This design comes from an exercise in tuning for small area and a short achievable clock period on the open sky130 flow, not from production work.
At most, simulation tests tie the RTL to the original design; equivalence was not proved.
The series may have gaps, and a smaller design here may also do less where the tests do not look.
For run 7, only the layout was checked, not whether the RTL still works.

==> design/flow/design.v <==
module float_larger (sa, ea, sb, eb, isLarger);
  input        sa, sb;
  input  [4:0] ea, eb;
  output       isLarger;
  assign isLarger = (sa ^ sb) ? ~sa : (ea >= eb);
endmodule
module add_float (za, sa, pa, ha, ma, zb, sb, pb, hb, mb, c);
  input        za, sa, ha, zb, sb, hb;
  input  [4:0] pa, pb;
  input  [9:0] ma, mb;
  output [15:0] c;
  wire        s1 = ~za & sa;
  wire        s2 = ~zb & sb;
  wire        h1 = ~za & ha;
  wire        h2 = ~zb & hb;
  wire [4:0]  p1 = za ? 5'd0 : pa;
  wire [4:0]  p2 = zb ? 5'd0 : pb;
  wire [9:0]  m1 = za ? 10'd0 : ma;
  wire [9:0]  m2 = zb ? 10'd0 : mb;
  wire [4:0]  e1 = p1 + {4'd0, h1};
  wire [4:0]  e2 = p2 + {4'd0, h2};
  wire l;
  float_larger fl (.sa(s1), .ea(e1), .sb(s2), .eb(e2), .isLarger(l));
  wire        sx = l ? s1 : s2;
  wire        sy = l ? s2 : s1;
  wire [4:0]  ex = l ? e1 : e2;
  wire [9:0]  mx = l ? m1 : m2;
  wire [9:0]  my = l ? m2 : m1;
  wire [4:0]  da = e1 - e2;
  wire [4:0]  db = e2 - e1;
  wire [10:0] ys = align({1'b1, my}, l ? da : db);
  wire [11:0] xp = {2'b01, mx};
  wire [11:0] xn = ~xp + 12'd1;
  wire [11:0] ax = sx ? xn : xp;
  wire [11:0] s  = ax + ({1'b0, ys} ^ {12{sy}}) + {11'd0, sy};
  reg  [3:0]  lz;
  integer i;
  always @* begin
    lz = 4'd0;
    for (i = 0; i <= 10; i = i + 1)
      if (s[i]) lz = 4'd10 - i[3:0];
  end
  wire [10:0] sn = s[10:0] << lz;
  wire zero = (s == 12'd0);
  assign c[15]    = sx;
  assign c[14:10] = s[11] ? ex + 5'd1 :
                    zero  ? 5'd0 : ex - {1'b0, lz};
  assign c[9:0]   = s[11] ? 10'd0 : sn[9:0];
  function [10:0] align(input [10:0] mm, input [4:0] sh);
    reg [10:0] t;
    begin
      t = sh[0] ? {1'd0, mm[10:1]} : mm;
      t = sh[1] ? {2'd0, t[10:2]} : t;
      t = sh[2] ? {4'd0, t[10:4]} : t;
      t = sh[3] ? {8'd0, t[10:8]} : t;
      align = sh[4] ? 11'd0 : t;
    end
  endfunction
endmodule
module sub_float (b, x, se, zs);
  input  [14:0] b;
  output [9:0]  x;
  output [4:0]  se;
  output        zs;
  wire [4:0]  e   = b[14:10];
  wire        mid = ~e[4] & (e >= 5'd5) & (e <= 5'd13);
  wire        e14 = (e == 5'd14);
  wire        e15 = (e == 5'd15);
  wire [10:0] v   = {1'b1, b[9:0]} >> ~e[3:0];
  wire [8:0]  u   = b[9:1];
  wire [9:0]  t;
  assign t[0] = 1'b1;
  genvar j;
  generate
    for (j = 1; j < 9; j = j + 1) begin : th
      assign t[j] = ~(&u[8:j] & |u[j-1:0]);
    end
  endgenerate
  assign t[9] = ~|u;
  wire [9:0]  oh  = t & ~{1'b0, t[9:1]};
  reg  [9:0]  us;
  reg  [3:0]  lz;
  integer q;
  always @* begin
    us = 10'd0;
    lz = 4'd0;
    for (q = 0; q <= 9; q = q + 1)
      if (oh[q]) begin
        us = us | ({u, 10'd0} >> q);
        lz = lz | (4'd10 - q[3:0]);
      end
  end
  assign x = mid ? {v[8:0], 1'b0} : e14 ? us : 10'd0;
  wire   xz = (x == 10'd0);
  assign se = e14 ? 5'd15 - {1'b0, lz} - {4'd0, xz} :
              e15 ? 5'd15 : 5'd14;
  assign zs = e15 & (b[9:0] == 10'd0);
endmodule
module Multiply (a, b, z, s, ep, h, m);
  input  [15:0] a, b;
  output        z;       
  output        s;       
  output [4:0]  ep;      
  output        h;       
  output [9:0]  m;       
  wire [9:0] an = ~a[9:0];
  wire [9:0] bn = ~b[9:0];
  wire pn0_0 = ~(a[0] & b[0]);
  wire pn0_1 = ~(a[0] & b[1]);
  wire pn0_2 = ~(a[0] & b[2]);
  wire pn0_3 = ~(a[0] & b[3]);
  wire pn0_4 = ~(a[0] & b[4]);
  wire pn0_5 = ~(a[0] & b[5]);
  wire pn0_6 = ~(a[0] & b[6]);
  wire pn0_7 = ~(a[0] & b[7]);
  wire pn0_8 = ~(a[0] & b[8]);
  wire pn0_9 = ~(a[0] & b[9]);
  wire pn1_0 = ~(a[1] & b[0]);
  wire pn1_1 = ~(a[1] & b[1]);
  wire pn1_2 = ~(a[1] & b[2]);
  wire pn1_3 = ~(a[1] & b[3]);
  wire pn1_4 = ~(a[1] & b[4]);
  wire pn1_5 = ~(a[1] & b[5]);
  wire pn1_6 = ~(a[1] & b[6]);
  wire pn1_7 = ~(a[1] & b[7]);
  wire pn1_8 = ~(a[1] & b[8]);
  wire pn1_9 = ~(a[1] & b[9]);
  wire pn2_0 = ~(a[2] & b[0]);
  wire pn2_1 = ~(a[2] & b[1]);
  wire pn2_2 = ~(a[2] & b[2]);
  wire pn2_3 = ~(a[2] & b[3]);
  wire pn2_4 = ~(a[2] & b[4]);
  wire pn2_5 = ~(a[2] & b[5]);
  wire pn2_6 = ~(a[2] & b[6]);
  wire pn2_7 = ~(a[2] & b[7]);
  wire pn2_8 = ~(a[2] & b[8]);
  wire pn2_9 = ~(a[2] & b[9]);
  wire pn3_0 = ~(a[3] & b[0]);
  wire pn3_1 = ~(a[3] & b[1]);
  wire pn3_2 = ~(a[3] & b[2]);
  wire pn3_3 = ~(a[3] & b[3]);
  wire pn3_4 = ~(a[3] & b[4]);
  wire pn3_5 = ~(a[3] & b[5]);
  wire pn3_6 = ~(a[3] & b[6]);
  wire pn3_7 = ~(a[3] & b[7]);
  wire pn3_8 = ~(a[3] & b[8]);
  wire pn3_9 = ~(a[3] & b[9]);
  wire pn4_0 = ~(a[4] & b[0]);
  wire pn4_1 = ~(a[4] & b[1]);
  wire pn4_2 = ~(a[4] & b[2]);
  wire pn4_3 = ~(a[4] & b[3]);
  wire pn4_4 = ~(a[4] & b[4]);
  wire pn4_5 = ~(a[4] & b[5]);
  wire pn4_6 = ~(a[4] & b[6]);
  wire pn4_7 = ~(a[4] & b[7]);
  wire pn4_8 = ~(a[4] & b[8]);
  wire pn4_9 = ~(a[4] & b[9]);
  wire pn5_0 = ~(a[5] & b[0]);
  wire pn5_1 = ~(a[5] & b[1]);
  wire pn5_2 = ~(a[5] & b[2]);
  wire pn5_3 = ~(a[5] & b[3]);
  wire pn5_4 = ~(a[5] & b[4]);
  wire pn5_5 = ~(a[5] & b[5]);
  wire pn5_6 = ~(a[5] & b[6]);
  wire pn5_7 = ~(a[5] & b[7]);
  wire pn5_8 = ~(a[5] & b[8]);
  wire pn5_9 = ~(a[5] & b[9]);
  wire pn6_0 = ~(a[6] & b[0]);
  wire pn6_1 = ~(a[6] & b[1]);
  wire pn6_2 = ~(a[6] & b[2]);
  wire pn6_3 = ~(a[6] & b[3]);
  wire pn6_4 = ~(a[6] & b[4]);
  wire pn6_5 = ~(a[6] & b[5]);
  wire pn6_6 = ~(a[6] & b[6]);
  wire pn6_7 = ~(a[6] & b[7]);
  wire pn6_8 = ~(a[6] & b[8]);
  wire pn6_9 = ~(a[6] & b[9]);
  wire pn7_0 = ~(a[7] & b[0]);
  wire pn7_1 = ~(a[7] & b[1]);
  wire pn7_2 = ~(a[7] & b[2]);
  wire pn7_3 = ~(a[7] & b[3]);
  wire pn7_4 = ~(a[7] & b[4]);
  wire pn7_5 = ~(a[7] & b[5]);
  wire pn7_6 = ~(a[7] & b[6]);
  wire pn7_7 = ~(a[7] & b[7]);
  wire pn7_8 = ~(a[7] & b[8]);
  wire pn7_9 = ~(a[7] & b[9]);
  wire pn8_0 = ~(a[8] & b[0]);
  wire pn8_1 = ~(a[8] & b[1]);
  wire pn8_2 = ~(a[8] & b[2]);
  wire pn8_3 = ~(a[8] & b[3]);
  wire pn8_4 = ~(a[8] & b[4]);
  wire pn8_5 = ~(a[8] & b[5]);
  wire pn8_6 = ~(a[8] & b[6]);
  wire pn8_7 = ~(a[8] & b[7]);
  wire pn8_8 = ~(a[8] & b[8]);
  wire pn8_9 = ~(a[8] & b[9]);
  wire pn9_0 = ~(a[9] & b[0]);
  wire pn9_1 = ~(a[9] & b[1]);
  wire pn9_2 = ~(a[9] & b[2]);
  wire pn9_3 = ~(a[9] & b[3]);
  wire pn9_4 = ~(a[9] & b[4]);
  wire pn9_5 = ~(a[9] & b[5]);
  wire pn9_6 = ~(a[9] & b[6]);
  wire pn9_7 = ~(a[9] & b[7]);
  wire pn9_8 = ~(a[9] & b[8]);
  wire pn9_9 = ~(a[9] & b[9]);
  wire s0, c0;
  assign s0 = ~(pn0_9 ^ pn1_8);
  assign c0 = pn0_9 | pn1_8;
  wire s1, c1;
  fa u1 (.a(pn1_9), .b(pn2_8), .c(pn3_7), .s(s1), .co(c1));
  wire s2, c2;
  assign s2 = ~(pn4_6 ^ pn5_5);
  assign c2 = pn4_6 | pn5_5;
  wire s3, c3;
  fa u3 (.a(pn2_9), .b(pn3_8), .c(pn4_7), .s(s3), .co(c3));
  wire s4, c4;
  assign s4 = ~(pn5_6 ^ pn6_5);
  assign c4 = pn5_6 | pn6_5;
  wire s5, c5;
  fa u5 (.a(pn3_9), .b(pn4_8), .c(pn5_7), .s(s5), .co(c5));
  wire s6, c6;
  assign s6 = ~(pn0_6 ^ pn1_5);
  assign c6 = pn0_6 | pn1_5;
  wire s7, c7;
  fa u7 (.a(pn0_7), .b(pn1_6), .c(pn2_5), .s(s7), .co(c7));
  wire s8, c8;
  assign s8 = ~(pn3_4 ^ pn4_3);
  assign c8 = pn3_4 | pn4_3;
  wire s9, c9;
  fa u9 (.a(pn0_8), .b(pn1_7), .c(pn2_6), .s(s9), .co(c9));
  wire s10, c10;
  fa u10 (.a(pn3_5), .b(pn4_4), .c(pn5_3), .s(s10), .co(c10));
  wire s11, c11;
  assign s11 = ~(pn6_2 ^ pn7_1);
  assign c11 = pn6_2 | pn7_1;
  wire s12, c12;
  fa u12 (.a(s0), .b(pn2_7), .c(pn3_6), .s(s12), .co(c12));
  wire s13, c13;
  fa u13 (.a(pn4_5), .b(pn5_4), .c(pn6_3), .s(s13), .co(c13));
  wire s14, c14;
  fa u14 (.a(pn7_2), .b(pn8_1), .c(pn9_0), .s(s14), .co(c14));
  wire s15, c15;
  fa u15 (.a(c0), .b(s1), .c(s2), .s(s15), .co(c15));
  wire s16, c16;
  fa u16 (.a(pn6_4), .b(pn7_3), .c(pn8_2), .s(s16), .co(c16));
  wire s17, c17;
  fa u17 (.a(pn9_1), .b(an[0]), .c(bn[0]), .s(s17), .co(c17));
  wire s18, c18;
  fa u18 (.a(c1), .b(c2), .c(s3), .s(s18), .co(c18));
  wire s19, c19;
  fa u19 (.a(s4), .b(pn7_4), .c(pn8_3), .s(s19), .co(c19));
  wire s20, c20;
  fa u20 (.a(pn9_2), .b(an[1]), .c(bn[1]), .s(s20), .co(c20));
  wire s21, c21;
  fa u21 (.a(c3), .b(c4), .c(s5), .s(s21), .co(c21));
  wire s22, c22;
  fa u22 (.a(pn6_6), .b(pn7_5), .c(pn8_4), .s(s22), .co(c22));
  wire s23, c23;
  fa u23 (.a(pn9_3), .b(an[2]), .c(bn[2]), .s(s23), .co(c23));
  wire s24, c24;
  fa u24 (.a(c5), .b(pn4_9), .c(pn5_8), .s(s24), .co(c24));
  wire s25, c25;
  fa u25 (.a(pn6_7), .b(pn7_6), .c(pn8_5), .s(s25), .co(c25));
  wire s26, c26;
  fa u26 (.a(pn9_4), .b(an[3]), .c(bn[3]), .s(s26), .co(c26));
  wire s27, c27;
  fa u27 (.a(pn5_9), .b(pn6_8), .c(pn7_7), .s(s27), .co(c27));
  wire s28, c28;
  fa u28 (.a(pn8_6), .b(pn9_5), .c(an[4]), .s(s28), .co(c28));
  wire s29, c29;
  fa u29 (.a(pn6_9), .b(pn7_8), .c(pn8_7), .s(s29), .co(c29));
  wire s30, c30;
  assign s30 = ~(pn0_4 ^ pn1_3);
  assign c30 = pn0_4 | pn1_3;
  wire s31, c31;
  fa u31 (.a(pn0_5), .b(pn1_4), .c(pn2_3), .s(s31), .co(c31));
  wire s32, c32;
  assign s32 = ~(pn3_2 ^ pn4_1);
  assign c32 = pn3_2 | pn4_1;
  wire s33, c33;
  fa u33 (.a(s6), .b(pn2_4), .c(pn3_3), .s(s33), .co(c33));
  wire s34, c34;
  fa u34 (.a(pn4_2), .b(pn5_1), .c(pn6_0), .s(s34), .co(c34));
  wire s35, c35;
  fa u35 (.a(c6), .b(s7), .c(s8), .s(s35), .co(c35));
  wire s36, c36;
  fa u36 (.a(pn5_2), .b(pn6_1), .c(pn7_0), .s(s36), .co(c36));
  wire s37, c37;
  fa u37 (.a(c7), .b(c8), .c(s9), .s(s37), .co(c37));
  wire s38, c38;
  fa u38 (.a(s10), .b(s11), .c(pn8_0), .s(s38), .co(c38));
  wire s39, c39;
  fa u39 (.a(c9), .b(c10), .c(c11), .s(s39), .co(c39));
  wire s40, c40;
  fa u40 (.a(s12), .b(s13), .c(s14), .s(s40), .co(c40));
  wire s41, c41;
  fa u41 (.a(c12), .b(c13), .c(c14), .s(s41), .co(c41));
  wire s42, c42;
  fa u42 (.a(s15), .b(s16), .c(s17), .s(s42), .co(c42));
  wire s43, c43;
  fa u43 (.a(c15), .b(c16), .c(c17), .s(s43), .co(c43));
  wire s44, c44;
  fa u44 (.a(s18), .b(s19), .c(s20), .s(s44), .co(c44));
  wire s45, c45;
  fa u45 (.a(c18), .b(c19), .c(c20), .s(s45), .co(c45));
  wire s46, c46;
  fa u46 (.a(s21), .b(s22), .c(s23), .s(s46), .co(c46));
  wire s47, c47;
  fa u47 (.a(c21), .b(c22), .c(c23), .s(s47), .co(c47));
  wire s48, c48;
  fa u48 (.a(s24), .b(s25), .c(s26), .s(s48), .co(c48));
  wire s49, c49;
  fa u49 (.a(c24), .b(c25), .c(c26), .s(s49), .co(c49));
  wire s50, c50;
  fa u50 (.a(s27), .b(s28), .c(bn[4]), .s(s50), .co(c50));
  wire s51, c51;
  fa u51 (.a(c27), .b(c28), .c(s29), .s(s51), .co(c51));
  wire s52, c52;
  fa u52 (.a(pn9_6), .b(an[5]), .c(bn[5]), .s(s52), .co(c52));
  wire s53, c53;
  fa u53 (.a(c29), .b(pn7_9), .c(pn8_8), .s(s53), .co(c53));
  wire s54, c54;
  fa u54 (.a(pn9_7), .b(an[6]), .c(bn[6]), .s(s54), .co(c54));
  wire s55, c55;
  fa u55 (.a(pn8_9), .b(pn9_8), .c(an[7]), .s(s55), .co(c55));
  wire s56, c56;
  assign s56 = ~(pn0_3 ^ pn1_2);
  assign c56 = pn0_3 | pn1_2;
  wire s57, c57;
  fa u57 (.a(s30), .b(pn2_2), .c(pn3_1), .s(s57), .co(c57));
  wire s58, c58;
  fa u58 (.a(c30), .b(s31), .c(s32), .s(s58), .co(c58));
  wire s59, c59;
  fa u59 (.a(c31), .b(c32), .c(s33), .s(s59), .co(c59));
  wire s60, c60;
  fa u60 (.a(c33), .b(c34), .c(s35), .s(s60), .co(c60));
  wire s61, c61;
  fa u61 (.a(c35), .b(c36), .c(s37), .s(s61), .co(c61));
  wire s62, c62;
  fa u62 (.a(c37), .b(c38), .c(s39), .s(s62), .co(c62));
  wire s63, c63;
  fa u63 (.a(c39), .b(c40), .c(s41), .s(s63), .co(c63));
  wire s64, c64;
  fa u64 (.a(c41), .b(c42), .c(s43), .s(s64), .co(c64));
  wire s65, c65;
  fa u65 (.a(c43), .b(c44), .c(s45), .s(s65), .co(c65));
  wire s66, c66;
  fa u66 (.a(c45), .b(c46), .c(s47), .s(s66), .co(c66));
  wire s67, c67;
  fa u67 (.a(c47), .b(c48), .c(s49), .s(s67), .co(c67));
  wire s68, c68;
  fa u68 (.a(c49), .b(c50), .c(s51), .s(s68), .co(c68));
  wire s69, c69;
  fa u69 (.a(c51), .b(c52), .c(s53), .s(s69), .co(c69));
  wire s70, c70;
  fa u70 (.a(c53), .b(c54), .c(s55), .s(s70), .co(c70));
  wire s71, c71;
  fa u71 (.a(c55), .b(pn9_9), .c(an[8]), .s(s71), .co(c71));
  wire s72, c72;
  assign s72 = ~(pn0_2 ^ pn1_1);
  assign c72 = pn0_2 | pn1_1;
  wire s73, c73;
  fa u73 (.a(s56), .b(pn2_1), .c(pn3_0), .s(s73), .co(c73));
  wire s74, c74;
  fa u74 (.a(c56), .b(s57), .c(pn4_0), .s(s74), .co(c74));
  wire s75, c75;
  fa u75 (.a(c57), .b(s58), .c(pn5_0), .s(s75), .co(c75));
  wire s76, c76;
  fa u76 (.a(c58), .b(s59), .c(s34), .s(s76), .co(c76));
  wire s77, c77;
  fa u77 (.a(c59), .b(s60), .c(s36), .s(s77), .co(c77));
  wire s78, c78;
  fa u78 (.a(c60), .b(s61), .c(s38), .s(s78), .co(c78));
  wire s79, c79;
  fa u79 (.a(c61), .b(s62), .c(s40), .s(s79), .co(c79));
  wire s80, c80;
  fa u80 (.a(c62), .b(s63), .c(s42), .s(s80), .co(c80));
  wire s81, c81;
  fa u81 (.a(c63), .b(s64), .c(s44), .s(s81), .co(c81));
  wire s82, c82;
  fa u82 (.a(c64), .b(s65), .c(s46), .s(s82), .co(c82));
  wire s83, c83;
  fa u83 (.a(c65), .b(s66), .c(s48), .s(s83), .co(c83));
  wire s84, c84;
  fa u84 (.a(c66), .b(s67), .c(s50), .s(s84), .co(c84));
  wire s85, c85;
  fa u85 (.a(c67), .b(s68), .c(s52), .s(s85), .co(c85));
  wire s86, c86;
  fa u86 (.a(c68), .b(s69), .c(s54), .s(s86), .co(c86));
  wire s87, c87;
  fa u87 (.a(c69), .b(s70), .c(bn[7]), .s(s87), .co(c87));
  wire s88, c88;
  fa u88 (.a(c70), .b(s71), .c(bn[8]), .s(s88), .co(c88));
  wire s89, c89;
  fa u89 (.a(c71), .b(an[9]), .c(bn[9]), .s(s89), .co(c89));
  wire [21:0] ran = {1'b1, c89, c88, c87, c86, c85, c84, c83, c82, c81, c80, c79, c78, c77, c76, c75, c74, c73, c72, s72, pn0_1, pn0_0};
  wire [21:0] rbn = {1'b1, 1'b0, s89, s88, s87, s86, s85, s84, s83, s82, s81, s80, s79, s78, s77, s76, s75, s74, s73, pn2_0, pn1_0, 1'b1};
  wire [21:0] g0 = ~(ran | rbn);
  wire [21:0] p0 = ~(ran & rbn);
  wire [21:0] x0 = ran ^ rbn;
  wire G_1 = g0[1] | (p0[1] & g0[0]);
  wire P_1 = p0[1] & p0[0];
  wire G_2 = g0[3] | (p0[3] & g0[2]);
  wire P_2 = p0[3] & p0[2];
  wire G_3 = g0[5] | (p0[5] & g0[4]);
  wire P_3 = p0[5] & p0[4];
  wire G_4 = g0[7] | (p0[7] & g0[6]);
  wire P_4 = p0[7] & p0[6];
  wire G_5 = g0[9] | (p0[9] & g0[8]);
  wire P_5 = p0[9] & p0[8];
  wire G_6 = g0[11] | (p0[11] & g0[10]);
  wire P_6 = p0[11] & p0[10];
  wire G_7 = g0[13] | (p0[13] & g0[12]);
  wire P_7 = p0[13] & p0[12];
  wire G_8 = g0[15] | (p0[15] & g0[14]);
  wire P_8 = p0[15] & p0[14];
  wire G_9 = g0[17] | (p0[17] & g0[16]);
  wire P_9 = p0[17] & p0[16];
  wire G_10 = g0[19] | (p0[19] & g0[18]);
  wire P_10 = p0[19] & p0[18];
  wire G_11 = g0[21] | (p0[21] & g0[20]);
  wire P_11 = p0[21] & p0[20];
  wire G_12 = G_2 | (P_2 & G_1);
  wire P_12 = P_2 & P_1;
  wire G_13 = G_4 | (P_4 & G_3);
  wire P_13 = P_4 & P_3;
  wire G_14 = G_6 | (P_6 & G_5);
  wire P_14 = P_6 & P_5;
  wire G_15 = G_8 | (P_8 & G_7);
  wire P_15 = P_8 & P_7;
  wire G_16 = G_10 | (P_10 & G_9);
  wire P_16 = P_10 & P_9;
  wire G_17 = G_13 | (P_13 & G_12);
  wire P_17 = P_13 & P_12;
  wire G_18 = G_15 | (P_15 & G_14);
  wire P_18 = P_15 & P_14;
  wire G_19 = G_18 | (P_18 & G_17);
  wire P_19 = P_18 & P_17;
  wire G_20 = G_14 | (P_14 & G_17);
  wire P_20 = P_14 & P_17;
  wire G_21 = G_16 | (P_16 & G_19);
  wire P_21 = P_16 & P_19;
  wire G_22 = G_3 | (P_3 & G_12);
  wire P_22 = P_3 & P_12;
  wire G_23 = G_5 | (P_5 & G_17);
  wire P_23 = P_5 & P_17;
  wire G_24 = G_7 | (P_7 & G_20);
  wire P_24 = P_7 & P_20;
  wire G_25 = G_9 | (P_9 & G_19);
  wire P_25 = P_9 & P_19;
  wire G_26 = G_11 | (P_11 & G_21);
  wire P_26 = P_11 & P_21;
  wire G_27 = g0[2] | (p0[2] & G_1);
  wire P_27 = p0[2] & P_1;
  wire G_28 = g0[4] | (p0[4] & G_12);
  wire P_28 = p0[4] & P_12;
  wire G_29 = g0[6] | (p0[6] & G_22);
  wire P_29 = p0[6] & P_22;
  wire G_30 = g0[8] | (p0[8] & G_17);
  wire P_30 = p0[8] & P_17;
  wire G_31 = g0[10] | (p0[10] & G_23);
  wire P_31 = p0[10] & P_23;
  wire G_32 = g0[12] | (p0[12] & G_20);
  wire P_32 = p0[12] & P_20;
  wire G_33 = g0[14] | (p0[14] & G_24);
  wire P_33 = p0[14] & P_24;
  wire G_34 = g0[16] | (p0[16] & G_19);
  wire P_34 = p0[16] & P_19;
  wire G_35 = g0[18] | (p0[18] & G_25);
  wire P_35 = p0[18] & P_25;
  wire G_36 = g0[20] | (p0[20] & G_21);
  wire P_36 = p0[20] & P_21;
  wire [21:0] t;
  assign t[0] = x0[0];
  assign t[1] = x0[1] ^ g0[0];
  assign t[2] = x0[2] ^ G_1;
  assign t[3] = x0[3] ^ G_27;
  assign t[4] = x0[4] ^ G_12;
  assign t[5] = x0[5] ^ G_28;
  assign t[6] = x0[6] ^ G_22;
  assign t[7] = x0[7] ^ G_29;
  assign t[8] = x0[8] ^ G_17;
  assign t[9] = x0[9] ^ G_30;
  assign t[10] = x0[10] ^ G_23;
  assign t[11] = x0[11] ^ G_31;
  assign t[12] = x0[12] ^ G_20;
  assign t[13] = x0[13] ^ G_32;
  assign t[14] = x0[14] ^ G_24;
  assign t[15] = x0[15] ^ G_33;
  assign t[16] = x0[16] ^ G_19;
  assign t[17] = x0[17] ^ G_34;
  assign t[18] = x0[18] ^ G_25;
  assign t[19] = x0[19] ^ G_35;
  assign t[20] = x0[20] ^ G_21;
  assign t[21] = x0[21] ^ G_36;
  assign h  = t[21];
  assign m  = h ? t[20:11] : t[19:10];
  assign ep = a[14:10] + b[14:10] + 5'd17;    
  assign s  = a[15] ^ b[15];
  assign z  = (a == 16'd0) | (b == 16'd0);
endmodule
module Multiply_one_minus (a, x, se, zs, z, s, ep, h, m);
  input  [15:0] a;
  input  [9:0]  x;       
  input  [4:0]  se;      
  input         zs;      
  output        z;       
  output        s;       
  output [4:0]  ep;      
  output        h;       
  output [9:0]  m;       
  wire [9:0] an = ~a[9:0];
  wire pn0_0 = ~(a[0] & ~x[0]);
  wire pn0_1 = ~(a[0] & ~x[1]);
  wire pn0_2 = ~(a[0] & ~x[2]);
  wire pn0_3 = ~(a[0] & ~x[3]);
  wire pn0_4 = ~(a[0] & ~x[4]);
  wire pn0_5 = ~(a[0] & ~x[5]);
  wire pn0_6 = ~(a[0] & ~x[6]);
  wire pn0_7 = ~(a[0] & ~x[7]);
  wire pn0_8 = ~(a[0] & ~x[8]);
  wire pn0_9 = ~(a[0] & ~x[9]);
  wire pn1_0 = ~(a[1] & ~x[0]);
  wire pn1_1 = ~(a[1] & ~x[1]);
  wire pn1_2 = ~(a[1] & ~x[2]);
  wire pn1_3 = ~(a[1] & ~x[3]);
  wire pn1_4 = ~(a[1] & ~x[4]);
  wire pn1_5 = ~(a[1] & ~x[5]);
  wire pn1_6 = ~(a[1] & ~x[6]);
  wire pn1_7 = ~(a[1] & ~x[7]);
  wire pn1_8 = ~(a[1] & ~x[8]);
  wire pn1_9 = ~(a[1] & ~x[9]);
  wire pn2_0 = ~(a[2] & ~x[0]);
  wire pn2_1 = ~(a[2] & ~x[1]);
  wire pn2_2 = ~(a[2] & ~x[2]);
  wire pn2_3 = ~(a[2] & ~x[3]);
  wire pn2_4 = ~(a[2] & ~x[4]);
  wire pn2_5 = ~(a[2] & ~x[5]);
  wire pn2_6 = ~(a[2] & ~x[6]);
  wire pn2_7 = ~(a[2] & ~x[7]);
  wire pn2_8 = ~(a[2] & ~x[8]);
  wire pn2_9 = ~(a[2] & ~x[9]);
  wire pn3_0 = ~(a[3] & ~x[0]);
  wire pn3_1 = ~(a[3] & ~x[1]);
  wire pn3_2 = ~(a[3] & ~x[2]);
  wire pn3_3 = ~(a[3] & ~x[3]);
  wire pn3_4 = ~(a[3] & ~x[4]);
  wire pn3_5 = ~(a[3] & ~x[5]);
  wire pn3_6 = ~(a[3] & ~x[6]);
  wire pn3_7 = ~(a[3] & ~x[7]);
  wire pn3_8 = ~(a[3] & ~x[8]);
  wire pn3_9 = ~(a[3] & ~x[9]);
  wire pn4_0 = ~(a[4] & ~x[0]);
  wire pn4_1 = ~(a[4] & ~x[1]);
  wire pn4_2 = ~(a[4] & ~x[2]);
  wire pn4_3 = ~(a[4] & ~x[3]);
  wire pn4_4 = ~(a[4] & ~x[4]);
  wire pn4_5 = ~(a[4] & ~x[5]);
  wire pn4_6 = ~(a[4] & ~x[6]);
  wire pn4_7 = ~(a[4] & ~x[7]);
  wire pn4_8 = ~(a[4] & ~x[8]);
  wire pn4_9 = ~(a[4] & ~x[9]);
  wire pn5_0 = ~(a[5] & ~x[0]);
  wire pn5_1 = ~(a[5] & ~x[1]);
  wire pn5_2 = ~(a[5] & ~x[2]);
  wire pn5_3 = ~(a[5] & ~x[3]);
  wire pn5_4 = ~(a[5] & ~x[4]);
  wire pn5_5 = ~(a[5] & ~x[5]);
  wire pn5_6 = ~(a[5] & ~x[6]);
  wire pn5_7 = ~(a[5] & ~x[7]);
  wire pn5_8 = ~(a[5] & ~x[8]);
  wire pn5_9 = ~(a[5] & ~x[9]);
  wire pn6_0 = ~(a[6] & ~x[0]);
  wire pn6_1 = ~(a[6] & ~x[1]);
  wire pn6_2 = ~(a[6] & ~x[2]);
  wire pn6_3 = ~(a[6] & ~x[3]);
  wire pn6_4 = ~(a[6] & ~x[4]);
  wire pn6_5 = ~(a[6] & ~x[5]);
  wire pn6_6 = ~(a[6] & ~x[6]);
  wire pn6_7 = ~(a[6] & ~x[7]);
  wire pn6_8 = ~(a[6] & ~x[8]);
  wire pn6_9 = ~(a[6] & ~x[9]);
  wire pn7_0 = ~(a[7] & ~x[0]);
  wire pn7_1 = ~(a[7] & ~x[1]);
  wire pn7_2 = ~(a[7] & ~x[2]);
  wire pn7_3 = ~(a[7] & ~x[3]);
  wire pn7_4 = ~(a[7] & ~x[4]);
  wire pn7_5 = ~(a[7] & ~x[5]);
  wire pn7_6 = ~(a[7] & ~x[6]);
  wire pn7_7 = ~(a[7] & ~x[7]);
  wire pn7_8 = ~(a[7] & ~x[8]);
  wire pn7_9 = ~(a[7] & ~x[9]);
  wire pn8_0 = ~(a[8] & ~x[0]);
  wire pn8_1 = ~(a[8] & ~x[1]);
  wire pn8_2 = ~(a[8] & ~x[2]);
  wire pn8_3 = ~(a[8] & ~x[3]);
  wire pn8_4 = ~(a[8] & ~x[4]);
  wire pn8_5 = ~(a[8] & ~x[5]);
  wire pn8_6 = ~(a[8] & ~x[6]);
  wire pn8_7 = ~(a[8] & ~x[7]);
  wire pn8_8 = ~(a[8] & ~x[8]);
  wire pn8_9 = ~(a[8] & ~x[9]);
  wire pn9_0 = ~(a[9] & ~x[0]);
  wire pn9_1 = ~(a[9] & ~x[1]);
  wire pn9_2 = ~(a[9] & ~x[2]);
  wire pn9_3 = ~(a[9] & ~x[3]);
  wire pn9_4 = ~(a[9] & ~x[4]);
  wire pn9_5 = ~(a[9] & ~x[5]);
  wire pn9_6 = ~(a[9] & ~x[6]);
  wire pn9_7 = ~(a[9] & ~x[7]);
  wire pn9_8 = ~(a[9] & ~x[8]);
  wire pn9_9 = ~(a[9] & ~x[9]);
  wire s0, c0;
  assign s0 = ~(pn0_8 ^ pn1_7);
  assign c0 = pn0_8 | pn1_7;
  wire s1, c1;
  fa u1 (.a(pn0_9), .b(pn1_8), .c(pn2_7), .s(s1), .co(c1));
  wire s2, c2;
  assign s2 = ~(pn3_6 ^ pn4_5);
  assign c2 = pn3_6 | pn4_5;
  wire s3, c3;
  fa u3 (.a(pn1_9), .b(pn2_8), .c(pn3_7), .s(s3), .co(c3));
  wire s4, c4;
  fa u4 (.a(pn4_6), .b(pn5_5), .c(pn6_4), .s(s4), .co(c4));
  wire s5, c5;
  assign s5 = ~(pn7_3 ^ pn8_2);
  assign c5 = pn7_3 | pn8_2;
  wire s6, c6;
  fa u6 (.a(pn2_9), .b(pn3_8), .c(pn4_7), .s(s6), .co(c6));
  wire s7, c7;
  fa u7 (.a(pn5_6), .b(pn6_5), .c(pn7_4), .s(s7), .co(c7));
  wire s8, c8;
  fa u8 (.a(pn3_9), .b(pn4_8), .c(pn5_7), .s(s8), .co(c8));
  wire s9, c9;
  assign s9 = ~(pn0_5 ^ pn1_4);
  assign c9 = pn0_5 | pn1_4;
  wire s10, c10;
  fa u10 (.a(pn0_6), .b(pn1_5), .c(pn2_4), .s(s10), .co(c10));
  wire s11, c11;
  assign s11 = ~(pn3_3 ^ pn4_2);
  assign c11 = pn3_3 | pn4_2;
  wire s12, c12;
  fa u12 (.a(pn0_7), .b(pn1_6), .c(pn2_5), .s(s12), .co(c12));
  wire s13, c13;
  fa u13 (.a(pn3_4), .b(pn4_3), .c(pn5_2), .s(s13), .co(c13));
  wire s14, c14;
  assign s14 = ~(pn6_1 ^ pn7_0);
  assign c14 = pn6_1 | pn7_0;
  wire s15, c15;
  fa u15 (.a(s0), .b(pn2_6), .c(pn3_5), .s(s15), .co(c15));
  wire s16, c16;
  fa u16 (.a(pn4_4), .b(pn5_3), .c(pn6_2), .s(s16), .co(c16));
  wire s17, c17;
  fa u17 (.a(pn7_1), .b(pn8_0), .c(an[8]), .s(s17), .co(c17));
  wire s18, c18;
  fa u18 (.a(c0), .b(s1), .c(s2), .s(s18), .co(c18));
  wire s19, c19;
  fa u19 (.a(pn5_4), .b(pn6_3), .c(pn7_2), .s(s19), .co(c19));
  wire s20, c20;
  fa u20 (.a(pn8_1), .b(pn9_0), .c(an[9]), .s(s20), .co(c20));
  wire s21, c21;
  fa u21 (.a(c1), .b(c2), .c(s3), .s(s21), .co(c21));
  wire s22, c22;
  fa u22 (.a(s4), .b(s5), .c(pn9_1), .s(s22), .co(c22));
  wire s23, c23;
  assign s23 = an[0] ^ x[0];
  assign c23 = an[0] & x[0];
  wire s24, c24;
  fa u24 (.a(c3), .b(c4), .c(c5), .s(s24), .co(c24));
  wire s25, c25;
  fa u25 (.a(s6), .b(s7), .c(pn8_3), .s(s25), .co(c25));
  wire s26, c26;
  fa u26 (.a(pn9_2), .b(an[1]), .c(x[1]), .s(s26), .co(c26));
  wire s27, c27;
  fa u27 (.a(c6), .b(c7), .c(s8), .s(s27), .co(c27));
  wire s28, c28;
  fa u28 (.a(pn6_6), .b(pn7_5), .c(pn8_4), .s(s28), .co(c28));
  wire s29, c29;
  fa u29 (.a(pn9_3), .b(an[2]), .c(x[2]), .s(s29), .co(c29));
  wire s30, c30;
  fa u30 (.a(c8), .b(pn4_9), .c(pn5_8), .s(s30), .co(c30));
  wire s31, c31;
  fa u31 (.a(pn6_7), .b(pn7_6), .c(pn8_5), .s(s31), .co(c31));
  wire s32, c32;
  fa u32 (.a(pn9_4), .b(an[3]), .c(x[3]), .s(s32), .co(c32));
  wire s33, c33;
  fa u33 (.a(pn5_9), .b(pn6_8), .c(pn7_7), .s(s33), .co(c33));
  wire s34, c34;
  fa u34 (.a(pn8_6), .b(pn9_5), .c(an[4]), .s(s34), .co(c34));
  wire s35, c35;
  fa u35 (.a(pn6_9), .b(pn7_8), .c(pn8_7), .s(s35), .co(c35));
  wire s36, c36;
  assign s36 = ~(pn0_3 ^ pn1_2);
  assign c36 = pn0_3 | pn1_2;
  wire s37, c37;
  fa u37 (.a(pn0_4), .b(pn1_3), .c(pn2_2), .s(s37), .co(c37));
  wire s38, c38;
  assign s38 = ~(pn3_1 ^ pn4_0);
  assign c38 = pn3_1 | pn4_0;
  wire s39, c39;
  fa u39 (.a(s9), .b(pn2_3), .c(pn3_2), .s(s39), .co(c39));
  wire s40, c40;
  fa u40 (.a(pn4_1), .b(pn5_0), .c(an[5]), .s(s40), .co(c40));
  wire s41, c41;
  fa u41 (.a(c9), .b(s10), .c(s11), .s(s41), .co(c41));
  wire s42, c42;
  fa u42 (.a(pn5_1), .b(pn6_0), .c(an[6]), .s(s42), .co(c42));
  wire s43, c43;
  fa u43 (.a(c10), .b(c11), .c(s12), .s(s43), .co(c43));
  wire s44, c44;
  fa u44 (.a(s13), .b(s14), .c(an[7]), .s(s44), .co(c44));
  wire s45, c45;
  fa u45 (.a(c12), .b(c13), .c(c14), .s(s45), .co(c45));
  wire s46, c46;
  fa u46 (.a(s15), .b(s16), .c(s17), .s(s46), .co(c46));
  wire s47, c47;
  fa u47 (.a(c15), .b(c16), .c(c17), .s(s47), .co(c47));
  wire s48, c48;
  fa u48 (.a(s18), .b(s19), .c(s20), .s(s48), .co(c48));
  wire s49, c49;
  fa u49 (.a(c18), .b(c19), .c(c20), .s(s49), .co(c49));
  wire s50, c50;
  fa u50 (.a(s21), .b(s22), .c(s23), .s(s50), .co(c50));
  wire s51, c51;
  fa u51 (.a(c21), .b(c22), .c(c23), .s(s51), .co(c51));
  wire s52, c52;
  fa u52 (.a(s24), .b(s25), .c(s26), .s(s52), .co(c52));
  wire s53, c53;
  fa u53 (.a(c24), .b(c25), .c(c26), .s(s53), .co(c53));
  wire s54, c54;
  fa u54 (.a(s27), .b(s28), .c(s29), .s(s54), .co(c54));
  wire s55, c55;
  fa u55 (.a(c27), .b(c28), .c(c29), .s(s55), .co(c55));
  wire s56, c56;
  fa u56 (.a(s30), .b(s31), .c(s32), .s(s56), .co(c56));
  wire s57, c57;
  fa u57 (.a(c30), .b(c31), .c(c32), .s(s57), .co(c57));
  wire s58, c58;
  fa u58 (.a(s33), .b(s34), .c(x[4]), .s(s58), .co(c58));
  wire s59, c59;
  fa u59 (.a(c33), .b(c34), .c(s35), .s(s59), .co(c59));
  wire s60, c60;
  fa u60 (.a(pn9_6), .b(an[5]), .c(x[5]), .s(s60), .co(c60));
  wire s61, c61;
  fa u61 (.a(c35), .b(pn7_9), .c(pn8_8), .s(s61), .co(c61));
  wire s62, c62;
  fa u62 (.a(pn9_7), .b(an[6]), .c(x[6]), .s(s62), .co(c62));
  wire s63, c63;
  fa u63 (.a(pn8_9), .b(pn9_8), .c(an[7]), .s(s63), .co(c63));
  wire s64, c64;
  assign s64 = ~(pn0_2 ^ pn1_1);
  assign c64 = pn0_2 | pn1_1;
  wire s65, c65;
  fa u65 (.a(s36), .b(pn2_1), .c(pn3_0), .s(s65), .co(c65));
  wire s66, c66;
  fa u66 (.a(c36), .b(s37), .c(s38), .s(s66), .co(c66));
  wire s67, c67;
  fa u67 (.a(c37), .b(c38), .c(s39), .s(s67), .co(c67));
  wire s68, c68;
  fa u68 (.a(c39), .b(c40), .c(s41), .s(s68), .co(c68));
  wire s69, c69;
  fa u69 (.a(c41), .b(c42), .c(s43), .s(s69), .co(c69));
  wire s70, c70;
  fa u70 (.a(c43), .b(c44), .c(s45), .s(s70), .co(c70));
  wire s71, c71;
  fa u71 (.a(c45), .b(c46), .c(s47), .s(s71), .co(c71));
  wire s72, c72;
  fa u72 (.a(c47), .b(c48), .c(s49), .s(s72), .co(c72));
  wire s73, c73;
  fa u73 (.a(c49), .b(c50), .c(s51), .s(s73), .co(c73));
  wire s74, c74;
  fa u74 (.a(c51), .b(c52), .c(s53), .s(s74), .co(c74));
  wire s75, c75;
  fa u75 (.a(c53), .b(c54), .c(s55), .s(s75), .co(c75));
  wire s76, c76;
  fa u76 (.a(c55), .b(c56), .c(s57), .s(s76), .co(c76));
  wire s77, c77;
  fa u77 (.a(c57), .b(c58), .c(s59), .s(s77), .co(c77));
  wire s78, c78;
  fa u78 (.a(c59), .b(c60), .c(s61), .s(s78), .co(c78));
  wire s79, c79;
  fa u79 (.a(c61), .b(c62), .c(s63), .s(s79), .co(c79));
  wire s80, c80;
  fa u80 (.a(c63), .b(pn9_9), .c(an[8]), .s(s80), .co(c80));
  wire s81, c81;
  assign s81 = ~(pn0_1 ^ pn1_0);
  assign c81 = pn0_1 | pn1_0;
  wire s82, c82;
  fa u82 (.a(s64), .b(pn2_0), .c(an[2]), .s(s82), .co(c82));
  wire s83, c83;
  fa u83 (.a(c64), .b(s65), .c(an[3]), .s(s83), .co(c83));
  wire s84, c84;
  fa u84 (.a(c65), .b(s66), .c(an[4]), .s(s84), .co(c84));
  wire s85, c85;
  fa u85 (.a(c66), .b(s67), .c(s40), .s(s85), .co(c85));
  wire s86, c86;
  fa u86 (.a(c67), .b(s68), .c(s42), .s(s86), .co(c86));
  wire s87, c87;
  fa u87 (.a(c68), .b(s69), .c(s44), .s(s87), .co(c87));
  wire s88, c88;
  fa u88 (.a(c69), .b(s70), .c(s46), .s(s88), .co(c88));
  wire s89, c89;
  fa u89 (.a(c70), .b(s71), .c(s48), .s(s89), .co(c89));
  wire s90, c90;
  fa u90 (.a(c71), .b(s72), .c(s50), .s(s90), .co(c90));
  wire s91, c91;
  fa u91 (.a(c72), .b(s73), .c(s52), .s(s91), .co(c91));
  wire s92, c92;
  fa u92 (.a(c73), .b(s74), .c(s54), .s(s92), .co(c92));
  wire s93, c93;
  fa u93 (.a(c74), .b(s75), .c(s56), .s(s93), .co(c93));
  wire s94, c94;
  fa u94 (.a(c75), .b(s76), .c(s58), .s(s94), .co(c94));
  wire s95, c95;
  fa u95 (.a(c76), .b(s77), .c(s60), .s(s95), .co(c95));
  wire s96, c96;
  fa u96 (.a(c77), .b(s78), .c(s62), .s(s96), .co(c96));
  wire s97, c97;
  fa u97 (.a(c78), .b(s79), .c(x[7]), .s(s97), .co(c97));
  wire s98, c98;
  fa u98 (.a(c79), .b(s80), .c(x[8]), .s(s98), .co(c98));
  wire s99, c99;
  fa u99 (.a(c80), .b(an[9]), .c(x[9]), .s(s99), .co(c99));
  wire [21:0] ran = {1'b1, c99, c98, c97, c96, c95, c94, c93, c92, c91, c90, c89, c88, c87, c86, c85, c84, c83, c82, c81, s81, pn0_0};
  wire [21:0] rbn = {1'b1, 1'b0, s99, s98, s97, s96, s95, s94, s93, s92, s91, s90, s89, s88, s87, s86, s85, s84, s83, s82, an[1], an[0]};
  wire [21:0] g0 = ~(ran | rbn);
  wire [21:0] p0 = ~(ran & rbn);
  wire [21:0] x0 = ran ^ rbn;
  wire G1_1 = g0[1] | (p0[1] & g0[0]);
  wire P1_1 = p0[1] & p0[0];
  wire G1_3 = g0[3] | (p0[3] & g0[2]);
  wire P1_3 = p0[3] & p0[2];
  wire G1_5 = g0[5] | (p0[5] & g0[4]);
  wire P1_5 = p0[5] & p0[4];
  wire G1_7 = g0[7] | (p0[7] & g0[6]);
  wire P1_7 = p0[7] & p0[6];
  wire G1_9 = g0[9] | (p0[9] & g0[8]);
  wire P1_9 = p0[9] & p0[8];
  wire G1_11 = g0[11] | (p0[11] & g0[10]);
  wire P1_11 = p0[11] & p0[10];
  wire G1_13 = g0[13] | (p0[13] & g0[12]);
  wire P1_13 = p0[13] & p0[12];
  wire G1_15 = g0[15] | (p0[15] & g0[14]);
  wire P1_15 = p0[15] & p0[14];
  wire G1_17 = g0[17] | (p0[17] & g0[16]);
  wire P1_17 = p0[17] & p0[16];
  wire G1_19 = g0[19] | (p0[19] & g0[18]);
  wire P1_19 = p0[19] & p0[18];
  wire G1_21 = g0[21] | (p0[21] & g0[20]);
  wire P1_21 = p0[21] & p0[20];
  wire G2_2 = g0[2] | (p0[2] & G1_1);
  wire P2_2 = p0[2] & P1_1;
  wire G2_3 = G1_3 | (P1_3 & G1_1);
  wire P2_3 = P1_3 & P1_1;
  wire G2_6 = g0[6] | (p0[6] & G1_5);
  wire P2_6 = p0[6] & P1_5;
  wire G2_7 = G1_7 | (P1_7 & G1_5);
  wire P2_7 = P1_7 & P1_5;
  wire G2_10 = g0[10] | (p0[10] & G1_9);
  wire P2_10 = p0[10] & P1_9;
  wire G2_11 = G1_11 | (P1_11 & G1_9);
  wire P2_11 = P1_11 & P1_9;
  wire G2_14 = g0[14] | (p0[14] & G1_13);
  wire P2_14 = p0[14] & P1_13;
  wire G2_15 = G1_15 | (P1_15 & G1_13);
  wire P2_15 = P1_15 & P1_13;
  wire G2_18 = g0[18] | (p0[18] & G1_17);
  wire P2_18 = p0[18] & P1_17;
  wire G2_19 = G1_19 | (P1_19 & G1_17);
  wire P2_19 = P1_19 & P1_17;
  wire G3_4 = g0[4] | (p0[4] & G2_3);
  wire P3_4 = p0[4] & P2_3;
  wire G3_5 = G1_5 | (P1_5 & G2_3);
  wire P3_5 = P1_5 & P2_3;
  wire G3_6 = G2_6 | (P2_6 & G2_3);
  wire P3_6 = P2_6 & P2_3;
  wire G3_7 = G2_7 | (P2_7 & G2_3);
  wire P3_7 = P2_7 & P2_3;
  wire G3_12 = g0[12] | (p0[12] & G2_11);
  wire P3_12 = p0[12] & P2_11;
  wire G3_13 = G1_13 | (P1_13 & G2_11);
  wire P3_13 = P1_13 & P2_11;
  wire G3_14 = G2_14 | (P2_14 & G2_11);
  wire P3_14 = P2_14 & P2_11;
  wire G3_15 = G2_15 | (P2_15 & G2_11);
  wire P3_15 = P2_15 & P2_11;
  wire G3_20 = g0[20] | (p0[20] & G2_19);
  wire P3_20 = p0[20] & P2_19;
  wire G3_21 = G1_21 | (P1_21 & G2_19);
  wire P3_21 = P1_21 & P2_19;
  wire G4_8 = g0[8] | (p0[8] & G3_7);
  wire P4_8 = p0[8] & P3_7;
  wire G4_9 = G1_9 | (P1_9 & G3_7);
  wire P4_9 = P1_9 & P3_7;
  wire G4_10 = G2_10 | (P2_10 & G3_7);
  wire P4_10 = P2_10 & P3_7;
  wire G4_11 = G2_11 | (P2_11 & G3_7);
  wire P4_11 = P2_11 & P3_7;
  wire G4_12 = G3_12 | (P3_12 & G3_7);
  wire P4_12 = P3_12 & P3_7;
  wire G4_13 = G3_13 | (P3_13 & G3_7);
  wire P4_13 = P3_13 & P3_7;
  wire G4_14 = G3_14 | (P3_14 & G3_7);
  wire P4_14 = P3_14 & P3_7;
  wire G4_15 = G3_15 | (P3_15 & G3_7);
  wire P4_15 = P3_15 & P3_7;
  wire G5_16 = g0[16] | (p0[16] & G4_15);
  wire P5_16 = p0[16] & P4_15;
  wire G5_17 = G1_17 | (P1_17 & G4_15);
  wire P5_17 = P1_17 & P4_15;
  wire G5_18 = G2_18 | (P2_18 & G4_15);
  wire P5_18 = P2_18 & P4_15;
  wire G5_19 = G2_19 | (P2_19 & G4_15);
  wire P5_19 = P2_19 & P4_15;
  wire G5_20 = G3_20 | (P3_20 & G4_15);
  wire P5_20 = P3_20 & P4_15;
  wire G5_21 = G3_21 | (P3_21 & G4_15);
  wire P5_21 = P3_21 & P4_15;
  wire [21:0] t;
  assign t[0] = x0[0];
  assign t[1] = x0[1] ^ g0[0];
  assign t[2] = x0[2] ^ G1_1;
  assign t[3] = x0[3] ^ G2_2;
  assign t[4] = x0[4] ^ G2_3;
  assign t[5] = x0[5] ^ G3_4;
  assign t[6] = x0[6] ^ G3_5;
  assign t[7] = x0[7] ^ G3_6;
  assign t[8] = x0[8] ^ G3_7;
  assign t[9] = x0[9] ^ G4_8;
  assign t[10] = x0[10] ^ G4_9;
  assign t[11] = x0[11] ^ G4_10;
  assign t[12] = x0[12] ^ G4_11;
  assign t[13] = x0[13] ^ G4_12;
  assign t[14] = x0[14] ^ G4_13;
  assign t[15] = x0[15] ^ G4_14;
  assign t[16] = x0[16] ^ G4_15;
  assign t[17] = x0[17] ^ G5_16;
  assign t[18] = x0[18] ^ G5_17;
  assign t[19] = x0[19] ^ G5_18;
  assign t[20] = x0[20] ^ G5_19;
  assign t[21] = x0[21] ^ G5_20;
  assign h  = t[21];
  assign m  = h ? t[20:11] : t[19:10];
  assign ep = a[14:10] + se + 5'd17;    
  assign s  = a[15];
  assign z  = (a == 16'd0) | zs;
endmodule
module fa (a, b, c, s, co);
  input a, b, c;
  output s, co;
  assign s  = a ^ b ^ c;
  assign co = (a & b) | (a & c) | (b & c);
endmodule
module resize_datapath (
  clk,
  reset_n,
  enable,
  data_in1,
  data_in2,
  scale,
  data_out
);
  input wire [15:0] data_in1, data_in2, scale;
  input wire clk, reset_n, enable;
  output reg [15:0] data_out;
  wire [15:0] fsum;
  wire        z1, s1, h1, z2, s2, h2;
  wire [4:0]  p1, p2;
  wire [9:0]  q1, q2;
  wire [9:0] sx;
  wire [4:0] se;
  wire       zs;
  Multiply           m1 (.a(data_in2), .b(scale), .z(z1), .s(s1), .ep(p1), .h(h1), .m(q1));
  sub_float          sf (.b(scale[14:0]), .x(sx), .se(se), .zs(zs));   
  Multiply_one_minus m2 (.a(data_in1), .x(sx), .se(se), .zs(zs),
                         .z(z2), .s(s2), .ep(p2), .h(h2), .m(q2));
  add_float          af (.za(z1), .sa(s1), .pa(p1), .ha(h1), .ma(q1),
                         .zb(z2), .sb(s2), .pb(p2), .hb(h2), .mb(q2), .c(fsum));
  always @(posedge clk or negedge reset_n) begin
    if (~reset_n)
      data_out <= 16'd0;
    else if (enable)
      data_out <= fsum;
  end
endmodule
==> design/flow/flow/run.sh <==
#!/bin/bash
# Own layout flow:
#  1. the standard synthesis (bash standard.sh synth);
#  2. the logic between the registers and the full-adder cells is mapped
#     again by ABC for area (registers and full adders kept as they are);
#  3. the standard layout from the floorplan on, except that the delay
#     cells may not be used (so the port buffers are plain buffers); the
#     platform's own don't-use cells stay don't-use.
# Each tool's output goes to a log file of its own here (flow_*.log).
set -euo pipefail
W=$(pwd)
R=$W/orfs/results/$FLOW_PLATFORM/resize_datapath/base
YOSYS=$FLOW_HOME/../tools/install/yosys/bin/yosys
LIB=$FLOW_HOME/platforms/sky130hd/lib/sky130_fd_sc_hd__tt_025C_1v80.lib

bash standard.sh synth > "$W/flow_synth.log" 2>&1
cp "$R/1_2_yosys.v" "$W/standard_1_2_yosys.v"

DL="sky130_fd_sc_hd__clkdlybuf4s15_1 sky130_fd_sc_hd__clkdlybuf4s15_2 sky130_fd_sc_hd__clkdlybuf4s18_1 sky130_fd_sc_hd__clkdlybuf4s18_2 sky130_fd_sc_hd__clkdlybuf4s25_1 sky130_fd_sc_hd__clkdlybuf4s25_2 sky130_fd_sc_hd__clkdlybuf4s50_1 sky130_fd_sc_hd__clkdlybuf4s50_2 sky130_fd_sc_hd__dlygate4sd1_1 sky130_fd_sc_hd__dlygate4sd2_1 sky130_fd_sc_hd__dlygate4sd3_1 sky130_fd_sc_hd__dlymetal6s2s_1 sky130_fd_sc_hd__dlymetal6s4s_1 sky130_fd_sc_hd__dlymetal6s6s_1"
PLAT=$(sed -n '/^export DONT_USE_CELLS/,/^[^ ]/p' "$FLOW_HOME/platforms/sky130hd/config.mk" | grep -o 'sky130_fd_sc_hd__[A-Za-z0-9_]*' | tr '\n' ' ')
DONT_ALL="$DL $PLAT"
# ABC may not use the don't-use cells, nor the multi-output adder cells
ABC_DONT=$(for c in $DONT_ALL sky130_fd_sc_hd__fa_1 sky130_fd_sc_hd__fa_2 sky130_fd_sc_hd__fa_4 sky130_fd_sc_hd__fah_1 sky130_fd_sc_hd__fahcin_1 sky130_fd_sc_hd__fahcon_1 sky130_fd_sc_hd__ha_1 sky130_fd_sc_hd__ha_2 sky130_fd_sc_hd__ha_4; do printf -- "-dont_use $c "; done)
printf 'set_driving_cell sky130_fd_sc_hd__buf_1\nset_load 5\n' > "$W/resyn.constr"
echo 'strash; dc2; balance; dch; map -a; topo; stime -c; upsize -c; dnsize -c' > "$W/resyn.abc"
cat > "$W/resyn.ys" <<EOS
read_liberty -ignore_miss_func $LIB
blackbox sky130_fd_sc_hd__fa_1 sky130_fd_sc_hd__fa_2 sky130_fd_sc_hd__fa_4 sky130_fd_sc_hd__dfrtp_1 sky130_fd_sc_hd__dfrtp_2 sky130_fd_sc_hd__dfrtp_4
read_verilog $W/standard_1_2_yosys.v
hierarchy -top $FLOW_TOP
flatten
opt_clean -purge
abc -liberty $LIB -constr $W/resyn.constr -script $W/resyn.abc $ABC_DONT
opt_clean -purge
hilomap -singleton -hicell sky130_fd_sc_hd__conb_1 HI -locell sky130_fd_sc_hd__conb_1 LO
splitnets
opt_clean -purge
write_verilog -noattr -nohex -nodec $W/resyn.v
EOS
"$YOSYS" -s "$W/resyn.ys" > "$W/flow_resyn.log" 2>&1
# read the new netlist back on its own and check it
"$YOSYS" -p "read_liberty -lib $LIB; read_verilog $W/resyn.v; hierarchy -check -top $FLOW_TOP; check -assert -mapped; stat -liberty $LIB" > "$W/flow_resyn_check.log" 2>&1
cp "$W/resyn.v" "$R/1_2_yosys.v"
touch "$R/1_2_yosys.v"

bash standard.sh "DONT_USE_CELLS=$DONT_ALL" SETUP_SLACK_MARGIN=7.5 finish > "$W/flow_finish.log" 2>&1
==> design/flow/standard.sh <==
#!/bin/bash
# synth_recipe.tcl (not shown) runs the flow's synth.tcl, then flattens the netlist and writes it again
# the make line also repeats each setting of config.mk as NAME=value (left out here)
make -C /OpenROAD-flow-scripts/flow DESIGN_CONFIG=/design/flow/config.mk WORK_HOME=/design/flow/orfs CLKGATE_MAP_FILE= SYNTH_SCRIPT=/design/flow/synth_recipe.tcl "${@:-finish}"
==> design/flow/config.mk <==
export PLATFORM = sky130hd
export DESIGN_NAME = resize_datapath
export DESIGN_NICKNAME = resize_datapath
export VERILOG_FILES = /design/flow/design.v
export SDC_FILE = /design/flow/constraint.sdc
export NUM_CORES = 4
export LEC_CHECK = 0
export ABC_AREA = 1
export CAP_MARGIN = 20
export CORE_MARGIN = 2
export CORE_UTILIZATION = 55
export PLACE_DENSITY = 0.7
export SETUP_SLACK_MARGIN = 5
export SLEW_MARGIN = 20
export SYNTH_HIERARCHICAL = 1
export SYNTH_MINIMUM_KEEP_SIZE = 0
==> design/flow/constraint.sdc <==
create_clock -name core_clock -period 25.0 [get_ports {clk}]
set_input_delay 5.0000 -clock core_clock [delete_from_list [all_inputs] [get_ports {clk}]]
set_output_delay 5.0000 -clock core_clock [all_outputs]
set_load 0.01 [all_outputs]
Run 1, cells by drive strength:
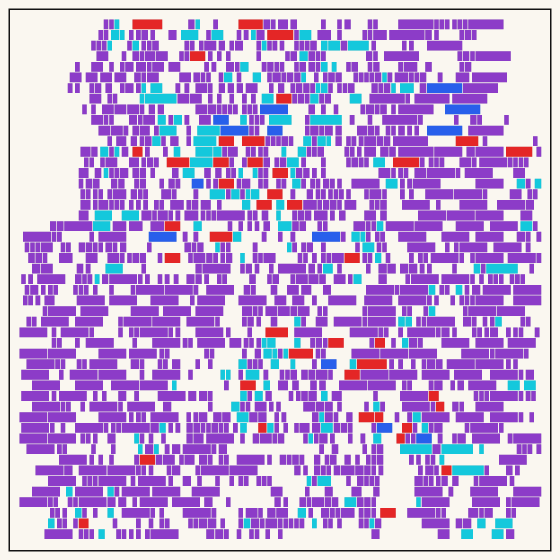
legend:
  x1 and smaller:
    colour: purple
    cells: 1313
  x6 and larger:
    colour: blue
    cells: 13
  x2:
    colour: cyan
    cells: 158
  x3 and x4:
    colour: red
    cells: 41
setup slack of the critical path after layout: 7.95 ns
layout overhead on the synthesized area: 12.8%

Run 1, logic cells by family:
Bar = 50 um.
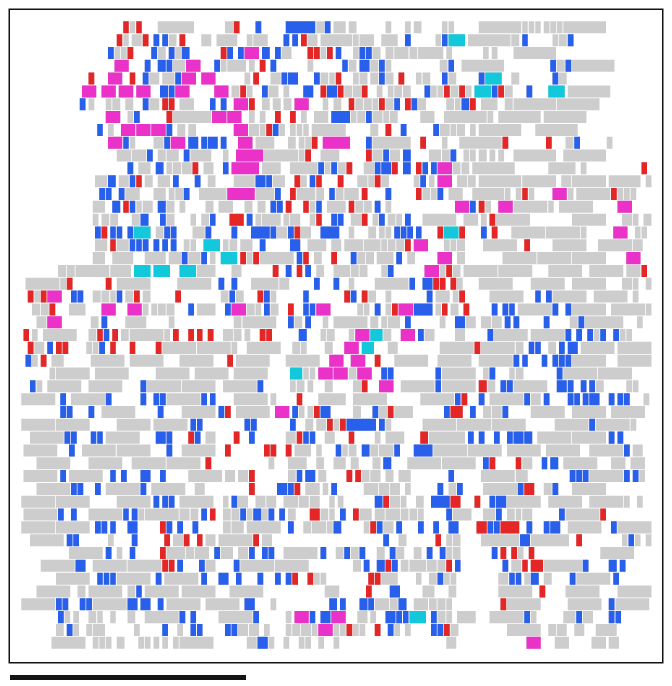
legend:
  non-inverting ao/oa cells:
    colour: cyan
    cells: 15
    most_used: a32o_1
  inv cells:
    colour: red
    cells: 185
    most_used: clkinv_1
  nand cells:
    colour: blue
    cells: 445
    most_used: nand2_1
    where: spread over the die
  xor and xnor cells:
    colour: magenta
    cells: 60
    most_used: xor2_1

==> summary.txt, run 1 <==
Status
The flow ran to the end and the layout has no timing, DRC or antenna violations.

Floorplan
In this run the core area contains 49 standard-cell rows. The core region is 17800 um^2. The die area is ~19000 um^2. In this run the count of I/O pins placed on the die edge is 67. The initial utilization of the core area, before any placement, comes to 0.556. During tapcell insertion the tool placed 229 well taps.

Detailed routing
The detailed-route via count is between 10000 and 15000. The wire length on met3 is 2660 um. In this run, the number of DRC markers left after iteration 0 of detailed routing was approximately 870.

The total met2 wirelength after detailed routing is 13800 um. The number of nets with antenna violations after detailed routing is 0. Before antenna repair, the detailed router went through 6 iterations. Wires add up to 29900 um. In the final routed layout, each cell accounts on average for 17.0 um. In the routed layout, each cell is associated on average with a via count of a little under 6. The met1 routed wirelength after detailed routing is roughly 12000 um. Signal routing reaches up to met4. For this run, design rule violations remaining after detail routing come to 0.

Setup path
The worst reg-to-reg setup slack is between 20 and 25 ns. The critical path crosses 91 cells after its start point. The start point of the critical path is scale[2]. The highest net fanout along the worst path is 7. For the worst setup path, the data required time is about 25 ns. In this run the critical register-to-register path is captured at data_out[5]$_DFFE_PN0P_. The worst register-to-register path begins at data_out[5]$_DFFE_PN0P_. On the critical path the largest part of the delay comes from simple AND/OR/NAND/NOR gates. The cell with the most instances on the worst path is sky130_fd_sc_hd__nand2_1.

The kind of start point of the critical path is a primary input. The data arrival time of the worst path is roughly 17 ns. The number of cells on the worst reg-to-reg path is 1. The slowest stage of the critical path is the sky130_fd_sc_hd__fa_2 cell. The buffer and inverter count on the worst path is 16. The peak per-stage delay on the critical path is 0.60 ns. The worst setup path is of the primary input to flop kind. Following the worst setup path forward leads to its endpoint at data_out[14]$_DFFE_PN0P_.

STA classifies the critical path endpoint as a flop.

Finish
Leaving out the clock tree, the finished layout contains an inverter count of about 190. The number of standard cells in the final layout excluding fillers is around 1800. The multi-input combinational cell count is 1184. The number of non-clock buffers is roughly 140. In the final layout, the share of cells above drive strength 1 is 0.139. The sequential cell area in the final layout is approximately 400 um^2. The commonest non-fill, non-tap cell in the layout is sky130_fd_sc_hd__nand2_1. The register with the most flip-flops in the layout has 16 of them.

The net total in the final layout is between 1500 and 2000. The diode insertion count for antenna repair is 1. The final instance area is ~11000 um^2. For this run, the share of the core covered by cells in the final layout is 0.627. The share of cell area taken by flip-flops and latches is 0.0358. The clock network area share is 0.00671. After layout, the clock buffer instance count stands at 3. Of all the cell area in the finished design, non-clock buffers hold 0.0537.

The largest registers in the layout are data_out: 16 flops. In the layout the commonest cells are 377 x sky130_fd_sc_hd__nand2_1, 175 x sky130_fd_sc_hd__fa_1, 147 x sky130_fd_sc_hd__nor2_1, 124 x sky130_fd_sc_hd__clkinv_1, 96 x sky130_fd_sc_hd__buf_1. Summing all multi-input logic gate instances after layout gives 9100 um^2.

Multi-input logic gates represent a cell area share of 0.813. The number of fill cells is ~1700. The register with the most flip-flops is data_out. The number of flip-flops and latches is 16.

The cell group occupying the most layout area is multi-input combinational cells.

Global routing
The largest net degree at the start of global routing is 22. The met1 routing resource usage after global routing is 0.422. The initial antenna violation count was 1.

In the global route stage, met3 resource usage came out at 0.0551. The global-route wire length before repair is a little under 50000 um. The combined global-route utilization of all metal layers is 0.307.

The routing usage on met2 is 0.492. The via count of the first global-routing pass is ~10000. Global routing finished with a remaining overflow of 0.

The global routing stage identified its most utilized layer as met2.

Clock tree
The clock-pin slew reported for the worst setup and hold paths after clock tree synthesis is roughly 0.04 ns. No sink is reached through more buffers than the 2 on the longest clock path. The post-cts repair resize count is 16. The count of hold-fix buffers inserted at cts is 0. CTS built an H-tree with a depth of 1. Counting the buffers created by CTS gives 3. The clock tree root buffer cell is sky130_fd_sc_hd__clkbuf_16.

Clock tree synthesis found a total of 16 sinks. The worst-skew pair later-pin latency is between 0.2 and 0.25 ns. The post-CTS setup buffer count is 4. The clock tree from TritonCTS is yes.

Min path
The worst hold path begins at data_out[15]$_DFFE_PN0P_. The path with the worst hold slack has its endpoint at data_out[15]$_DFFE_PN0P_. The worst hold-check path type is flop to flop.

The number of cells traversed by the worst hold path is 2.

STA
For this run, the top clock speed supported by timing is between 50 and 60 MHz. The max-slew violation total from the final report is 0. Setup repair after global routing could not meet its margin everywhere. The hold violation count in the final report is 0. For the final database, setup skew stands at 0 ns. In this run the tightest slew margin relative to its limit is 0.344. The share of the clock period used by the worst path after layout is 0.682. The final-layout worst hold slack is 0.474 ns. In the final timing run, aggregate negative setup slack is 0 ns.

For the pin with the worst max-slew slack, the measured transition is a little under 1 ns. The total of endpoints with negative setup slack in the final report is 0. The clock period minus final worst setup slack is roughly 17 ns.

Placement
The post-place setup slack is approximately 6.5 ns. The cell count after placement is between 1500 and 2000. Summed over all nets, the half-perimeter wirelength after detailed placement is around 24000 um.

The placement-stage cell area is about 10000 um^2. Routability-driven placement finished with a final weighted congestion of ~0.99.

Yosys
Dividing the synthesized area by the synthesized cell count gives slightly above 7 um^2. The mapped netlist covers slightly below 10000 um^2. During synthesis, Yosys emitted a total of 9 warnings. The number of instances in the synthesized netlist is between 1000 and 1500.

The synthesized netlist net count is approximately 1600.

Flow run
The number of max-cap violations is 0.
Run 1, ports around the boundary:
Pins as bars across the die edge, other pins in grey.
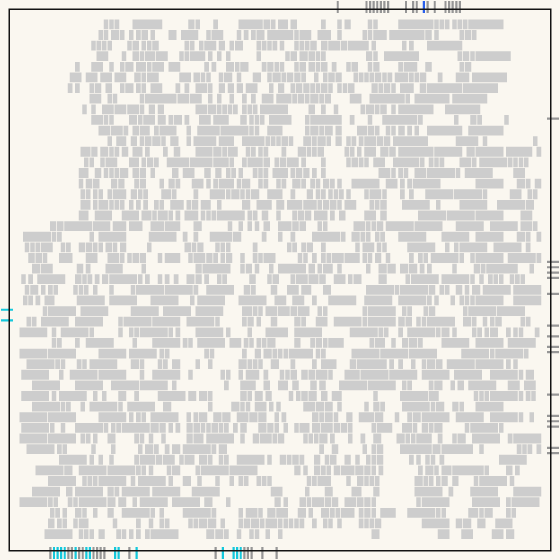
legend:
  `clk`:
    colour: blue
    pins: 1
    direction: input
    edge: top
  `data_in2`:
    colour: cyan
    pins: 16
    direction: input
    edge: 14 bottom, 2 left
all pins by edge: 30 bottom, 19 top, 16 right, 2 left
x dimension of the die: 138 um
count of buffers from port buffering: 66
overall die height: 138 um

Run 1, placement by cell class:
Bar = 50 um. Fill, decap, tap and diode cells in grey.
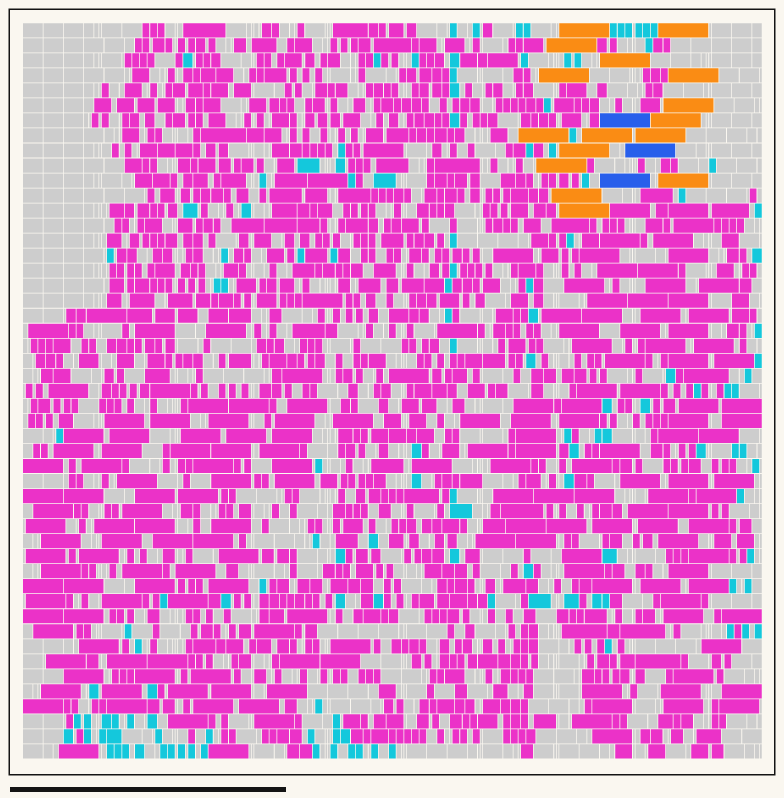

--- run 2 (diff from run 1) ---
--- a/design/flow/flow/run.sh
+++ b/design/flow/flow/run.sh
@@ -24,3 +24,3 @@
 printf 'set_driving_cell sky130_fd_sc_hd__buf_1\nset_load 5\n' > "$W/resyn.constr"
-echo 'strash; dc2; balance; dch; map -a; topo; stime -c; upsize -c; dnsize -c' > "$W/resyn.abc"
+echo 'strash; balance; dch; amap -m; topo; stime -c; upsize -c; dnsize -c' > "$W/resyn.abc"
 cat > "$W/resyn.ys" <<EOS
--- a/design/flow/config.mk
+++ b/design/flow/config.mk
@@ -10,4 +10,4 @@
 export CORE_MARGIN = 2
-export CORE_UTILIZATION = 55
-export PLACE_DENSITY = 0.7
+export CORE_UTILIZATION = 65
+export PLACE_DENSITY = 0.8
 export SETUP_SLACK_MARGIN = 5
Run 2, placement by cell class:
Bar = 50 um. Fill, decap, tap and diode cells in grey.
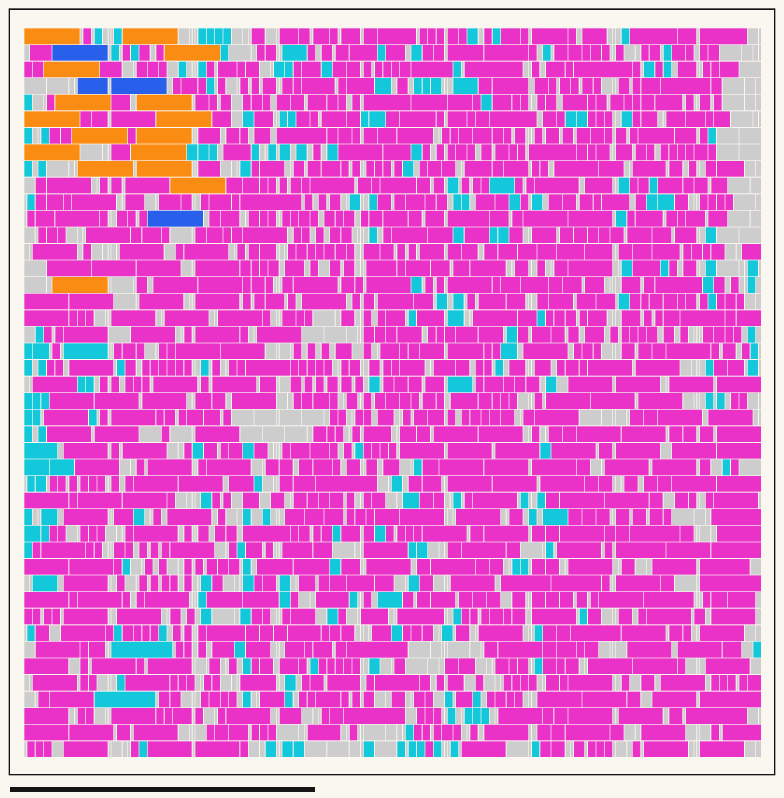
legend:
  remaining logic cells:
    colour: magenta
    cells: 1239
    share_of_their_area: 87%
  remaining buffers and delay cells:
    colour: cyan
    cells: 209
    share_of_their_area: 8.9%
  clock drivers and dummy loads:
    colour: blue
    cells: 4
    share_of_their_area: 0.75%
  registers:
    colour: orange
    cells: 16
    share_of_their_area: 3.4%

==> run 2 against run 1 <==
Still clean on timing, DRC and antenna. Cell area grew 7.3%. Synthesized cell count down 9.2%. Sequential cell count did not move. Worst hold slack better by 0.0077 ns. Die area fell by 18%. Register-to-register slack got worse by 0.02 ns. First-iteration DRC count is 81% higher. Clock-buffer cell count rose by 1. Synthesized area fell by 3.5%. Global-route usage grew 7.2 points. Final cell count fell by 5.9%. Critical path type unchanged.
==> summary.txt, run 2 <==
Min path
The startpoint identified for the worst hold timing path is data_out[1]$_DFFE_PN0P_. In this run the worst hold path is classified as flop to flop. The number of cells traversed by the worst hold path is 2.

Setup path
The critical path capture point type is a flop. On the worst path, the slowest cell contributes a delay of around 0.54 ns. The kind of start point of the critical path is a primary input. Counting both buffers and inverters, the worst setup path holds a total of 13. The required time at the endpoint of the critical path is between 20 and 30 ns. The launch instance of the worst register-to-register path is data_out[10]$_DFFE_PN0P_. The data arrival time of the worst path is 17.80 ns.

Counting buffers and inverters, the worst setup path is 67 cells deep. Among all stages on the critical path, the largest delay is contributed by sky130_fd_sc_hd__fa_1. The highest net fanout along the worst path is 16. The critical register-to-register path endpoint is data_out[10]$_DFFE_PN0P_. Across all register-to-register paths, the minimum setup slack is roughly 24 ns. The timing endpoint of the critical path is data_out[14]$_DFFE_PN0P_.

The cell with the most instances on the worst path is sky130_fd_sc_hd__nor2_4. The depth of the most critical reg-to-reg path is 1. The critical path in this run is classified as primary input to flop. Tracing the worst setup path back leads to its startpoint at scale[7]. On the critical path the largest part of the delay comes from simple AND/OR/NAND/NOR gates.

Clock tree
The post-cts repair resize count is 86. The CTS sink count is 16. The longest clock path from root to sink contains 2 buffers.

At the later pin of the worst-skew pair, clock insertion delay measures between 0.2 and 0.3 ns. For this design, the CTS-stage hold fixing added 0 buffers. Buffers inserted during clock tree synthesis total 3. The post-CTS setup buffer count is 27.

TritonCTS built the clock tree. CTS built an H-tree with a depth of 1. The clock tree root buffer cell is sky130_fd_sc_hd__clkbuf_16. The clock-pin slew reported for the worst setup and hold paths after clock tree synthesis is around 0.050 ns.

Floorplan
The die area is around 16000 um^2. The placeable core area is between 10000 and 15000 um^2. The floorplan step set the die width to between 100 and 150 um. The height of the chip is around 130 um.

The starting density of the core is 0.661. During I/O placement, the number of pins put on the boundary was 67. The floorplan row count is between 40 and 50.

The total number of tap cells is around 180.

Finish
The cell group occupying the most layout area is multi-input combinational cells. The area added between synthesis and finish is 25.4%. The flip-flop count of the largest register, all copies and words added is 16. The largest registers in the layout are data_out: 16 flops. Multi-input logic gates represent a cell area share of 0.810.

In the layout the commonest cells are 195 x sky130_fd_sc_hd__nor2_1, 170 x sky130_fd_sc_hd__fa_1, 159 x sky130_fd_sc_hd__nand2_1, 119 x sky130_fd_sc_hd__buf_1, 86 x sky130_fd_sc_hd__clkinv_1. Sequential cells placed in the final layout were counted as 16. The number of non-clock buffers is between 200 and 250.

The final instance area is roughly 12000 um^2. The non-clock buffer share of cell area is 0.0871. Measured on the final layout, the clock distribution area share stands at 0.00740. Of the cells placed in the final design, the portion with a size suffix greater than 1 is 0.211. The multi-input combinational cells in the finished layout cover a total of between 9000 and 10000 um^2. The number of standard cells in the final layout excluding fillers is 1652. Multi-input combinational cells in the finished layout were counted as approximately 1100. Of the total standard cell area in the layout, the sequential portion is 0.0334.

The sequential cell area in the final layout is 400 um^2. The count of clock buffers in the final design is 4. Counting the fill cells in the layout gives ~900. Ranked by flip-flop count, first place goes to data_out. The diode insertion count for antenna repair is 0. Non-clock inverters in the final layout number approximately 130. The library cell used most frequently in the layout, excluding fill and tap cells, is sky130_fd_sc_hd__nor2_1.

STA
The clock period could shrink to ~18 ns. Setup violations remaining at the end of the flow were counted as 0. The transition time of the tightest slew-check pin is 0.937 ns. In the final timing run, aggregate negative setup slack is 0 ns. The worst-case clock skew is 0 ns. The tightest slew margin relative to the limit is 0.367. The final worst setup slack is approximately 7.3 ns.

The max-slew violation total from the final report is 0. The timing-limited maximum frequency is between 50 and 60 MHz. The hold violation count in the final report is 0. The share of the clock period used by the worst path after layout is 0.707. Setup repair after global routing could not meet its margin everywhere.

Global routing
The peak-usage layer in the global routing report is met2. In the global route stage, met1 resource usage came out at 0.533. The first global-routing pass estimated ~49000 um of wire. The total congestion overflow is 0. The met3 capacity usage during global routing is 0.0518. The combined global-route utilization of all metal layers is 0.379. In the global route stage, met2 resource usage came out at 0.619. The initial antenna violation count is 0. The largest net degree at the start of global routing is 19.

Flow run
The number of max-cap violations is 0.

Placement
In this run, placement finished with an instance count of 1517. The final HPWL from detailed placement is roughly 23000 um. The post-place setup slack is about 5.3 ns. In this run the cell area measured after placement is 10100 um^2. Buffers placed on the I/O ports in this run total 66. The final RePlAce weighted congestion is 0.994.

Yosys
The average cell area after synthesis is roughly 7.6 um^2. The number of instances in the synthesized netlist is between 1000 and 1500. During synthesis, Yosys emitted a total of 9 warnings. The synthesized netlist net count is approximately 1500. The post-synthesis instance area is 9570 um^2.

Detailed routing
The met1 routed wirelength after detailed routing is between 10000 and 15000 um. The detailed-route via count is between 10000 and 15000. Once detail routing completed, the nets flagged for antenna violations numbered 0. The number of DRC markers after the initial detailed-route iteration is around 1600. The count of TritonRoute iterations in the first routing pass is 6.

The highest metal layer carrying signal wires in the routed design is met4. In the routed design, unresolved DRC markers number 0. After detailed routing, the average wire length per cell comes to between 20 and 25 um. The routed design uses 3640 um of met3 wire. Wires add up to roughly 34000 um. After detailed routing, the number of vias per cell comes to ~6.8.

Status
The run finished with no timing, DRC or antenna violations.
Run 2, ports around the boundary:
Pins as bars across the die edge, other pins in grey.
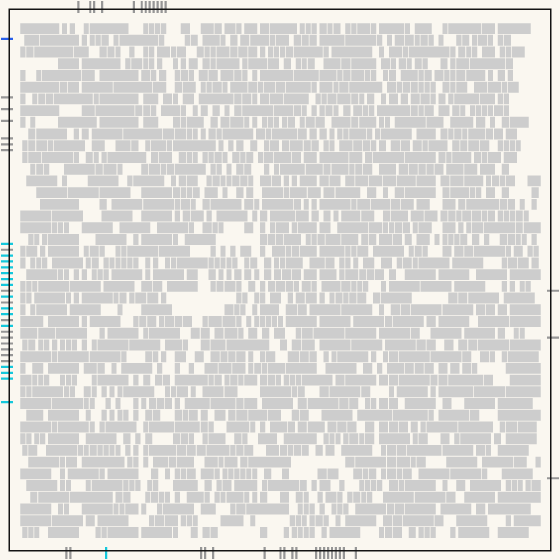
legend:
  `clk`:
    colour: blue
    pins: 1
    direction: input
    edge: left
  `data_in2`:
    colour: cyan
    pins: 16
    direction: input
    edge: 15 left, 1 bottom

Run 2, cells by drive strength:
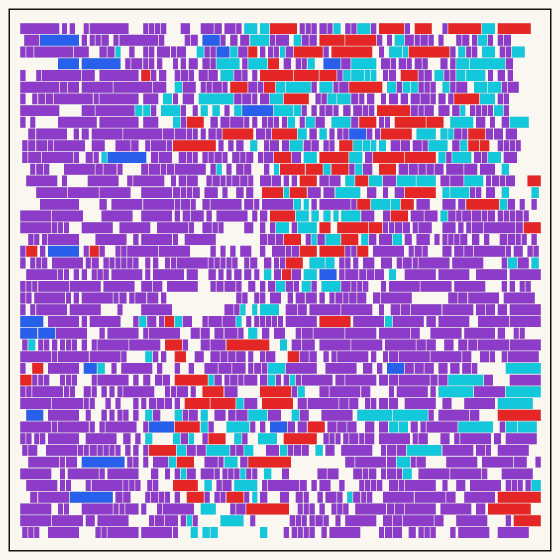

--- run 3 (diff from run 2) ---
--- a/design/flow/flow/run.sh
+++ b/design/flow/flow/run.sh
@@ -24,3 +24,3 @@
 printf 'set_driving_cell sky130_fd_sc_hd__buf_1\nset_load 5\n' > "$W/resyn.constr"
-echo 'strash; balance; dch; amap -m; topo; stime -c; upsize -c; dnsize -c' > "$W/resyn.abc"
+echo 'strash; balance; dch; map -a; topo; stime -c; upsize -c; dnsize -c' > "$W/resyn.abc"
 cat > "$W/resyn.ys" <<EOS
--- a/design/flow/config.mk
+++ b/design/flow/config.mk
@@ -7,3 +7,3 @@
 export LEC_CHECK = 0
-export ABC_AREA = 1
+export ABC_AREA = 0
 export CAP_MARGIN = 20
Run 3, cells by drive strength:
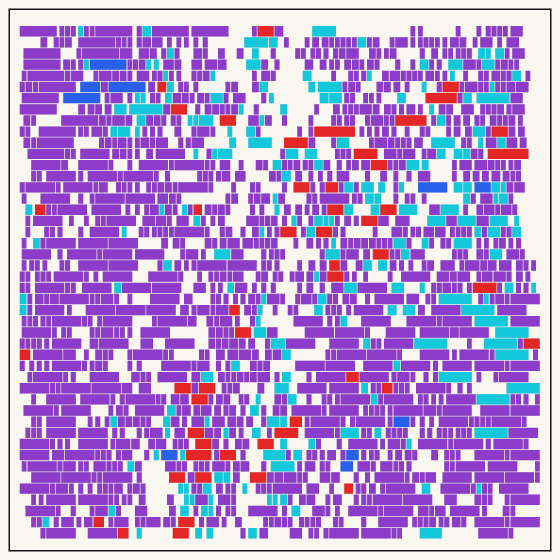
legend:
  x2:
    colour: cyan
    cells: 214
  x1 and smaller:
    colour: purple
    cells: 1404
  x6 and larger:
    colour: blue
    cells: 10
  x3 and x4:
    colour: red
    cells: 50

==> run 3 against run 2 <==
Clock skew unchanged. Sequential cell count unchanged. Critical path depth up 20. Utilization down 7.8 points. First-iteration DRC count down 23%. Via count up 1.3%. Clock-buffer cell count unchanged. Largest cell class unchanged.
==> summary.txt, run 3 <==
Clock tree
TritonCTS built the clock tree. In this run, CTS created clock tree buffers numbering 3. The level count of the clock H-tree is 1. The clock tree root buffer cell is sky130_fd_sc_hd__clkbuf_16. The maximum buffer depth of the clock tree is 2. Counting every sink on the clock net gives 16. The post-cts repair resize count is 29.

Once the clock tree was built, the setup fixing pass inserted 5 buffers.

Finish
Once layout is complete, the cells apart from fillers number 1894. For this run, the share of the core covered by cells in the final layout is 0.751. In the final layout, the share of cells above drive strength 1 is 0.163. The flip-flop count of the largest register, all copies and words added is 16. The multi-input combinational cells in the finished layout cover a total of 9600 um^2. Summing all non-filler instances in the final layout gives an area of between 10000 and 15000 um^2. In the layout the commonest cells are 353 x sky130_fd_sc_hd__nand2_1, 215 x sky130_fd_sc_hd__nor2_1, 168 x sky130_fd_sc_hd__fa_1, 157 x sky130_fd_sc_hd__clkinv_1, 84 x sky130_fd_sc_hd__buf_1.

Counting flops per register, the top entry is data_out. The net total in the final layout is roughly 1900. The design has 16 sequential cells. The commonest non-fill, non-tap cell in the layout is sky130_fd_sc_hd__nand2_1. The number of non-clock buffers is between 100 and 150. The sequential cells in the finished layout cover a total of 400 um^2. In the final design, more cell area goes to multi-input combinational cells than to any other class. The fraction of area in multi-input gates is 0.805. The number of fill cells is approximately 1300. ~1300 cells are multi-input combinational gates. Measured on the final layout, buffering overhead outside the clock network stands at 0.0460.

Floorplan
The die width is 132 um. The initial utilization of the core area, before any placement, comes to 0.667. The total number of tap cells is between 200 and 250. The number of ports placed on the die boundary is 67. The floorplan row count is 46. The placeable core area is 15900 um^2.

Detailed routing
Summed over all nets, wire length on met3 after detailed routing comes to ~3700 um. The detailed-route via count is about 11000. The top routing layer in use is met4. The pre-antenna-repair detailed-routing pass consisted of 10 iterations. Once detail routing completed, the nets flagged for antenna violations numbered 0. After detailed routing, the number of remaining DRC violations is 0. In the routed layout, each cell is associated on average with a via count of ~6.0. After the first detailed-routing iteration, the DRC count stood at around 1200.

The met1 routed wirelength after detailed routing is about 13000 um.

Setup path
Setup slack on the worst reg-to-reg path comes out at ~24 ns. The required time at the endpoint of the critical path is 25.11 ns. The kind of start point of the critical path is a primary input.

The critical path capture point type is a flop. The number of cells on the worst reg-to-reg path is 1. The buffer and inverter count on the worst path is 19.

The peak per-stage delay on the critical path is around 0.60 ns. Among cell families on the critical path, the largest total delay comes from simple AND/OR/NAND/NOR gates. In this run the critical register-to-register path is launched from data_out[5]$_DFFE_PN0P_.

The critical register-to-register path endpoint is data_out[5]$_DFFE_PN0P_. In this run the number of cells on the critical path is 87. The most numerous cell type found on the critical path is sky130_fd_sc_hd__nor2_4.

The critical path starts at scale[2]. For this design, the slowest cell found on the critical path is sky130_fd_sc_hd__fa_2. The data arrival time of the worst path is 17.05 ns. The setup path with the least slack is of type primary input to flop.

Yosys
The number of instances in the synthesized netlist is 1553. A synthesized cell averages just under 7 um^2. Yosys printed 9 warnings. The post-synthesis instance area is about 11000 um^2. The synthesized netlist net count is approximately 1800.

Placement
After detailed placement, the total cell area comes to 11100 um^2. The cell count after placement is around 1800. The final HPWL from detailed placement is about 26000 um.

Input and output buffers added on the ports amount to 66. The final RePlAce weighted congestion is ~1.

Min path
The worst hold path terminates at data_out[9]$_DFFE_PN0P_. The worst hold path belongs to the class flop to flop. The number of cells traversed by the worst hold path is 2.

STA
The timing-limited maximum frequency is 59.0 MHz. Setup violations remaining at the end of the flow were counted as 0. The hold violation count in the final report is 0. The smallest clock period supported by the final layout is computed as 16.94 ns.

Measured against its own limit, the worst slew margin works out to 0.364. The final worst setup slack is around 8 ns. The max-slew violation total from the final report was 0. Dividing the final minimum period by the clock period gives 0.678.

Status
The flow ran to the end and the layout has no timing, DRC or antenna violations.

Global routing
For this run, the total global-route usage over all layers was measured as 0.371. The total overflow left after global routing is 0. The peak-usage layer in the global routing report is met2. The initial antenna violation count was 1.

The via count of the first global-routing pass was 10858. The global-route wire length before repair is approximately 52000 um. For this run, global-route usage on met3 was measured as 0.0664.

Flow run
Max-cap violations in this run came to 0.
Run 3, the clock network:
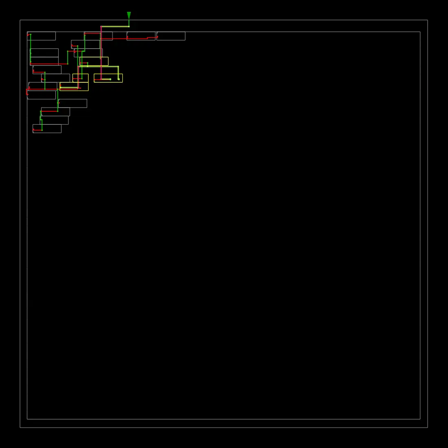
Worst-Skew Late Latency: 0.25 ns
clock tree buffer count of the final layout: 4

Run 3, ports around the boundary:
Pins as bars across the die edge, other pins in grey.
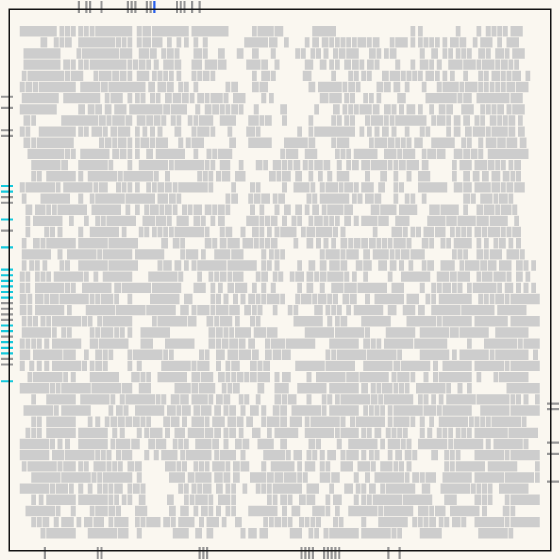

--- run 4 (diff from run 3) ---
--- a/design/flow/config.mk
+++ b/design/flow/config.mk
@@ -7,3 +7,3 @@
 export LEC_CHECK = 0
-export ABC_AREA = 0
+export ABC_AREA = 1
 export CAP_MARGIN = 20
Run 4, ports around the boundary:
Pins as bars across the die edge, other pins in grey.
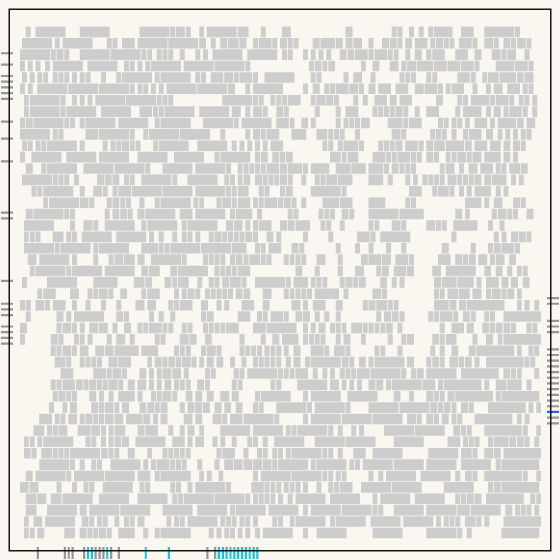
legend:
  `data_in2`:
    colour: cyan
    pins: 16
    direction: input
    edge: bottom
  `clk`:
    colour: blue
    pins: 1
    direction: input
    edge: right
all pins by edge: 28 bottom, 20 left, 19 right

Run 4, cells by drive strength:
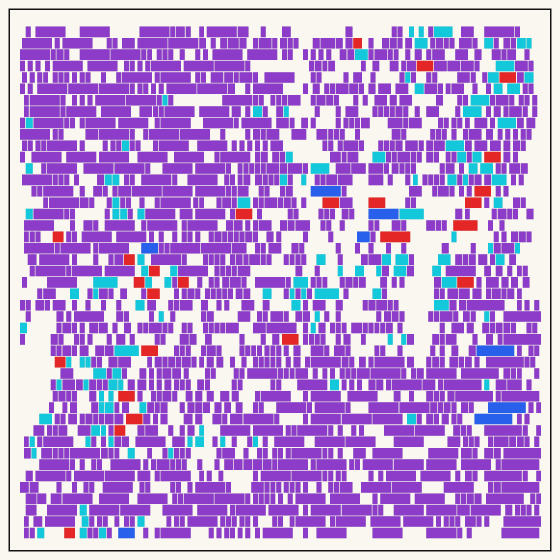
legend:
  x2:
    colour: cyan
    cells: 124
  x6 and larger:
    colour: blue
    cells: 8
  x3 and x4:
    colour: red
    cells: 25
  x1 and smaller:
    colour: purple
    cells: 1404
buffers outside the clock class: 94
layout overhead on the synthesized area: 8.08%
Final Cell Area: 11000 um^2
setup slack of the critical path after layout: 8.36 ns

==> run 4 against run 3 <==
Still clean. Global-route usage about the same. Utilization fell by 3.1 points. Critical path depth shrank 18. Critical endpoint unchanged. Highest routed layer unchanged.
==> summary.txt, run 4 <==
Floorplan
The floorplan step defined a die boundary enclosing 16600 um^2. The floorplan has between 40 and 50 rows. Pin placement for this block handled between 60 and 70 I/O pins.

For this floorplan the total number of well-tap instances is 211. The region available for standard cell placement spans 15300 um^2. The die width is between 100 and 150 um.

The height of the chip is 129 um. The initial utilization of the core area, before any placement, comes to 0.665.

Clock tree
CTS built an H-tree with a depth of 1. After clock tree synthesis, the clock-pin slew on the worst setup and hold paths is 0.05 ns. Post-CTS repair changed the size of 3 cells. Clock latency on the worst-skew pair, taken at its later pin, is roughly 0.24 ns. The clock tree from TritonCTS is yes. The count of hold-fix buffers inserted at cts is 0. The CTS buffer count is 3. The clock tree root buffer cell is sky130_fd_sc_hd__clkbuf_16. The CTS sink count is 16. The maximum buffer depth of the clock tree is 2.

The post-CTS setup buffer count is 0.

Yosys
Counting every net in the synthesized netlist gives around 1700. The cell area that synthesis handed to floorplanning was between 10000 and 15000 um^2. The cell count after synthesis came out at 1469.

Each instance of the synthesized netlist takes up on average around 7 um^2. During synthesis, Yosys emitted a total of 9 warnings.

STA
At the pin with the least slew margin, the transition time is 1.08 ns. The final setup TNS is 0 ns. The worst path in the final design needs a cycle of roughly 17 ns, including I/O delays and setup. The tightest slew margin relative to the limit is 0.270. The hold violation count in the final report came to 0. The worst-case clock skew is 0 ns.

The tightest hold path in the finished design has a slack of between 0.4 and 0.5 ns. The timing-limited maximum frequency is around 60 MHz. The total of endpoints with negative setup slack in the final report is 0.

Setup repair after global routing left no endpoint under its margin. The max-slew violation total from the final report is 0. Dividing the final minimum period by the clock period gives 0.666.

Min path
The worst hold path terminates at data_out[15]$_DFFE_PN0P_. The number of cells traversed by the worst hold path is 2. The worst hold path begins at data_out[15]$_DFFE_PN0P_. The worst hold-check path type is flop to flop.

Setup path
STA classifies the critical path startpoint as a primary input. The number of buffers and inverters on the critical path is 9. On the worst path, the slowest cell contributes a delay of approximately 0.60 ns.

The kind of cell with the highest combined delay along the critical path is simple AND/OR/NAND/NOR gates. In this run the worst setup path begins at scale[12]. The data arrival time of the worst path is approximately 17 ns. The timing endpoint of the critical path is data_out[14]$_DFFE_PN0P_. STA classifies the critical path endpoint as a flop. In this run the critical register-to-register path is captured at data_out[11]$_DFFE_PN0P_. The number of gates on the worst path with buffers counted is 69. The slowest stage of the critical path is the sky130_fd_sc_hd__fa_1 cell. STA puts the critical path data required time at ~25 ns. The worst reg-to-reg setup slack is roughly 24 ns. The most numerous cell type found on the critical path is sky130_fd_sc_hd__nor2_1. The number of cells on the worst reg-to-reg path is 2. In this run the critical register-to-register path is launched from data_out[11]$_DFFE_PN0P_. The highest net fanout along the worst path is 16. The classification of the worst setup path is primary input to flop.

Flow run
The number of max-cap violations is 0.

Global routing
The via count of the first global-routing pass is 10027. For met2 alone, demand over resource in global routing was 0.613. The combined global-route utilization of all metal layers is 0.371.

The first global-routing pass estimated ~49000 um of wire. The largest net degree at the start of global routing is 24. The initial antenna violation count is 0. The met1 routing resource usage after global routing is 0.496. The peak-usage layer in the global routing report is met2.

The total congestion overflow is 0. The met3 capacity usage during global routing is 0.0711.

Placement
The cell count after placement is 1743. The placement-stage cell area is approximately 11000 um^2. Buffers placed on the I/O ports in this run total 66. After legalization and detailed placement, the total HPWL measured ~25000 um. The post-place setup slack is slightly above 7 ns.

The final RePlAce weighted congestion is approximately 0.98.

Finish
For this run, the share of the core covered by cells in the final layout is 0.719. The biggest slice of the area belongs to multi-input combinational cells. The sequential cell area in the final layout is ~400 um^2. Non-clock inverters in the final layout number 206. The number of flip-flops and latches is 16. Of all the cell area in the finished design, non-clock buffers hold 0.0371. The commonest non-fill, non-tap cell in the layout is sky130_fd_sc_hd__nand2_1.

The diode insertion count for antenna repair is 0. The largest registers in the layout are data_out: 16 flops. The fraction of area in multi-input gates is 0.822. The layout cell share with drive strength beyond 1 is 0.101. The multi-input combinational cell count is about 1200. The share of cell area taken by flip-flops and latches is 0.0365. The net total in the final layout is between 1500 and 2000. Leaving out fill and tap cells, the most frequent cells in the layout are 386 x sky130_fd_sc_hd__nand2_1, 226 x sky130_fd_sc_hd__nor2_1, 181 x sky130_fd_sc_hd__fa_1, 132 x sky130_fd_sc_hd__clkinv_1. The flip-flop count of the largest register, all copies and words added is 16. More flip-flops sit in one register than any other, and that register is data_out.

The number of standard cells in the final layout excluding fillers is 1772. The multi-input combinational cells in the finished layout cover a total of ~9000 um^2. The clock network area share is 0.00684. The clock buffers instantiated in the layout total 3. The layout has about 1300 filler cells.

Detailed routing
The top routing layer in use is met4. The average wire per standard cell is 17.3 um. After detailed routing, the wire length on met1 is 12100 um. The wire length on met3 is 3250 um. The sum of routed wire length over all layers is a little over 30000 um. The count of TritonRoute iterations in the first routing pass is 7. In the routed design, unresolved DRC markers number 0. The via-per-instance ratio is just under 6. The detailed-route via count is 10512. The number of DRC markers after the initial detailed-route iteration is a little over 800.

In this run the remaining antenna-violating nets after routing total 0. The total met2 wirelength after detailed routing is between 10000 and 15000 um.

Status
The flow ran to the end and the layout has no timing, DRC or antenna violations.
Run 4, the clock network:
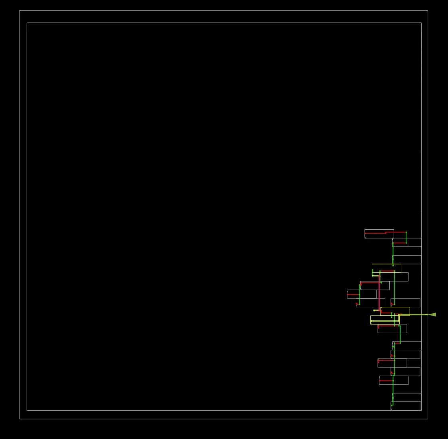

--- run 5 (diff from run 4) ---
--- a/design/flow/flow/run.sh
+++ b/design/flow/flow/run.sh
@@ -45,2 +45,2 @@
 
-bash standard.sh "DONT_USE_CELLS=$DONT_ALL" SETUP_SLACK_MARGIN=7.5 finish > "$W/flow_finish.log" 2>&1
+bash standard.sh "DONT_USE_CELLS=$DONT_ALL" SETUP_SLACK_MARGIN=8 finish > "$W/flow_finish.log" 2>&1
Run 5, the clock network:
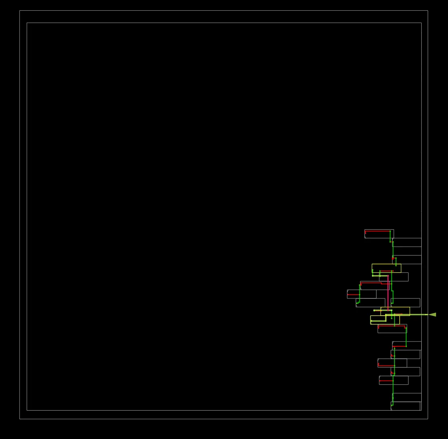
clock tree buffer count of the final layout: 3
clk_skew: 0 ns
number of buffers created by CTS: 3

Run 5, ports around the boundary:
Pins as bars across the die edge, other pins in grey.
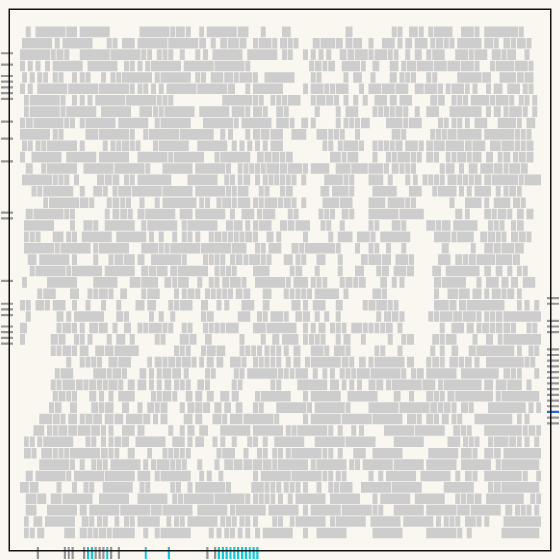
legend:
  `clk`:
    colour: blue
    pins: 1
    direction: input
    edge: right
  `data_in2`:
    colour: cyan
    pins: 16
    direction: input
    edge: bottom
all pins by edge: 28 bottom, 20 left, 19 right
overall die height: 129 um
x dimension of the die: 129 um

==> run 5 against run 4 <==
Via count up 1.1%. Worst hold slack about the same. Cell area increased by 2.9%. Die area did not move. Critical path type unchanged.
==> summary.txt, run 5 <==
Status
The run finished with no timing, DRC or antenna violations.

Setup path
In this run the critical register-to-register path is captured at data_out[11]$_DFFE_PN0P_. The peak per-stage delay on the critical path is ~0.55 ns. The timing endpoint of the critical path is data_out[14]$_DFFE_PN0P_. For the worst setup path, the data arrival time is approximately 17 ns.

The launch instance of the worst register-to-register path is data_out[11]$_DFFE_PN0P_. The start point of the critical path is scale[4]. The worst setup path is captured at a flop. The worst reg-to-reg setup slack is 24.28 ns. By startpoint and endpoint, the worst setup path is classified as primary input to flop. STA classifies the critical path startpoint as a primary input. The cell type group with the largest total delay on the critical path is simple AND/OR/NAND/NOR gates. In this design, the critical path's most frequently occurring cell is sky130_fd_sc_hd__nor2_1. Measured in cells, the most critical reg-to-reg path has a length of 2.

Detailed routing
In the final routing, the length of wire on met1 measures roughly 12000 um. The detail route stage leaves a number of antenna-violating nets equal to 0. Wire segments on met2 add up to ~14000 um in the final route. The DRC violations left is 0. The first routing iteration left ~820 violations.

The average wire per standard cell is around 17 um. The top routing layer in use is met4. The routed design has 31200 um of wire. The count of TritonRoute iterations in the first routing pass is 5. After detailed routing, the number of vias per cell comes to 5.93.

Clock tree
The worst-skew pair later-pin latency is around 0.24 ns. The post-CTS setup buffer count is 0. Clock-pin slew was measured on the worst setup and hold paths at about 0.05 ns. The level count of the clock H-tree is 1. After clock tree synthesis, the flow added hold-fix buffers numbering 0. Clock tree synthesis selected as its root buffer the cell sky130_fd_sc_hd__clkbuf_16. The clock passes through at most 2 buffers.

Global routing
For met2 alone, demand over resource in global routing was 0.614. Summed over all layers, the global routing overflow is 0. The global-route wire length before repair is about 49000 um.

The global routing stage identified its most utilized layer as met2. The initial antenna violation count was 0.

Placement
The post-place setup slack is about 7 ns. The cell count after placement is 1743. The HPWL after detailed placement is roughly 25000 um. The number of port buffers is between 60 and 70.

The congestion estimate from routability-driven global placement came to 0.984.

Finish
The layout cell share with drive strength beyond 1 is 0.130. The biggest slice of the area belongs to multi-input combinational cells. The multi-input combinational cell count is roughly 1200. The number of ordinary inverters in the final layout is approximately 210. The share of the core filled with cells in the final layout is 0.740. The clock network area share is 0.00665.

Multi-input logic gates represent a cell area share of 0.815. In the final layout, the registers with the most flip-flops are data_out: 16 flops. The number of standard cells in the final layout excluding fillers is 1794. In the layout the commonest cells are 385 x sky130_fd_sc_hd__nand2_1, 215 x sky130_fd_sc_hd__nor2_1, 176 x sky130_fd_sc_hd__fa_1, 130 x sky130_fd_sc_hd__clkinv_1, 75 x sky130_fd_sc_hd__buf_1. The flip-flop count of the largest register, all copies and words added is 16. The area taken by multi-input logic gates is just over 9000 um^2. After the last flow step, the layout net total stands at roughly 1800. Registers represent a cell area share of 0.0354.

The sequential cell area in the final layout is 400 um^2. The non-clock buffer share of cell area is 0.0465. The register with the most flip-flops is data_out.

STA
Setup violations remaining at the end of the flow were counted as 0. The clock period minus final worst setup slack is between 15 and 20 ns. Derived from the worst setup path, the maximum achievable clock frequency is approximately 60 MHz. The max-slew violation total from the final report is 0. The hold violation count in the final report is 0. Adding up every negative setup slack in the final design gives 0 ns.

On the final layout, the worst hold slack is around 0.48 ns. Dividing the final minimum period by the clock period gives 0.662. For the pin with the worst max-slew slack, the measured transition is approximately 1.1 ns.

Yosys
The synthesized netlist net count is 1701. In the synthesized netlist, the number of instances is between 1000 and 1500. During synthesis, Yosys emitted a total of 9 warnings. The average cell area after synthesis is 6.91 um^2. The post-synthesis instance area is ~10000 um^2.

Floorplan
The die covers ~17000 um^2. The flow inserted roughly 210 tap cells. Row generation in the floorplan step produced between 40 and 50 rows.

The initial utilization of the core area, before any placement, comes to 0.665.

Min path
The endpoint of the worst hold-timing path is data_out[15]$_DFFE_PN0P_. Counting instances, the worst hold path has a depth of 2. The source of the worst hold timing path is data_out[15]$_DFFE_PN0P_.
Run 5, logic cells by family:
Bar = 50 um.
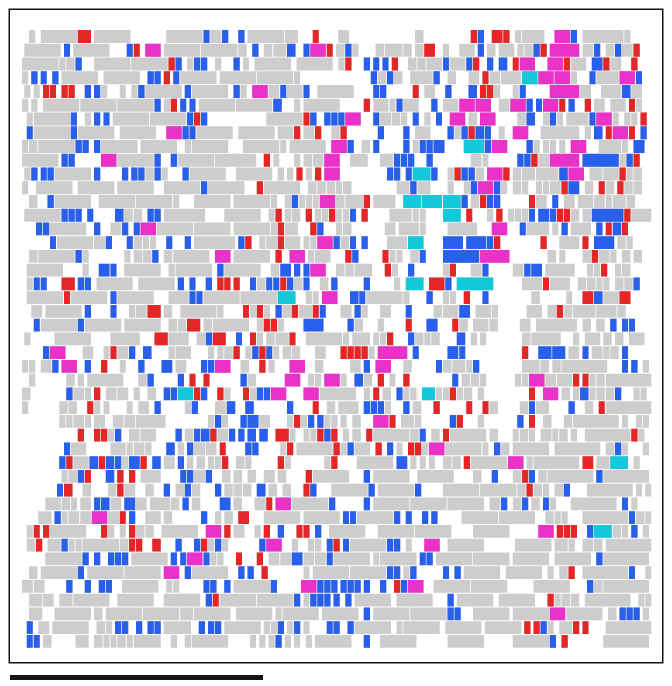

--- run 6 (diff from run 5) ---
--- a/design/flow/flow/run.sh
+++ b/design/flow/flow/run.sh
@@ -45,2 +45,2 @@
 
-bash standard.sh "DONT_USE_CELLS=$DONT_ALL" SETUP_SLACK_MARGIN=8 finish > "$W/flow_finish.log" 2>&1
+bash standard.sh "DONT_USE_CELLS=$DONT_ALL" SETUP_SLACK_MARGIN=7.5 RECOVER_POWER=100 finish > "$W/flow_finish.log" 2>&1
Run 6, logic cells by family:
Bar = 50 um.
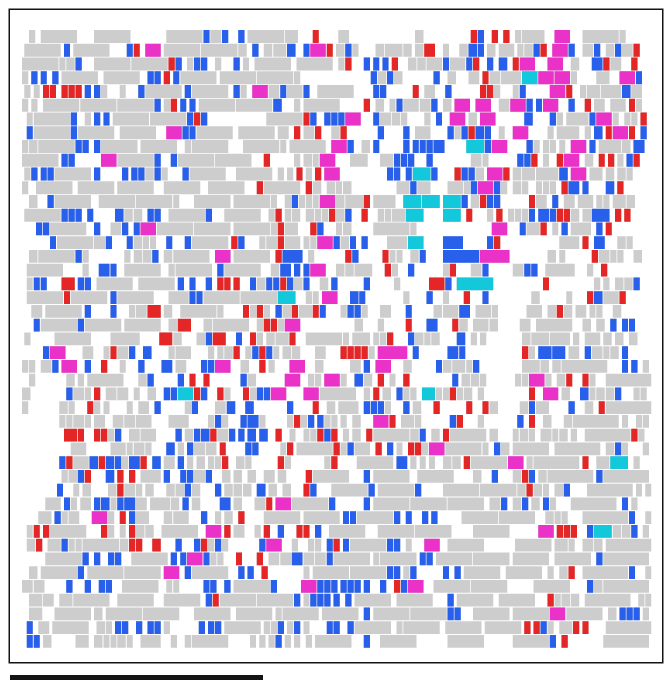
legend:
  xor and xnor cells:
    colour: magenta
    cells: 67
    most_used: xor2_1
  non-inverting ao/oa cells:
    colour: cyan
    cells: 15
    most_used: a32o_1
  inv cells:
    colour: red
    cells: 206
    most_used: clkinv_1
    where: spread over the die
  nand cells:
    colour: blue
    cells: 440
    most_used: nand2_1
    where: spread over the die
commonest non-fill, non-tap cell in the layout: sky130_fd_sc_hd__nand2_1
number of standard cells in the final layout excluding fillers: 1772
multi-input combinational area share: 0.822

Run 6, cells by drive strength:
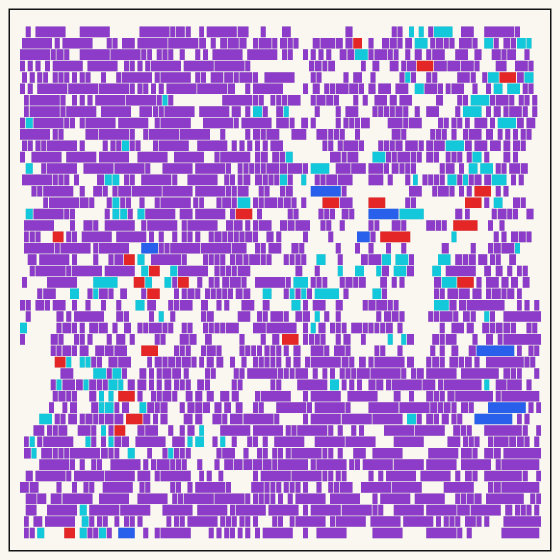
legend:
  x3 and x4:
    colour: red
    cells: 24
  x2:
    colour: cyan
    cells: 116
  x6 and larger:
    colour: blue
    cells: 8
  x1 and smaller:
    colour: purple
    cells: 1413
layout overhead on the synthesized area: 7.80%
Final Cell Area: 10900 um^2
setup slack of the critical path after layout: 7.52 ns

==> run 6 against run 5 <==
Via count is 1.1% lower. Sequential cell count unchanged. Utilization down 2.3 points. Worst hold slack barely moved. Highest routed layer unchanged. Die area unchanged. Cell area down 3.1%. Global-route usage down 0.089 points. Still clean.
==> summary.txt, run 6 <==
Floorplan
Tap insertion was completed with ~210 tapcells. The floorplan row count is between 40 and 50. During I/O placement, the number of pins put on the boundary was 67.

The die area is approximately 17000 um^2. Measured along the y axis, the die boundary spans about 130 um.

Finish
Clock buffers in the final layout number 3. The register with the most flip-flops in the layout has 16 of them. The number of fill cells is 1314.

The number of multi-input combinational cells in the layout is between 1000 and 1500. At the end of the flow, the number of nets in the layout was roughly 1800. The number of non-clock buffers is 94. Measured on the finished design, the core utilization comes to 0.717. The area taken by multi-input logic gates is 9000 um^2. The share of cell area taken by flip-flops and latches is 0.0366.

Clock tree
TritonCTS built the clock tree. The level count of the clock H-tree is 1. The tree is rooted in a sky130_fd_sc_hd__clkbuf_16.

After clock tree synthesis, the repair step resized 3 gates. For the worst-skew pair, the clock arrives at the later sink with an insertion delay of around 0.24 ns.

Global routing
The first global-routing pass estimated approximately 50000 um of wire. The largest net degree at the start of global routing is 24. For met1 alone, demand over resource in global routing was 0.496. In the global route stage, overall resource usage came out at 0.371. For this run the aggregate overflow at the end of global routing stands at 0. The layer flagged by global routing as most heavily used is met2. The met3 capacity usage during global routing is 0.0711.

Placement
Before CTS, the worst setup slack after placement is between 7 and 8 ns. The count of buffers added on input and output ports is 66. The final HPWL from detailed placement is approximately 25000 um. The cell count after placement is ~1700. The congestion estimate from routability-driven global placement came to slightly below 1.

STA
The final setup TNS is 0 ns. Subtracting the final worst setup slack from the clock period gives roughly 17 ns. Clock skew on the completed layout was measured at 0 ns. The hold violation count in the final report came to 0. Static timing analysis puts the maximum clock frequency at 57.2 MHz. The share of the clock period used by the worst path after layout is 0.699.

Detailed routing
Detailed routing placed a total of roughly 3100 um of wire on met3. The number of DRC markers after the initial detailed-route iteration is between 800 and 900. The final layout contains routed wiring with a total length of between 30000 and 40000 um. The DRC violations left is 0. The detailed-route via count is roughly 11000.

Setup path
The data arrival time of the worst path is 17.64 ns. For the worst setup path, the data required time is about 25 ns. For the worst flop-to-flop path, the logic depth is 2. The worst setup path is of the primary input to flop kind.

Among cell families on the critical path, the largest total delay comes from simple AND/OR/NAND/NOR gates. The master of the slowest instance on the critical path is sky130_fd_sc_hd__fa_1. The most critical setup path has its startpoint at scale[7].

Yosys
The post-synthesis instance area is 10200 um^2. Synthesis handed over a netlist of 1469 instances. The Yosys warning count is 9.

Status
The flow ran to the end and the layout has no timing, DRC or antenna violations.

Min path
The worst hold path terminates at data_out[15]$_DFFE_PN0P_.

Flow run
The number of max-cap violations is 0.
Run 6, the clock network:
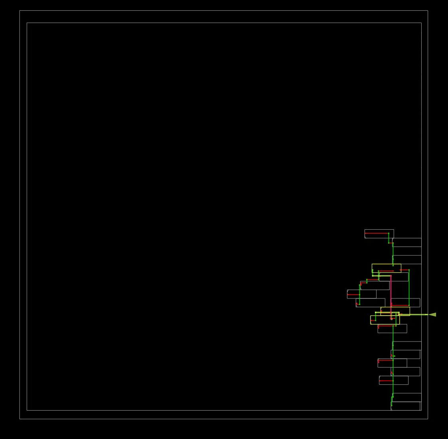

--- run 7 (diff from run 6) ---
--- a/design/flow/design.v
+++ b/design/flow/design.v
@@ -1,11 +1,18 @@
-module float_larger (sa, ea, sb, eb, isLarger);
-  input        sa, sb;
-  input  [4:0] ea, eb;
+module float_larger (sa, pa, ha, sb, pb, hb, isLarger);
+  input        sa, ha, sb, hb;
+  input  [4:0] pa, pb;
   output       isLarger;
-  assign isLarger = (sa ^ sb) ? ~sa : (ea >= eb);
+  wire [4:0] pa1 = pa + 5'd1;
+  wire [4:0] pb1 = pb + 5'd1;
+  wire ge00 = pa  >= pb;
+  wire ge01 = pa  >= pb1;
+  wire ge10 = pa1 >= pb;
+  wire ge11 = pa1 >= pb1;
+  wire ge = ha ? (hb ? ge11 : ge10) : (hb ? ge01 : ge00);
+  assign isLarger = (sa ^ sb) ? ~sa : ge;
 endmodule
-module add_float (za, sa, pa, ha, ma, zb, sb, pb, hb, mb, c);
-  input        za, sa, ha, zb, sb, hb;
+module add_float (za, sa, pa, ta, zb, sb, pb, tb, c);
+  input        za, sa, zb, sb;
   input  [4:0] pa, pb;
-  input  [9:0] ma, mb;
+  input  [11:0] ta, tb;
   output [15:0] c;
@@ -13,8 +20,10 @@
   wire        s2 = ~zb & sb;
-  wire        h1 = ~za & ha;
-  wire        h2 = ~zb & hb;
   wire [4:0]  p1 = za ? 5'd0 : pa;
   wire [4:0]  p2 = zb ? 5'd0 : pb;
-  wire [9:0]  m1 = za ? 10'd0 : ma;
-  wire [9:0]  m2 = zb ? 10'd0 : mb;
+  wire [11:0] t1 = za ? 12'h400 : ta;
+  wire [11:0] t2 = zb ? 12'h400 : tb;
+  wire        h1 = t1[11];
+  wire        h2 = t2[11];
+  wire [9:0]  m1 = h1 ? t1[10:1] : t1[9:0];
+  wire [9:0]  m2 = h2 ? t2[10:1] : t2[9:0];
   wire [4:0]  e1 = p1 + {4'd0, h1};
@@ -22,3 +31,9 @@
   wire l;
-  float_larger fl (.sa(s1), .ea(e1), .sb(s2), .eb(e2), .isLarger(l));
+  float_larger fl (.sa(s1), .pa(p1), .ha(h1), .sb(s2), .pb(p2), .hb(h2), .isLarger(l));
+  wire [4:0]  d  = p1 - p2;
+  wire [4:0]  d1 = d + 5'd1;
+  wire [4:0]  n  = p2 - p1;
+  wire [4:0]  n1 = n + 5'd1;
+  wire [4:0]  aa = h1 ? d1 : d;      
+  wire [4:0]  ab = h2 ? n1 : n;      
   wire        sx = l ? s1 : s2;
@@ -27,6 +42,6 @@
   wire [9:0]  mx = l ? m1 : m2;
-  wire [9:0]  my = l ? m2 : m1;
-  wire [4:0]  da = e1 - e2;
-  wire [4:0]  db = e2 - e1;
-  wire [10:0] ys = align({1'b1, my}, l ? da : db);
+  wire [11:0] ty = l ? t2 : t1;
+  wire        hy = l ? h2 : h1;
+  wire [4:0]  am = l ? aa : ab;
+  wire [10:0] ys = (hy && am == 5'd0) ? 11'd0 : align(ty, am);
   wire [11:0] xp = {2'b01, mx};
@@ -48,10 +63,10 @@
   assign c[9:0]   = s[11] ? 10'd0 : sn[9:0];
-  function [10:0] align(input [10:0] mm, input [4:0] sh);
-    reg [10:0] t;
+  function [10:0] align(input [11:0] tt, input [4:0] sh);
+    reg [11:0] t;
     begin
-      t = sh[0] ? {1'd0, mm[10:1]} : mm;
-      t = sh[1] ? {2'd0, t[10:2]} : t;
-      t = sh[2] ? {4'd0, t[10:4]} : t;
-      t = sh[3] ? {8'd0, t[10:8]} : t;
-      align = sh[4] ? 11'd0 : t;
+      t = sh[0] ? {1'd0, tt[11:1]} : tt;
+      t = sh[1] ? {2'd0, t[11:2]} : t;
+      t = sh[2] ? {4'd0, t[11:4]} : t;
+      t = sh[3] ? {8'd0, t[11:8]} : t;
+      align = sh[4] ? 11'd0 : t[10:0];
     end
@@ -98,3 +113,3 @@
 endmodule
-module Multiply (a, b, z, s, ep, h, m);
+module Multiply (a, b, z, s, ep, p);
   input  [15:0] a, b;
@@ -103,4 +118,3 @@
   output [4:0]  ep;      
-  output        h;       
-  output [9:0]  m;       
+  output [11:0] p;       
   wire [9:0] an = ~a[9:0];
@@ -497,4 +511,3 @@
   assign t[21] = x0[21] ^ G_36;
-  assign h  = t[21];
-  assign m  = h ? t[20:11] : t[19:10];
+  assign p  = t[21:10];
   assign ep = a[14:10] + b[14:10] + 5'd17;    
@@ -503,3 +516,3 @@
 endmodule
-module Multiply_one_minus (a, x, se, zs, z, s, ep, h, m);
+module Multiply_one_minus (a, x, se, zs, z, s, ep, p);
   input  [15:0] a;
@@ -511,4 +524,3 @@
   output [4:0]  ep;      
-  output        h;       
-  output [9:0]  m;       
+  output [11:0] p;       
   wire [9:0] an = ~a[9:0];
@@ -943,4 +955,3 @@
   assign t[21] = x0[21] ^ G5_20;
-  assign h  = t[21];
-  assign m  = h ? t[20:11] : t[19:10];
+  assign p  = t[21:10];
   assign ep = a[14:10] + se + 5'd17;    
@@ -968,5 +979,5 @@
   wire [15:0] fsum;
-  wire        z1, s1, h1, z2, s2, h2;
+  wire        z1, s1, z2, s2;
   wire [4:0]  p1, p2;
-  wire [9:0]  q1, q2;
+  wire [11:0] q1, q2;
   wire [9:0] sx;
@@ -974,8 +985,8 @@
   wire       zs;
-  Multiply           m1 (.a(data_in2), .b(scale), .z(z1), .s(s1), .ep(p1), .h(h1), .m(q1));
+  Multiply           m1 (.a(data_in2), .b(scale), .z(z1), .s(s1), .ep(p1), .p(q1));
   sub_float          sf (.b(scale[14:0]), .x(sx), .se(se), .zs(zs));   
   Multiply_one_minus m2 (.a(data_in1), .x(sx), .se(se), .zs(zs),
-                         .z(z2), .s(s2), .ep(p2), .h(h2), .m(q2));
-  add_float          af (.za(z1), .sa(s1), .pa(p1), .ha(h1), .ma(q1),
-                         .zb(z2), .sb(s2), .pb(p2), .hb(h2), .mb(q2), .c(fsum));
+                         .z(z2), .s(s2), .ep(p2), .p(q2));
+  add_float          af (.za(z1), .sa(s1), .pa(p1), .ta(q1),
+                         .zb(z2), .sb(s2), .pb(p2), .tb(q2), .c(fsum));
   always @(posedge clk or negedge reset_n) begin
--- a/design/flow/flow/run.sh
+++ b/design/flow/flow/run.sh
@@ -45,2 +45,2 @@
 
-bash standard.sh "DONT_USE_CELLS=$DONT_ALL" SETUP_SLACK_MARGIN=7.5 RECOVER_POWER=100 finish > "$W/flow_finish.log" 2>&1
+bash standard.sh "DONT_USE_CELLS=$DONT_ALL" SETUP_SLACK_MARGIN=7.5 finish > "$W/flow_finish.log" 2>&1
--- a/design/flow/config.mk
+++ b/design/flow/config.mk
@@ -10,4 +10,4 @@
 export CORE_MARGIN = 2
-export CORE_UTILIZATION = 65
-export PLACE_DENSITY = 0.8
+export CORE_UTILIZATION = 55
+export PLACE_DENSITY = 0.7
 export SETUP_SLACK_MARGIN = 5
Run 7, the clock network:
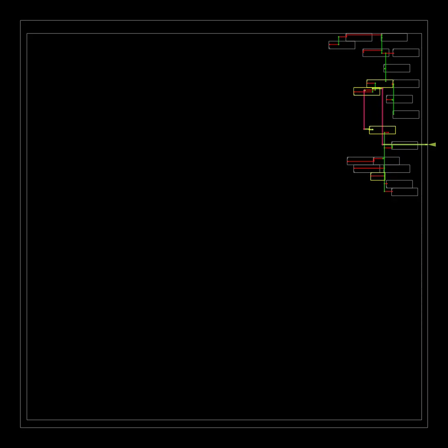
number of sinks on the clock net: 16
Worst-Skew Late Latency: 0.24 ns
clock tree buffer count of the final layout: 4

==> run 7 against run 6 <==
Still clean on timing, DRC and antenna. Clock-buffer cell count increased by 1. Sequential cell count unchanged. Fmax increased by 5.7%. Synthesized area increased by 5.1%. Worst hold slack got worse by 0.0035 ns. Final cell count increased by 11%. Critical path type unchanged. Largest cell class unchanged.
==> summary.txt, run 7 <==
Yosys
Counting every instance in the synthesized netlist gives between 1500 and 2000. Synthesis produced a netlist with a net count of 1829. The average cell area after synthesis is approximately 6.7 um^2.

The post-synthesis instance area is 10700 um^2.

Setup path
The worst reg-to-reg setup slack is about 24 ns. The buffer and inverter count on the worst path is 12. The peak per-stage delay on the critical path is 0.58 ns.

The required time at the endpoint of the critical path is roughly 25 ns. Along the worst path, the maximum fanout reaches 36. The critical register-to-register path endpoint is data_out[7]$_DFFE_PN0P_.

Among the stages of the critical path, the cell type that occurs most often is sky130_fd_sc_hd__nand2_1. Data on the critical path arrives at its endpoint at 16.66 ns. In this run the worst setup path begins at scale[3]. The classification of the worst setup path is primary input to flop. The depth of the most critical reg-to-reg path is 1.

Finish
The net total in the final layout is 1934. The multi-input combinational cell count is about 1300. The number of non-clock buffers is 104.

Counting the fill cells in the layout gives about 1900. The area taken by multi-input logic gates is around 9500 um^2. The register with the most flip-flops is data_out. Registers represent a cell area share of 0.0344. In the layout the commonest cells are 424 x sky130_fd_sc_hd__nand2_1, 243 x sky130_fd_sc_hd__nor2_1, 181 x sky130_fd_sc_hd__fa_1, 158 x sky130_fd_sc_hd__clkinv_1, 94 x sky130_fd_sc_hd__o21ai_0. By area, the class that comes first in the final layout consists of multi-input combinational cells.

The area added between synthesis and finish is 9.03%. The fraction of area in multi-input gates is 0.814. The non-clock buffer share of cell area is 0.0382. The layout has roughly 230 inverters outside the clock class. For this run, the share of the core covered by cells in the final layout is 0.616. The flip-flop count of the largest register, all copies and words added is 16. The largest registers in the layout are data_out: 16 flops. The commonest non-fill, non-tap cell in the layout is sky130_fd_sc_hd__nand2_1. The layout cell share with drive strength beyond 1 is 0.101.

Floorplan
For this configuration, the core starts out at a cell density of 0.565. The die area is between 20000 and 25000 um^2. During I/O placement, the number of pins put on the boundary was 67.

The floorplan row count is 50. The placeable core area is between 15000 and 20000 um^2. From bottom edge to top edge, the die measures 143 um.

Global routing
The largest net degree at the start of global routing is 37. Across every metal layer, demand over resource in global routing totals 0.326. The initial antenna violation count is 0. The routing usage on met2 is 0.547.

The total overflow left after global routing is 0. The via count of the first global-routing pass is between 10000 and 15000.

STA
The timing-limited maximum frequency is roughly 60 MHz. The share of the clock period used by the worst path after layout is 0.662. The hold violation count in the final report is 0. Setup repair after global routing left no endpoint under its margin.

The max-slew violation total from the final report came to 0. The clock arrives with 0 ns of skew. The final worst setup slack is 8.46 ns. The final-layout worst hold slack is about 0.47 ns. The final setup TNS is 0 ns.

Placement
Routability-driven placement finished with a final weighted congestion of roughly 1. In this run the cell area measured after placement is 11200 um^2. The number of port buffers is 66. Including well taps, the total number of placed cells is 1920.

Detailed routing
After detailed routing, the number of remaining DRC violations is 0. The via-per-instance ratio is 5.69. The routed design has 32100 um of wire. The met1 routed wirelength after detailed routing is ~13000 um. The first routing iteration left a little under 900 violations. Detailed routing placed a total of 14900 um of wire on met2.

The wire length on met3 is around 2600 um. The detailed-route via count is between 10000 and 15000. The detailed router used layers up to and including met4.

Clock tree
CTS built an H-tree with a depth of 1. The clock tree from TritonCTS is yes. The tree is rooted in a sky130_fd_sc_hd__clkbuf_16. Hold repair after CTS inserted 0 buffers. Buffers inserted during clock tree synthesis total 3.

The clock passes through at most 2 buffers.

Min path
Counting instances, the worst hold path has a depth of 1.

Flow run
Max-cap violations in this run came to 0.

Status
The run finished with no timing, DRC or antenna violations.
Run 7, placement by cell class:
Bar = 50 um. Fill, decap, tap and diode cells in grey.
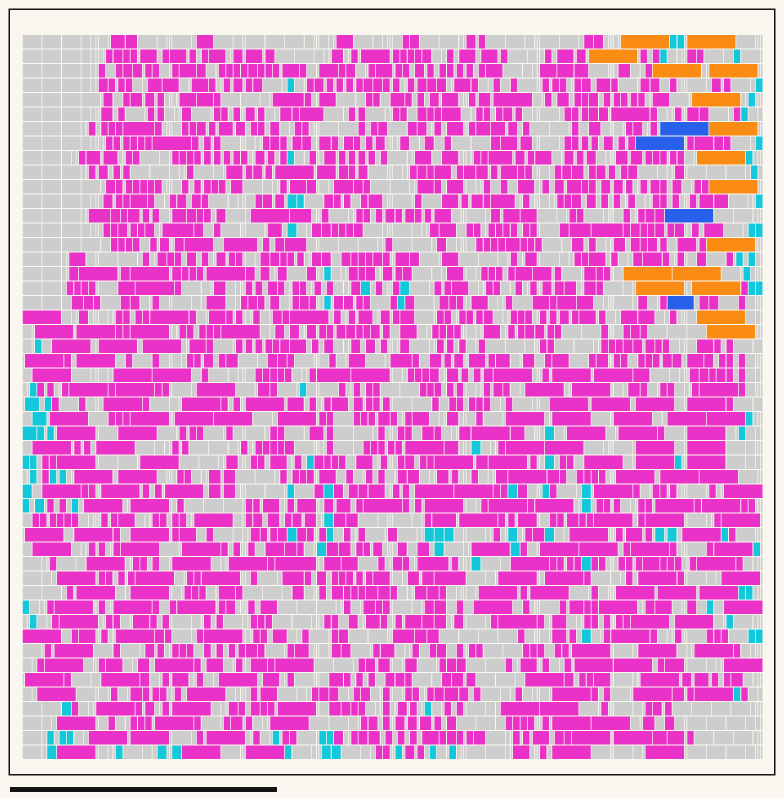
legend:
  remaining buffers and delay cells:
    colour: cyan
    cells: 104
    share_of_their_area: 3.9%
  registers:
    colour: orange
    cells: 16
    share_of_their_area: 3.5%
  remaining logic cells:
    colour: magenta
    cells: 1577
    share_of_their_area: 92%
  clock drivers and dummy loads:
    colour: blue
    cells: 4
    share_of_their_area: 0.79%


## Gallery

Placement by cell class.
Bar = 50 um. Fill, decap, tap and diode cells in grey.
panel A
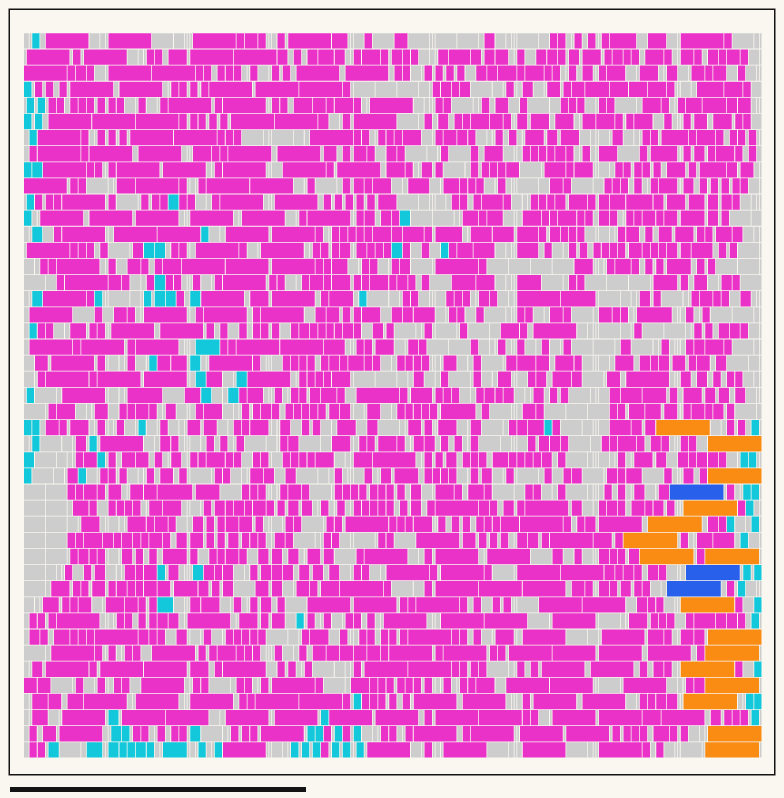
panel B
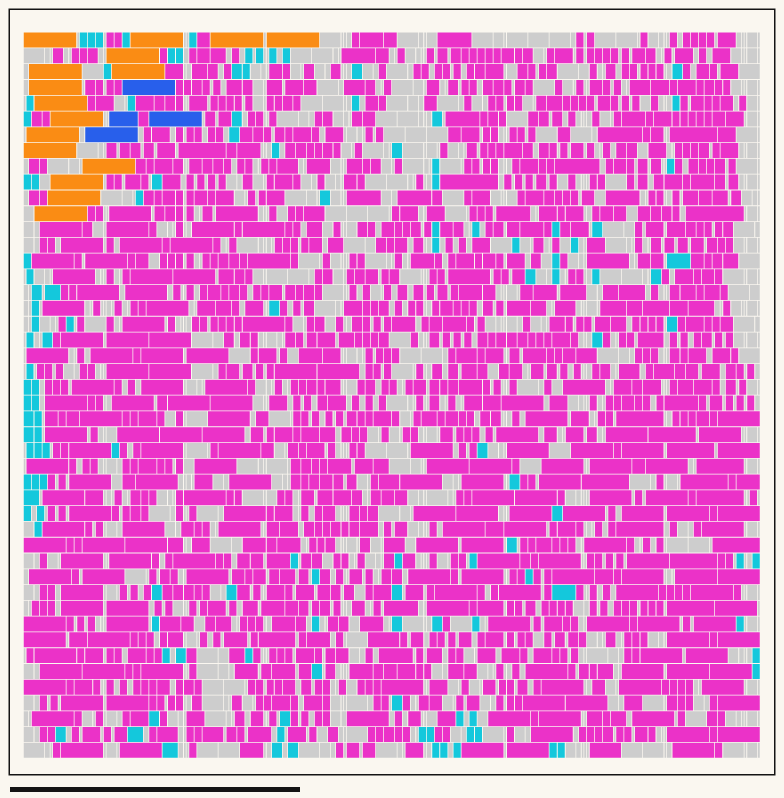
- panel A = run 4
- panel B = run 3


==> layout pictures side by side <==
Logic cells by family.
Bar = 50 um.
shot_01.png
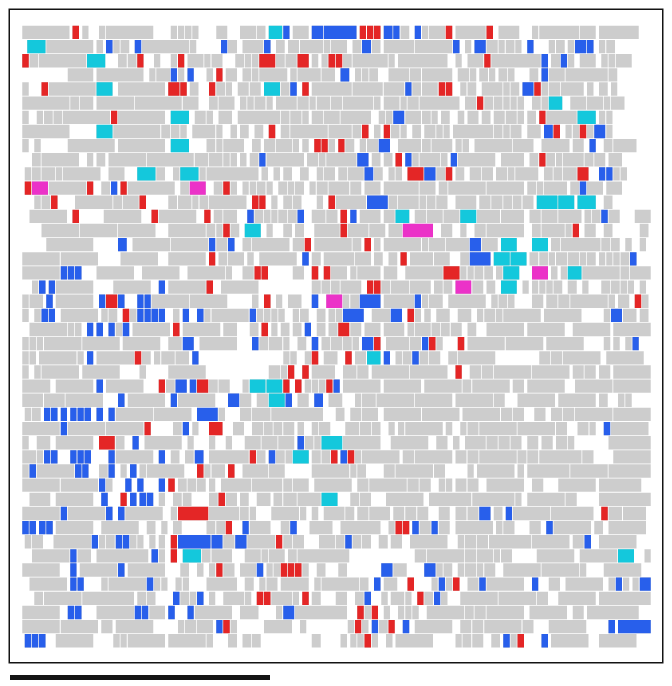
shot_02.png
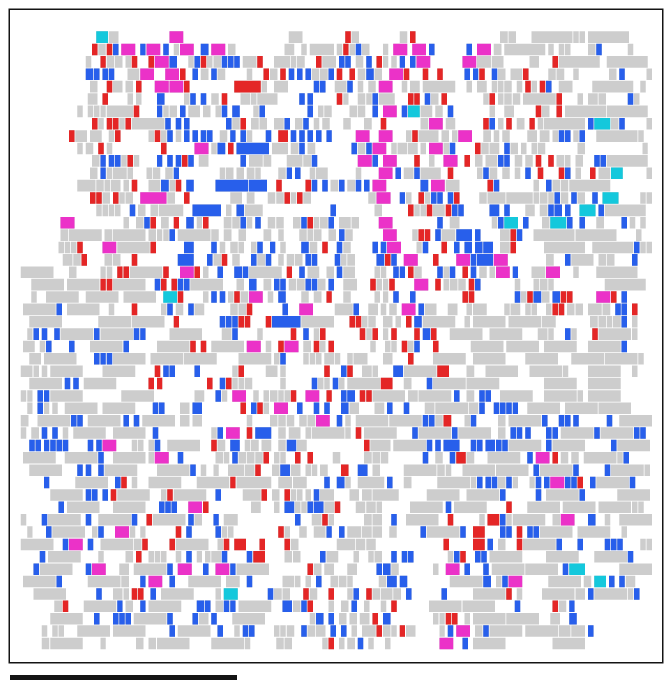
shot_03.png
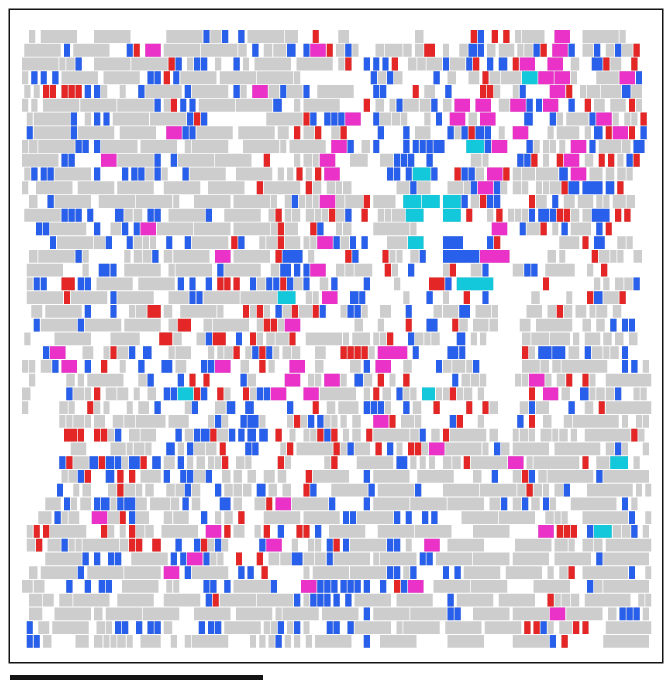
shot_04.png
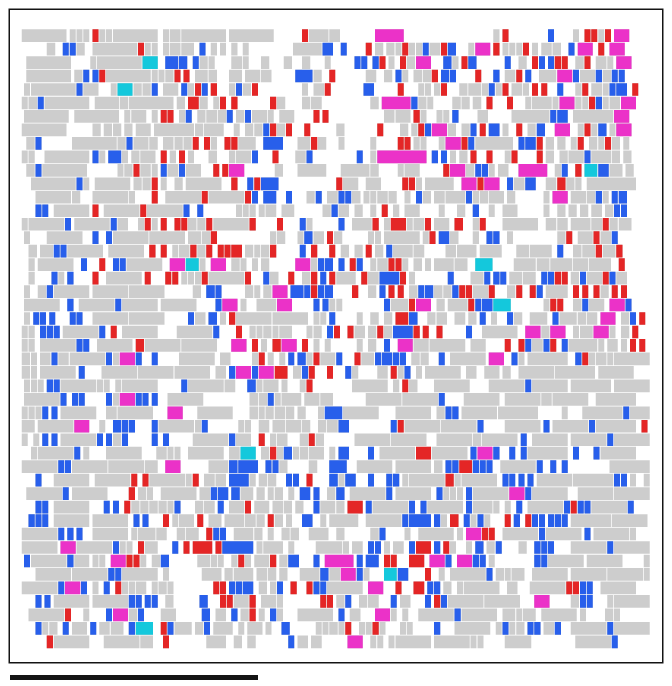
The one with the largest die is shot_02.png.
shot_01.png: run 2
shot_03.png: run 4
shot_02.png: run 7
shot_04.png: run 3

Key to shot_01.png:
legend:
  inv cells:
    colour: red
    cells: 125
    most_used: clkinv_1
  xor and xnor cells:
    colour: magenta
    cells: 6
    most_used: xnor2_1
  non-inverting ao/oa cells:
    colour: cyan
    cells: 34
    most_used: o22a_1
  nand cells:
    colour: blue
    cells: 198
    most_used: nand2_1
    where: spread over the die

==> port drivers added, routing unchanged <==
The results above use ideal ports. As a check the final layouts listed here were re-extracted and re-timed, cells and wires unchanged.
Step 1 sets driving cells, clkbuf_16 on the clock port and buf_2 on the other inputs (assumed; they add their load-dependent delay and slew).
Step 2 times the ports against the registers' clock, not the clock port: input delays grow and output delays shrink by t, the midpoint of the rising clock arrivals with the driver on.
Slacks: ideal / step 1 / step 2; pairs: ideal / step 1.
run | shift t [ns] | setup slack, ns | worst setup path after step 2 | latest minus earliest clock arrival (ns) | cell pins on the clock port's net
run 1 | 0.260 | 7.954 / 7.948 / 7.688 | input to register | 0.003 / 0.002 | 1
run 2 | 0.273 | 7.336 / 7.297 / 7.024 | input to register | 0.003 / 0.002 | 1
run 3 | 0.275 | 8.060 / 8.066 / 7.791 | input to register | 0.004 / 0.004 | 1
run 4 | 0.264 | 8.360 / 8.345 / 8.081 | input to register | 0.003 / 0.004 | 1
run 5 | 0.265 | 8.460 / 8.465 / 8.200 | input to register | 0.002 / 0.002 | 1
run 6 | 0.266 | 7.524 / 7.512 / 7.247 | input to register | 0.003 / 0.003 | 1
run 7 | 0.272 | 8.461 / 8.470 / 8.198 | input to register | 0.001 / 0.001 | 1
After both steps setup and hold are still met in every run listed. For run 2, which loses most, drivers alone change the setup slack by -0.039 ns; drivers and shift together by -0.312 ns.
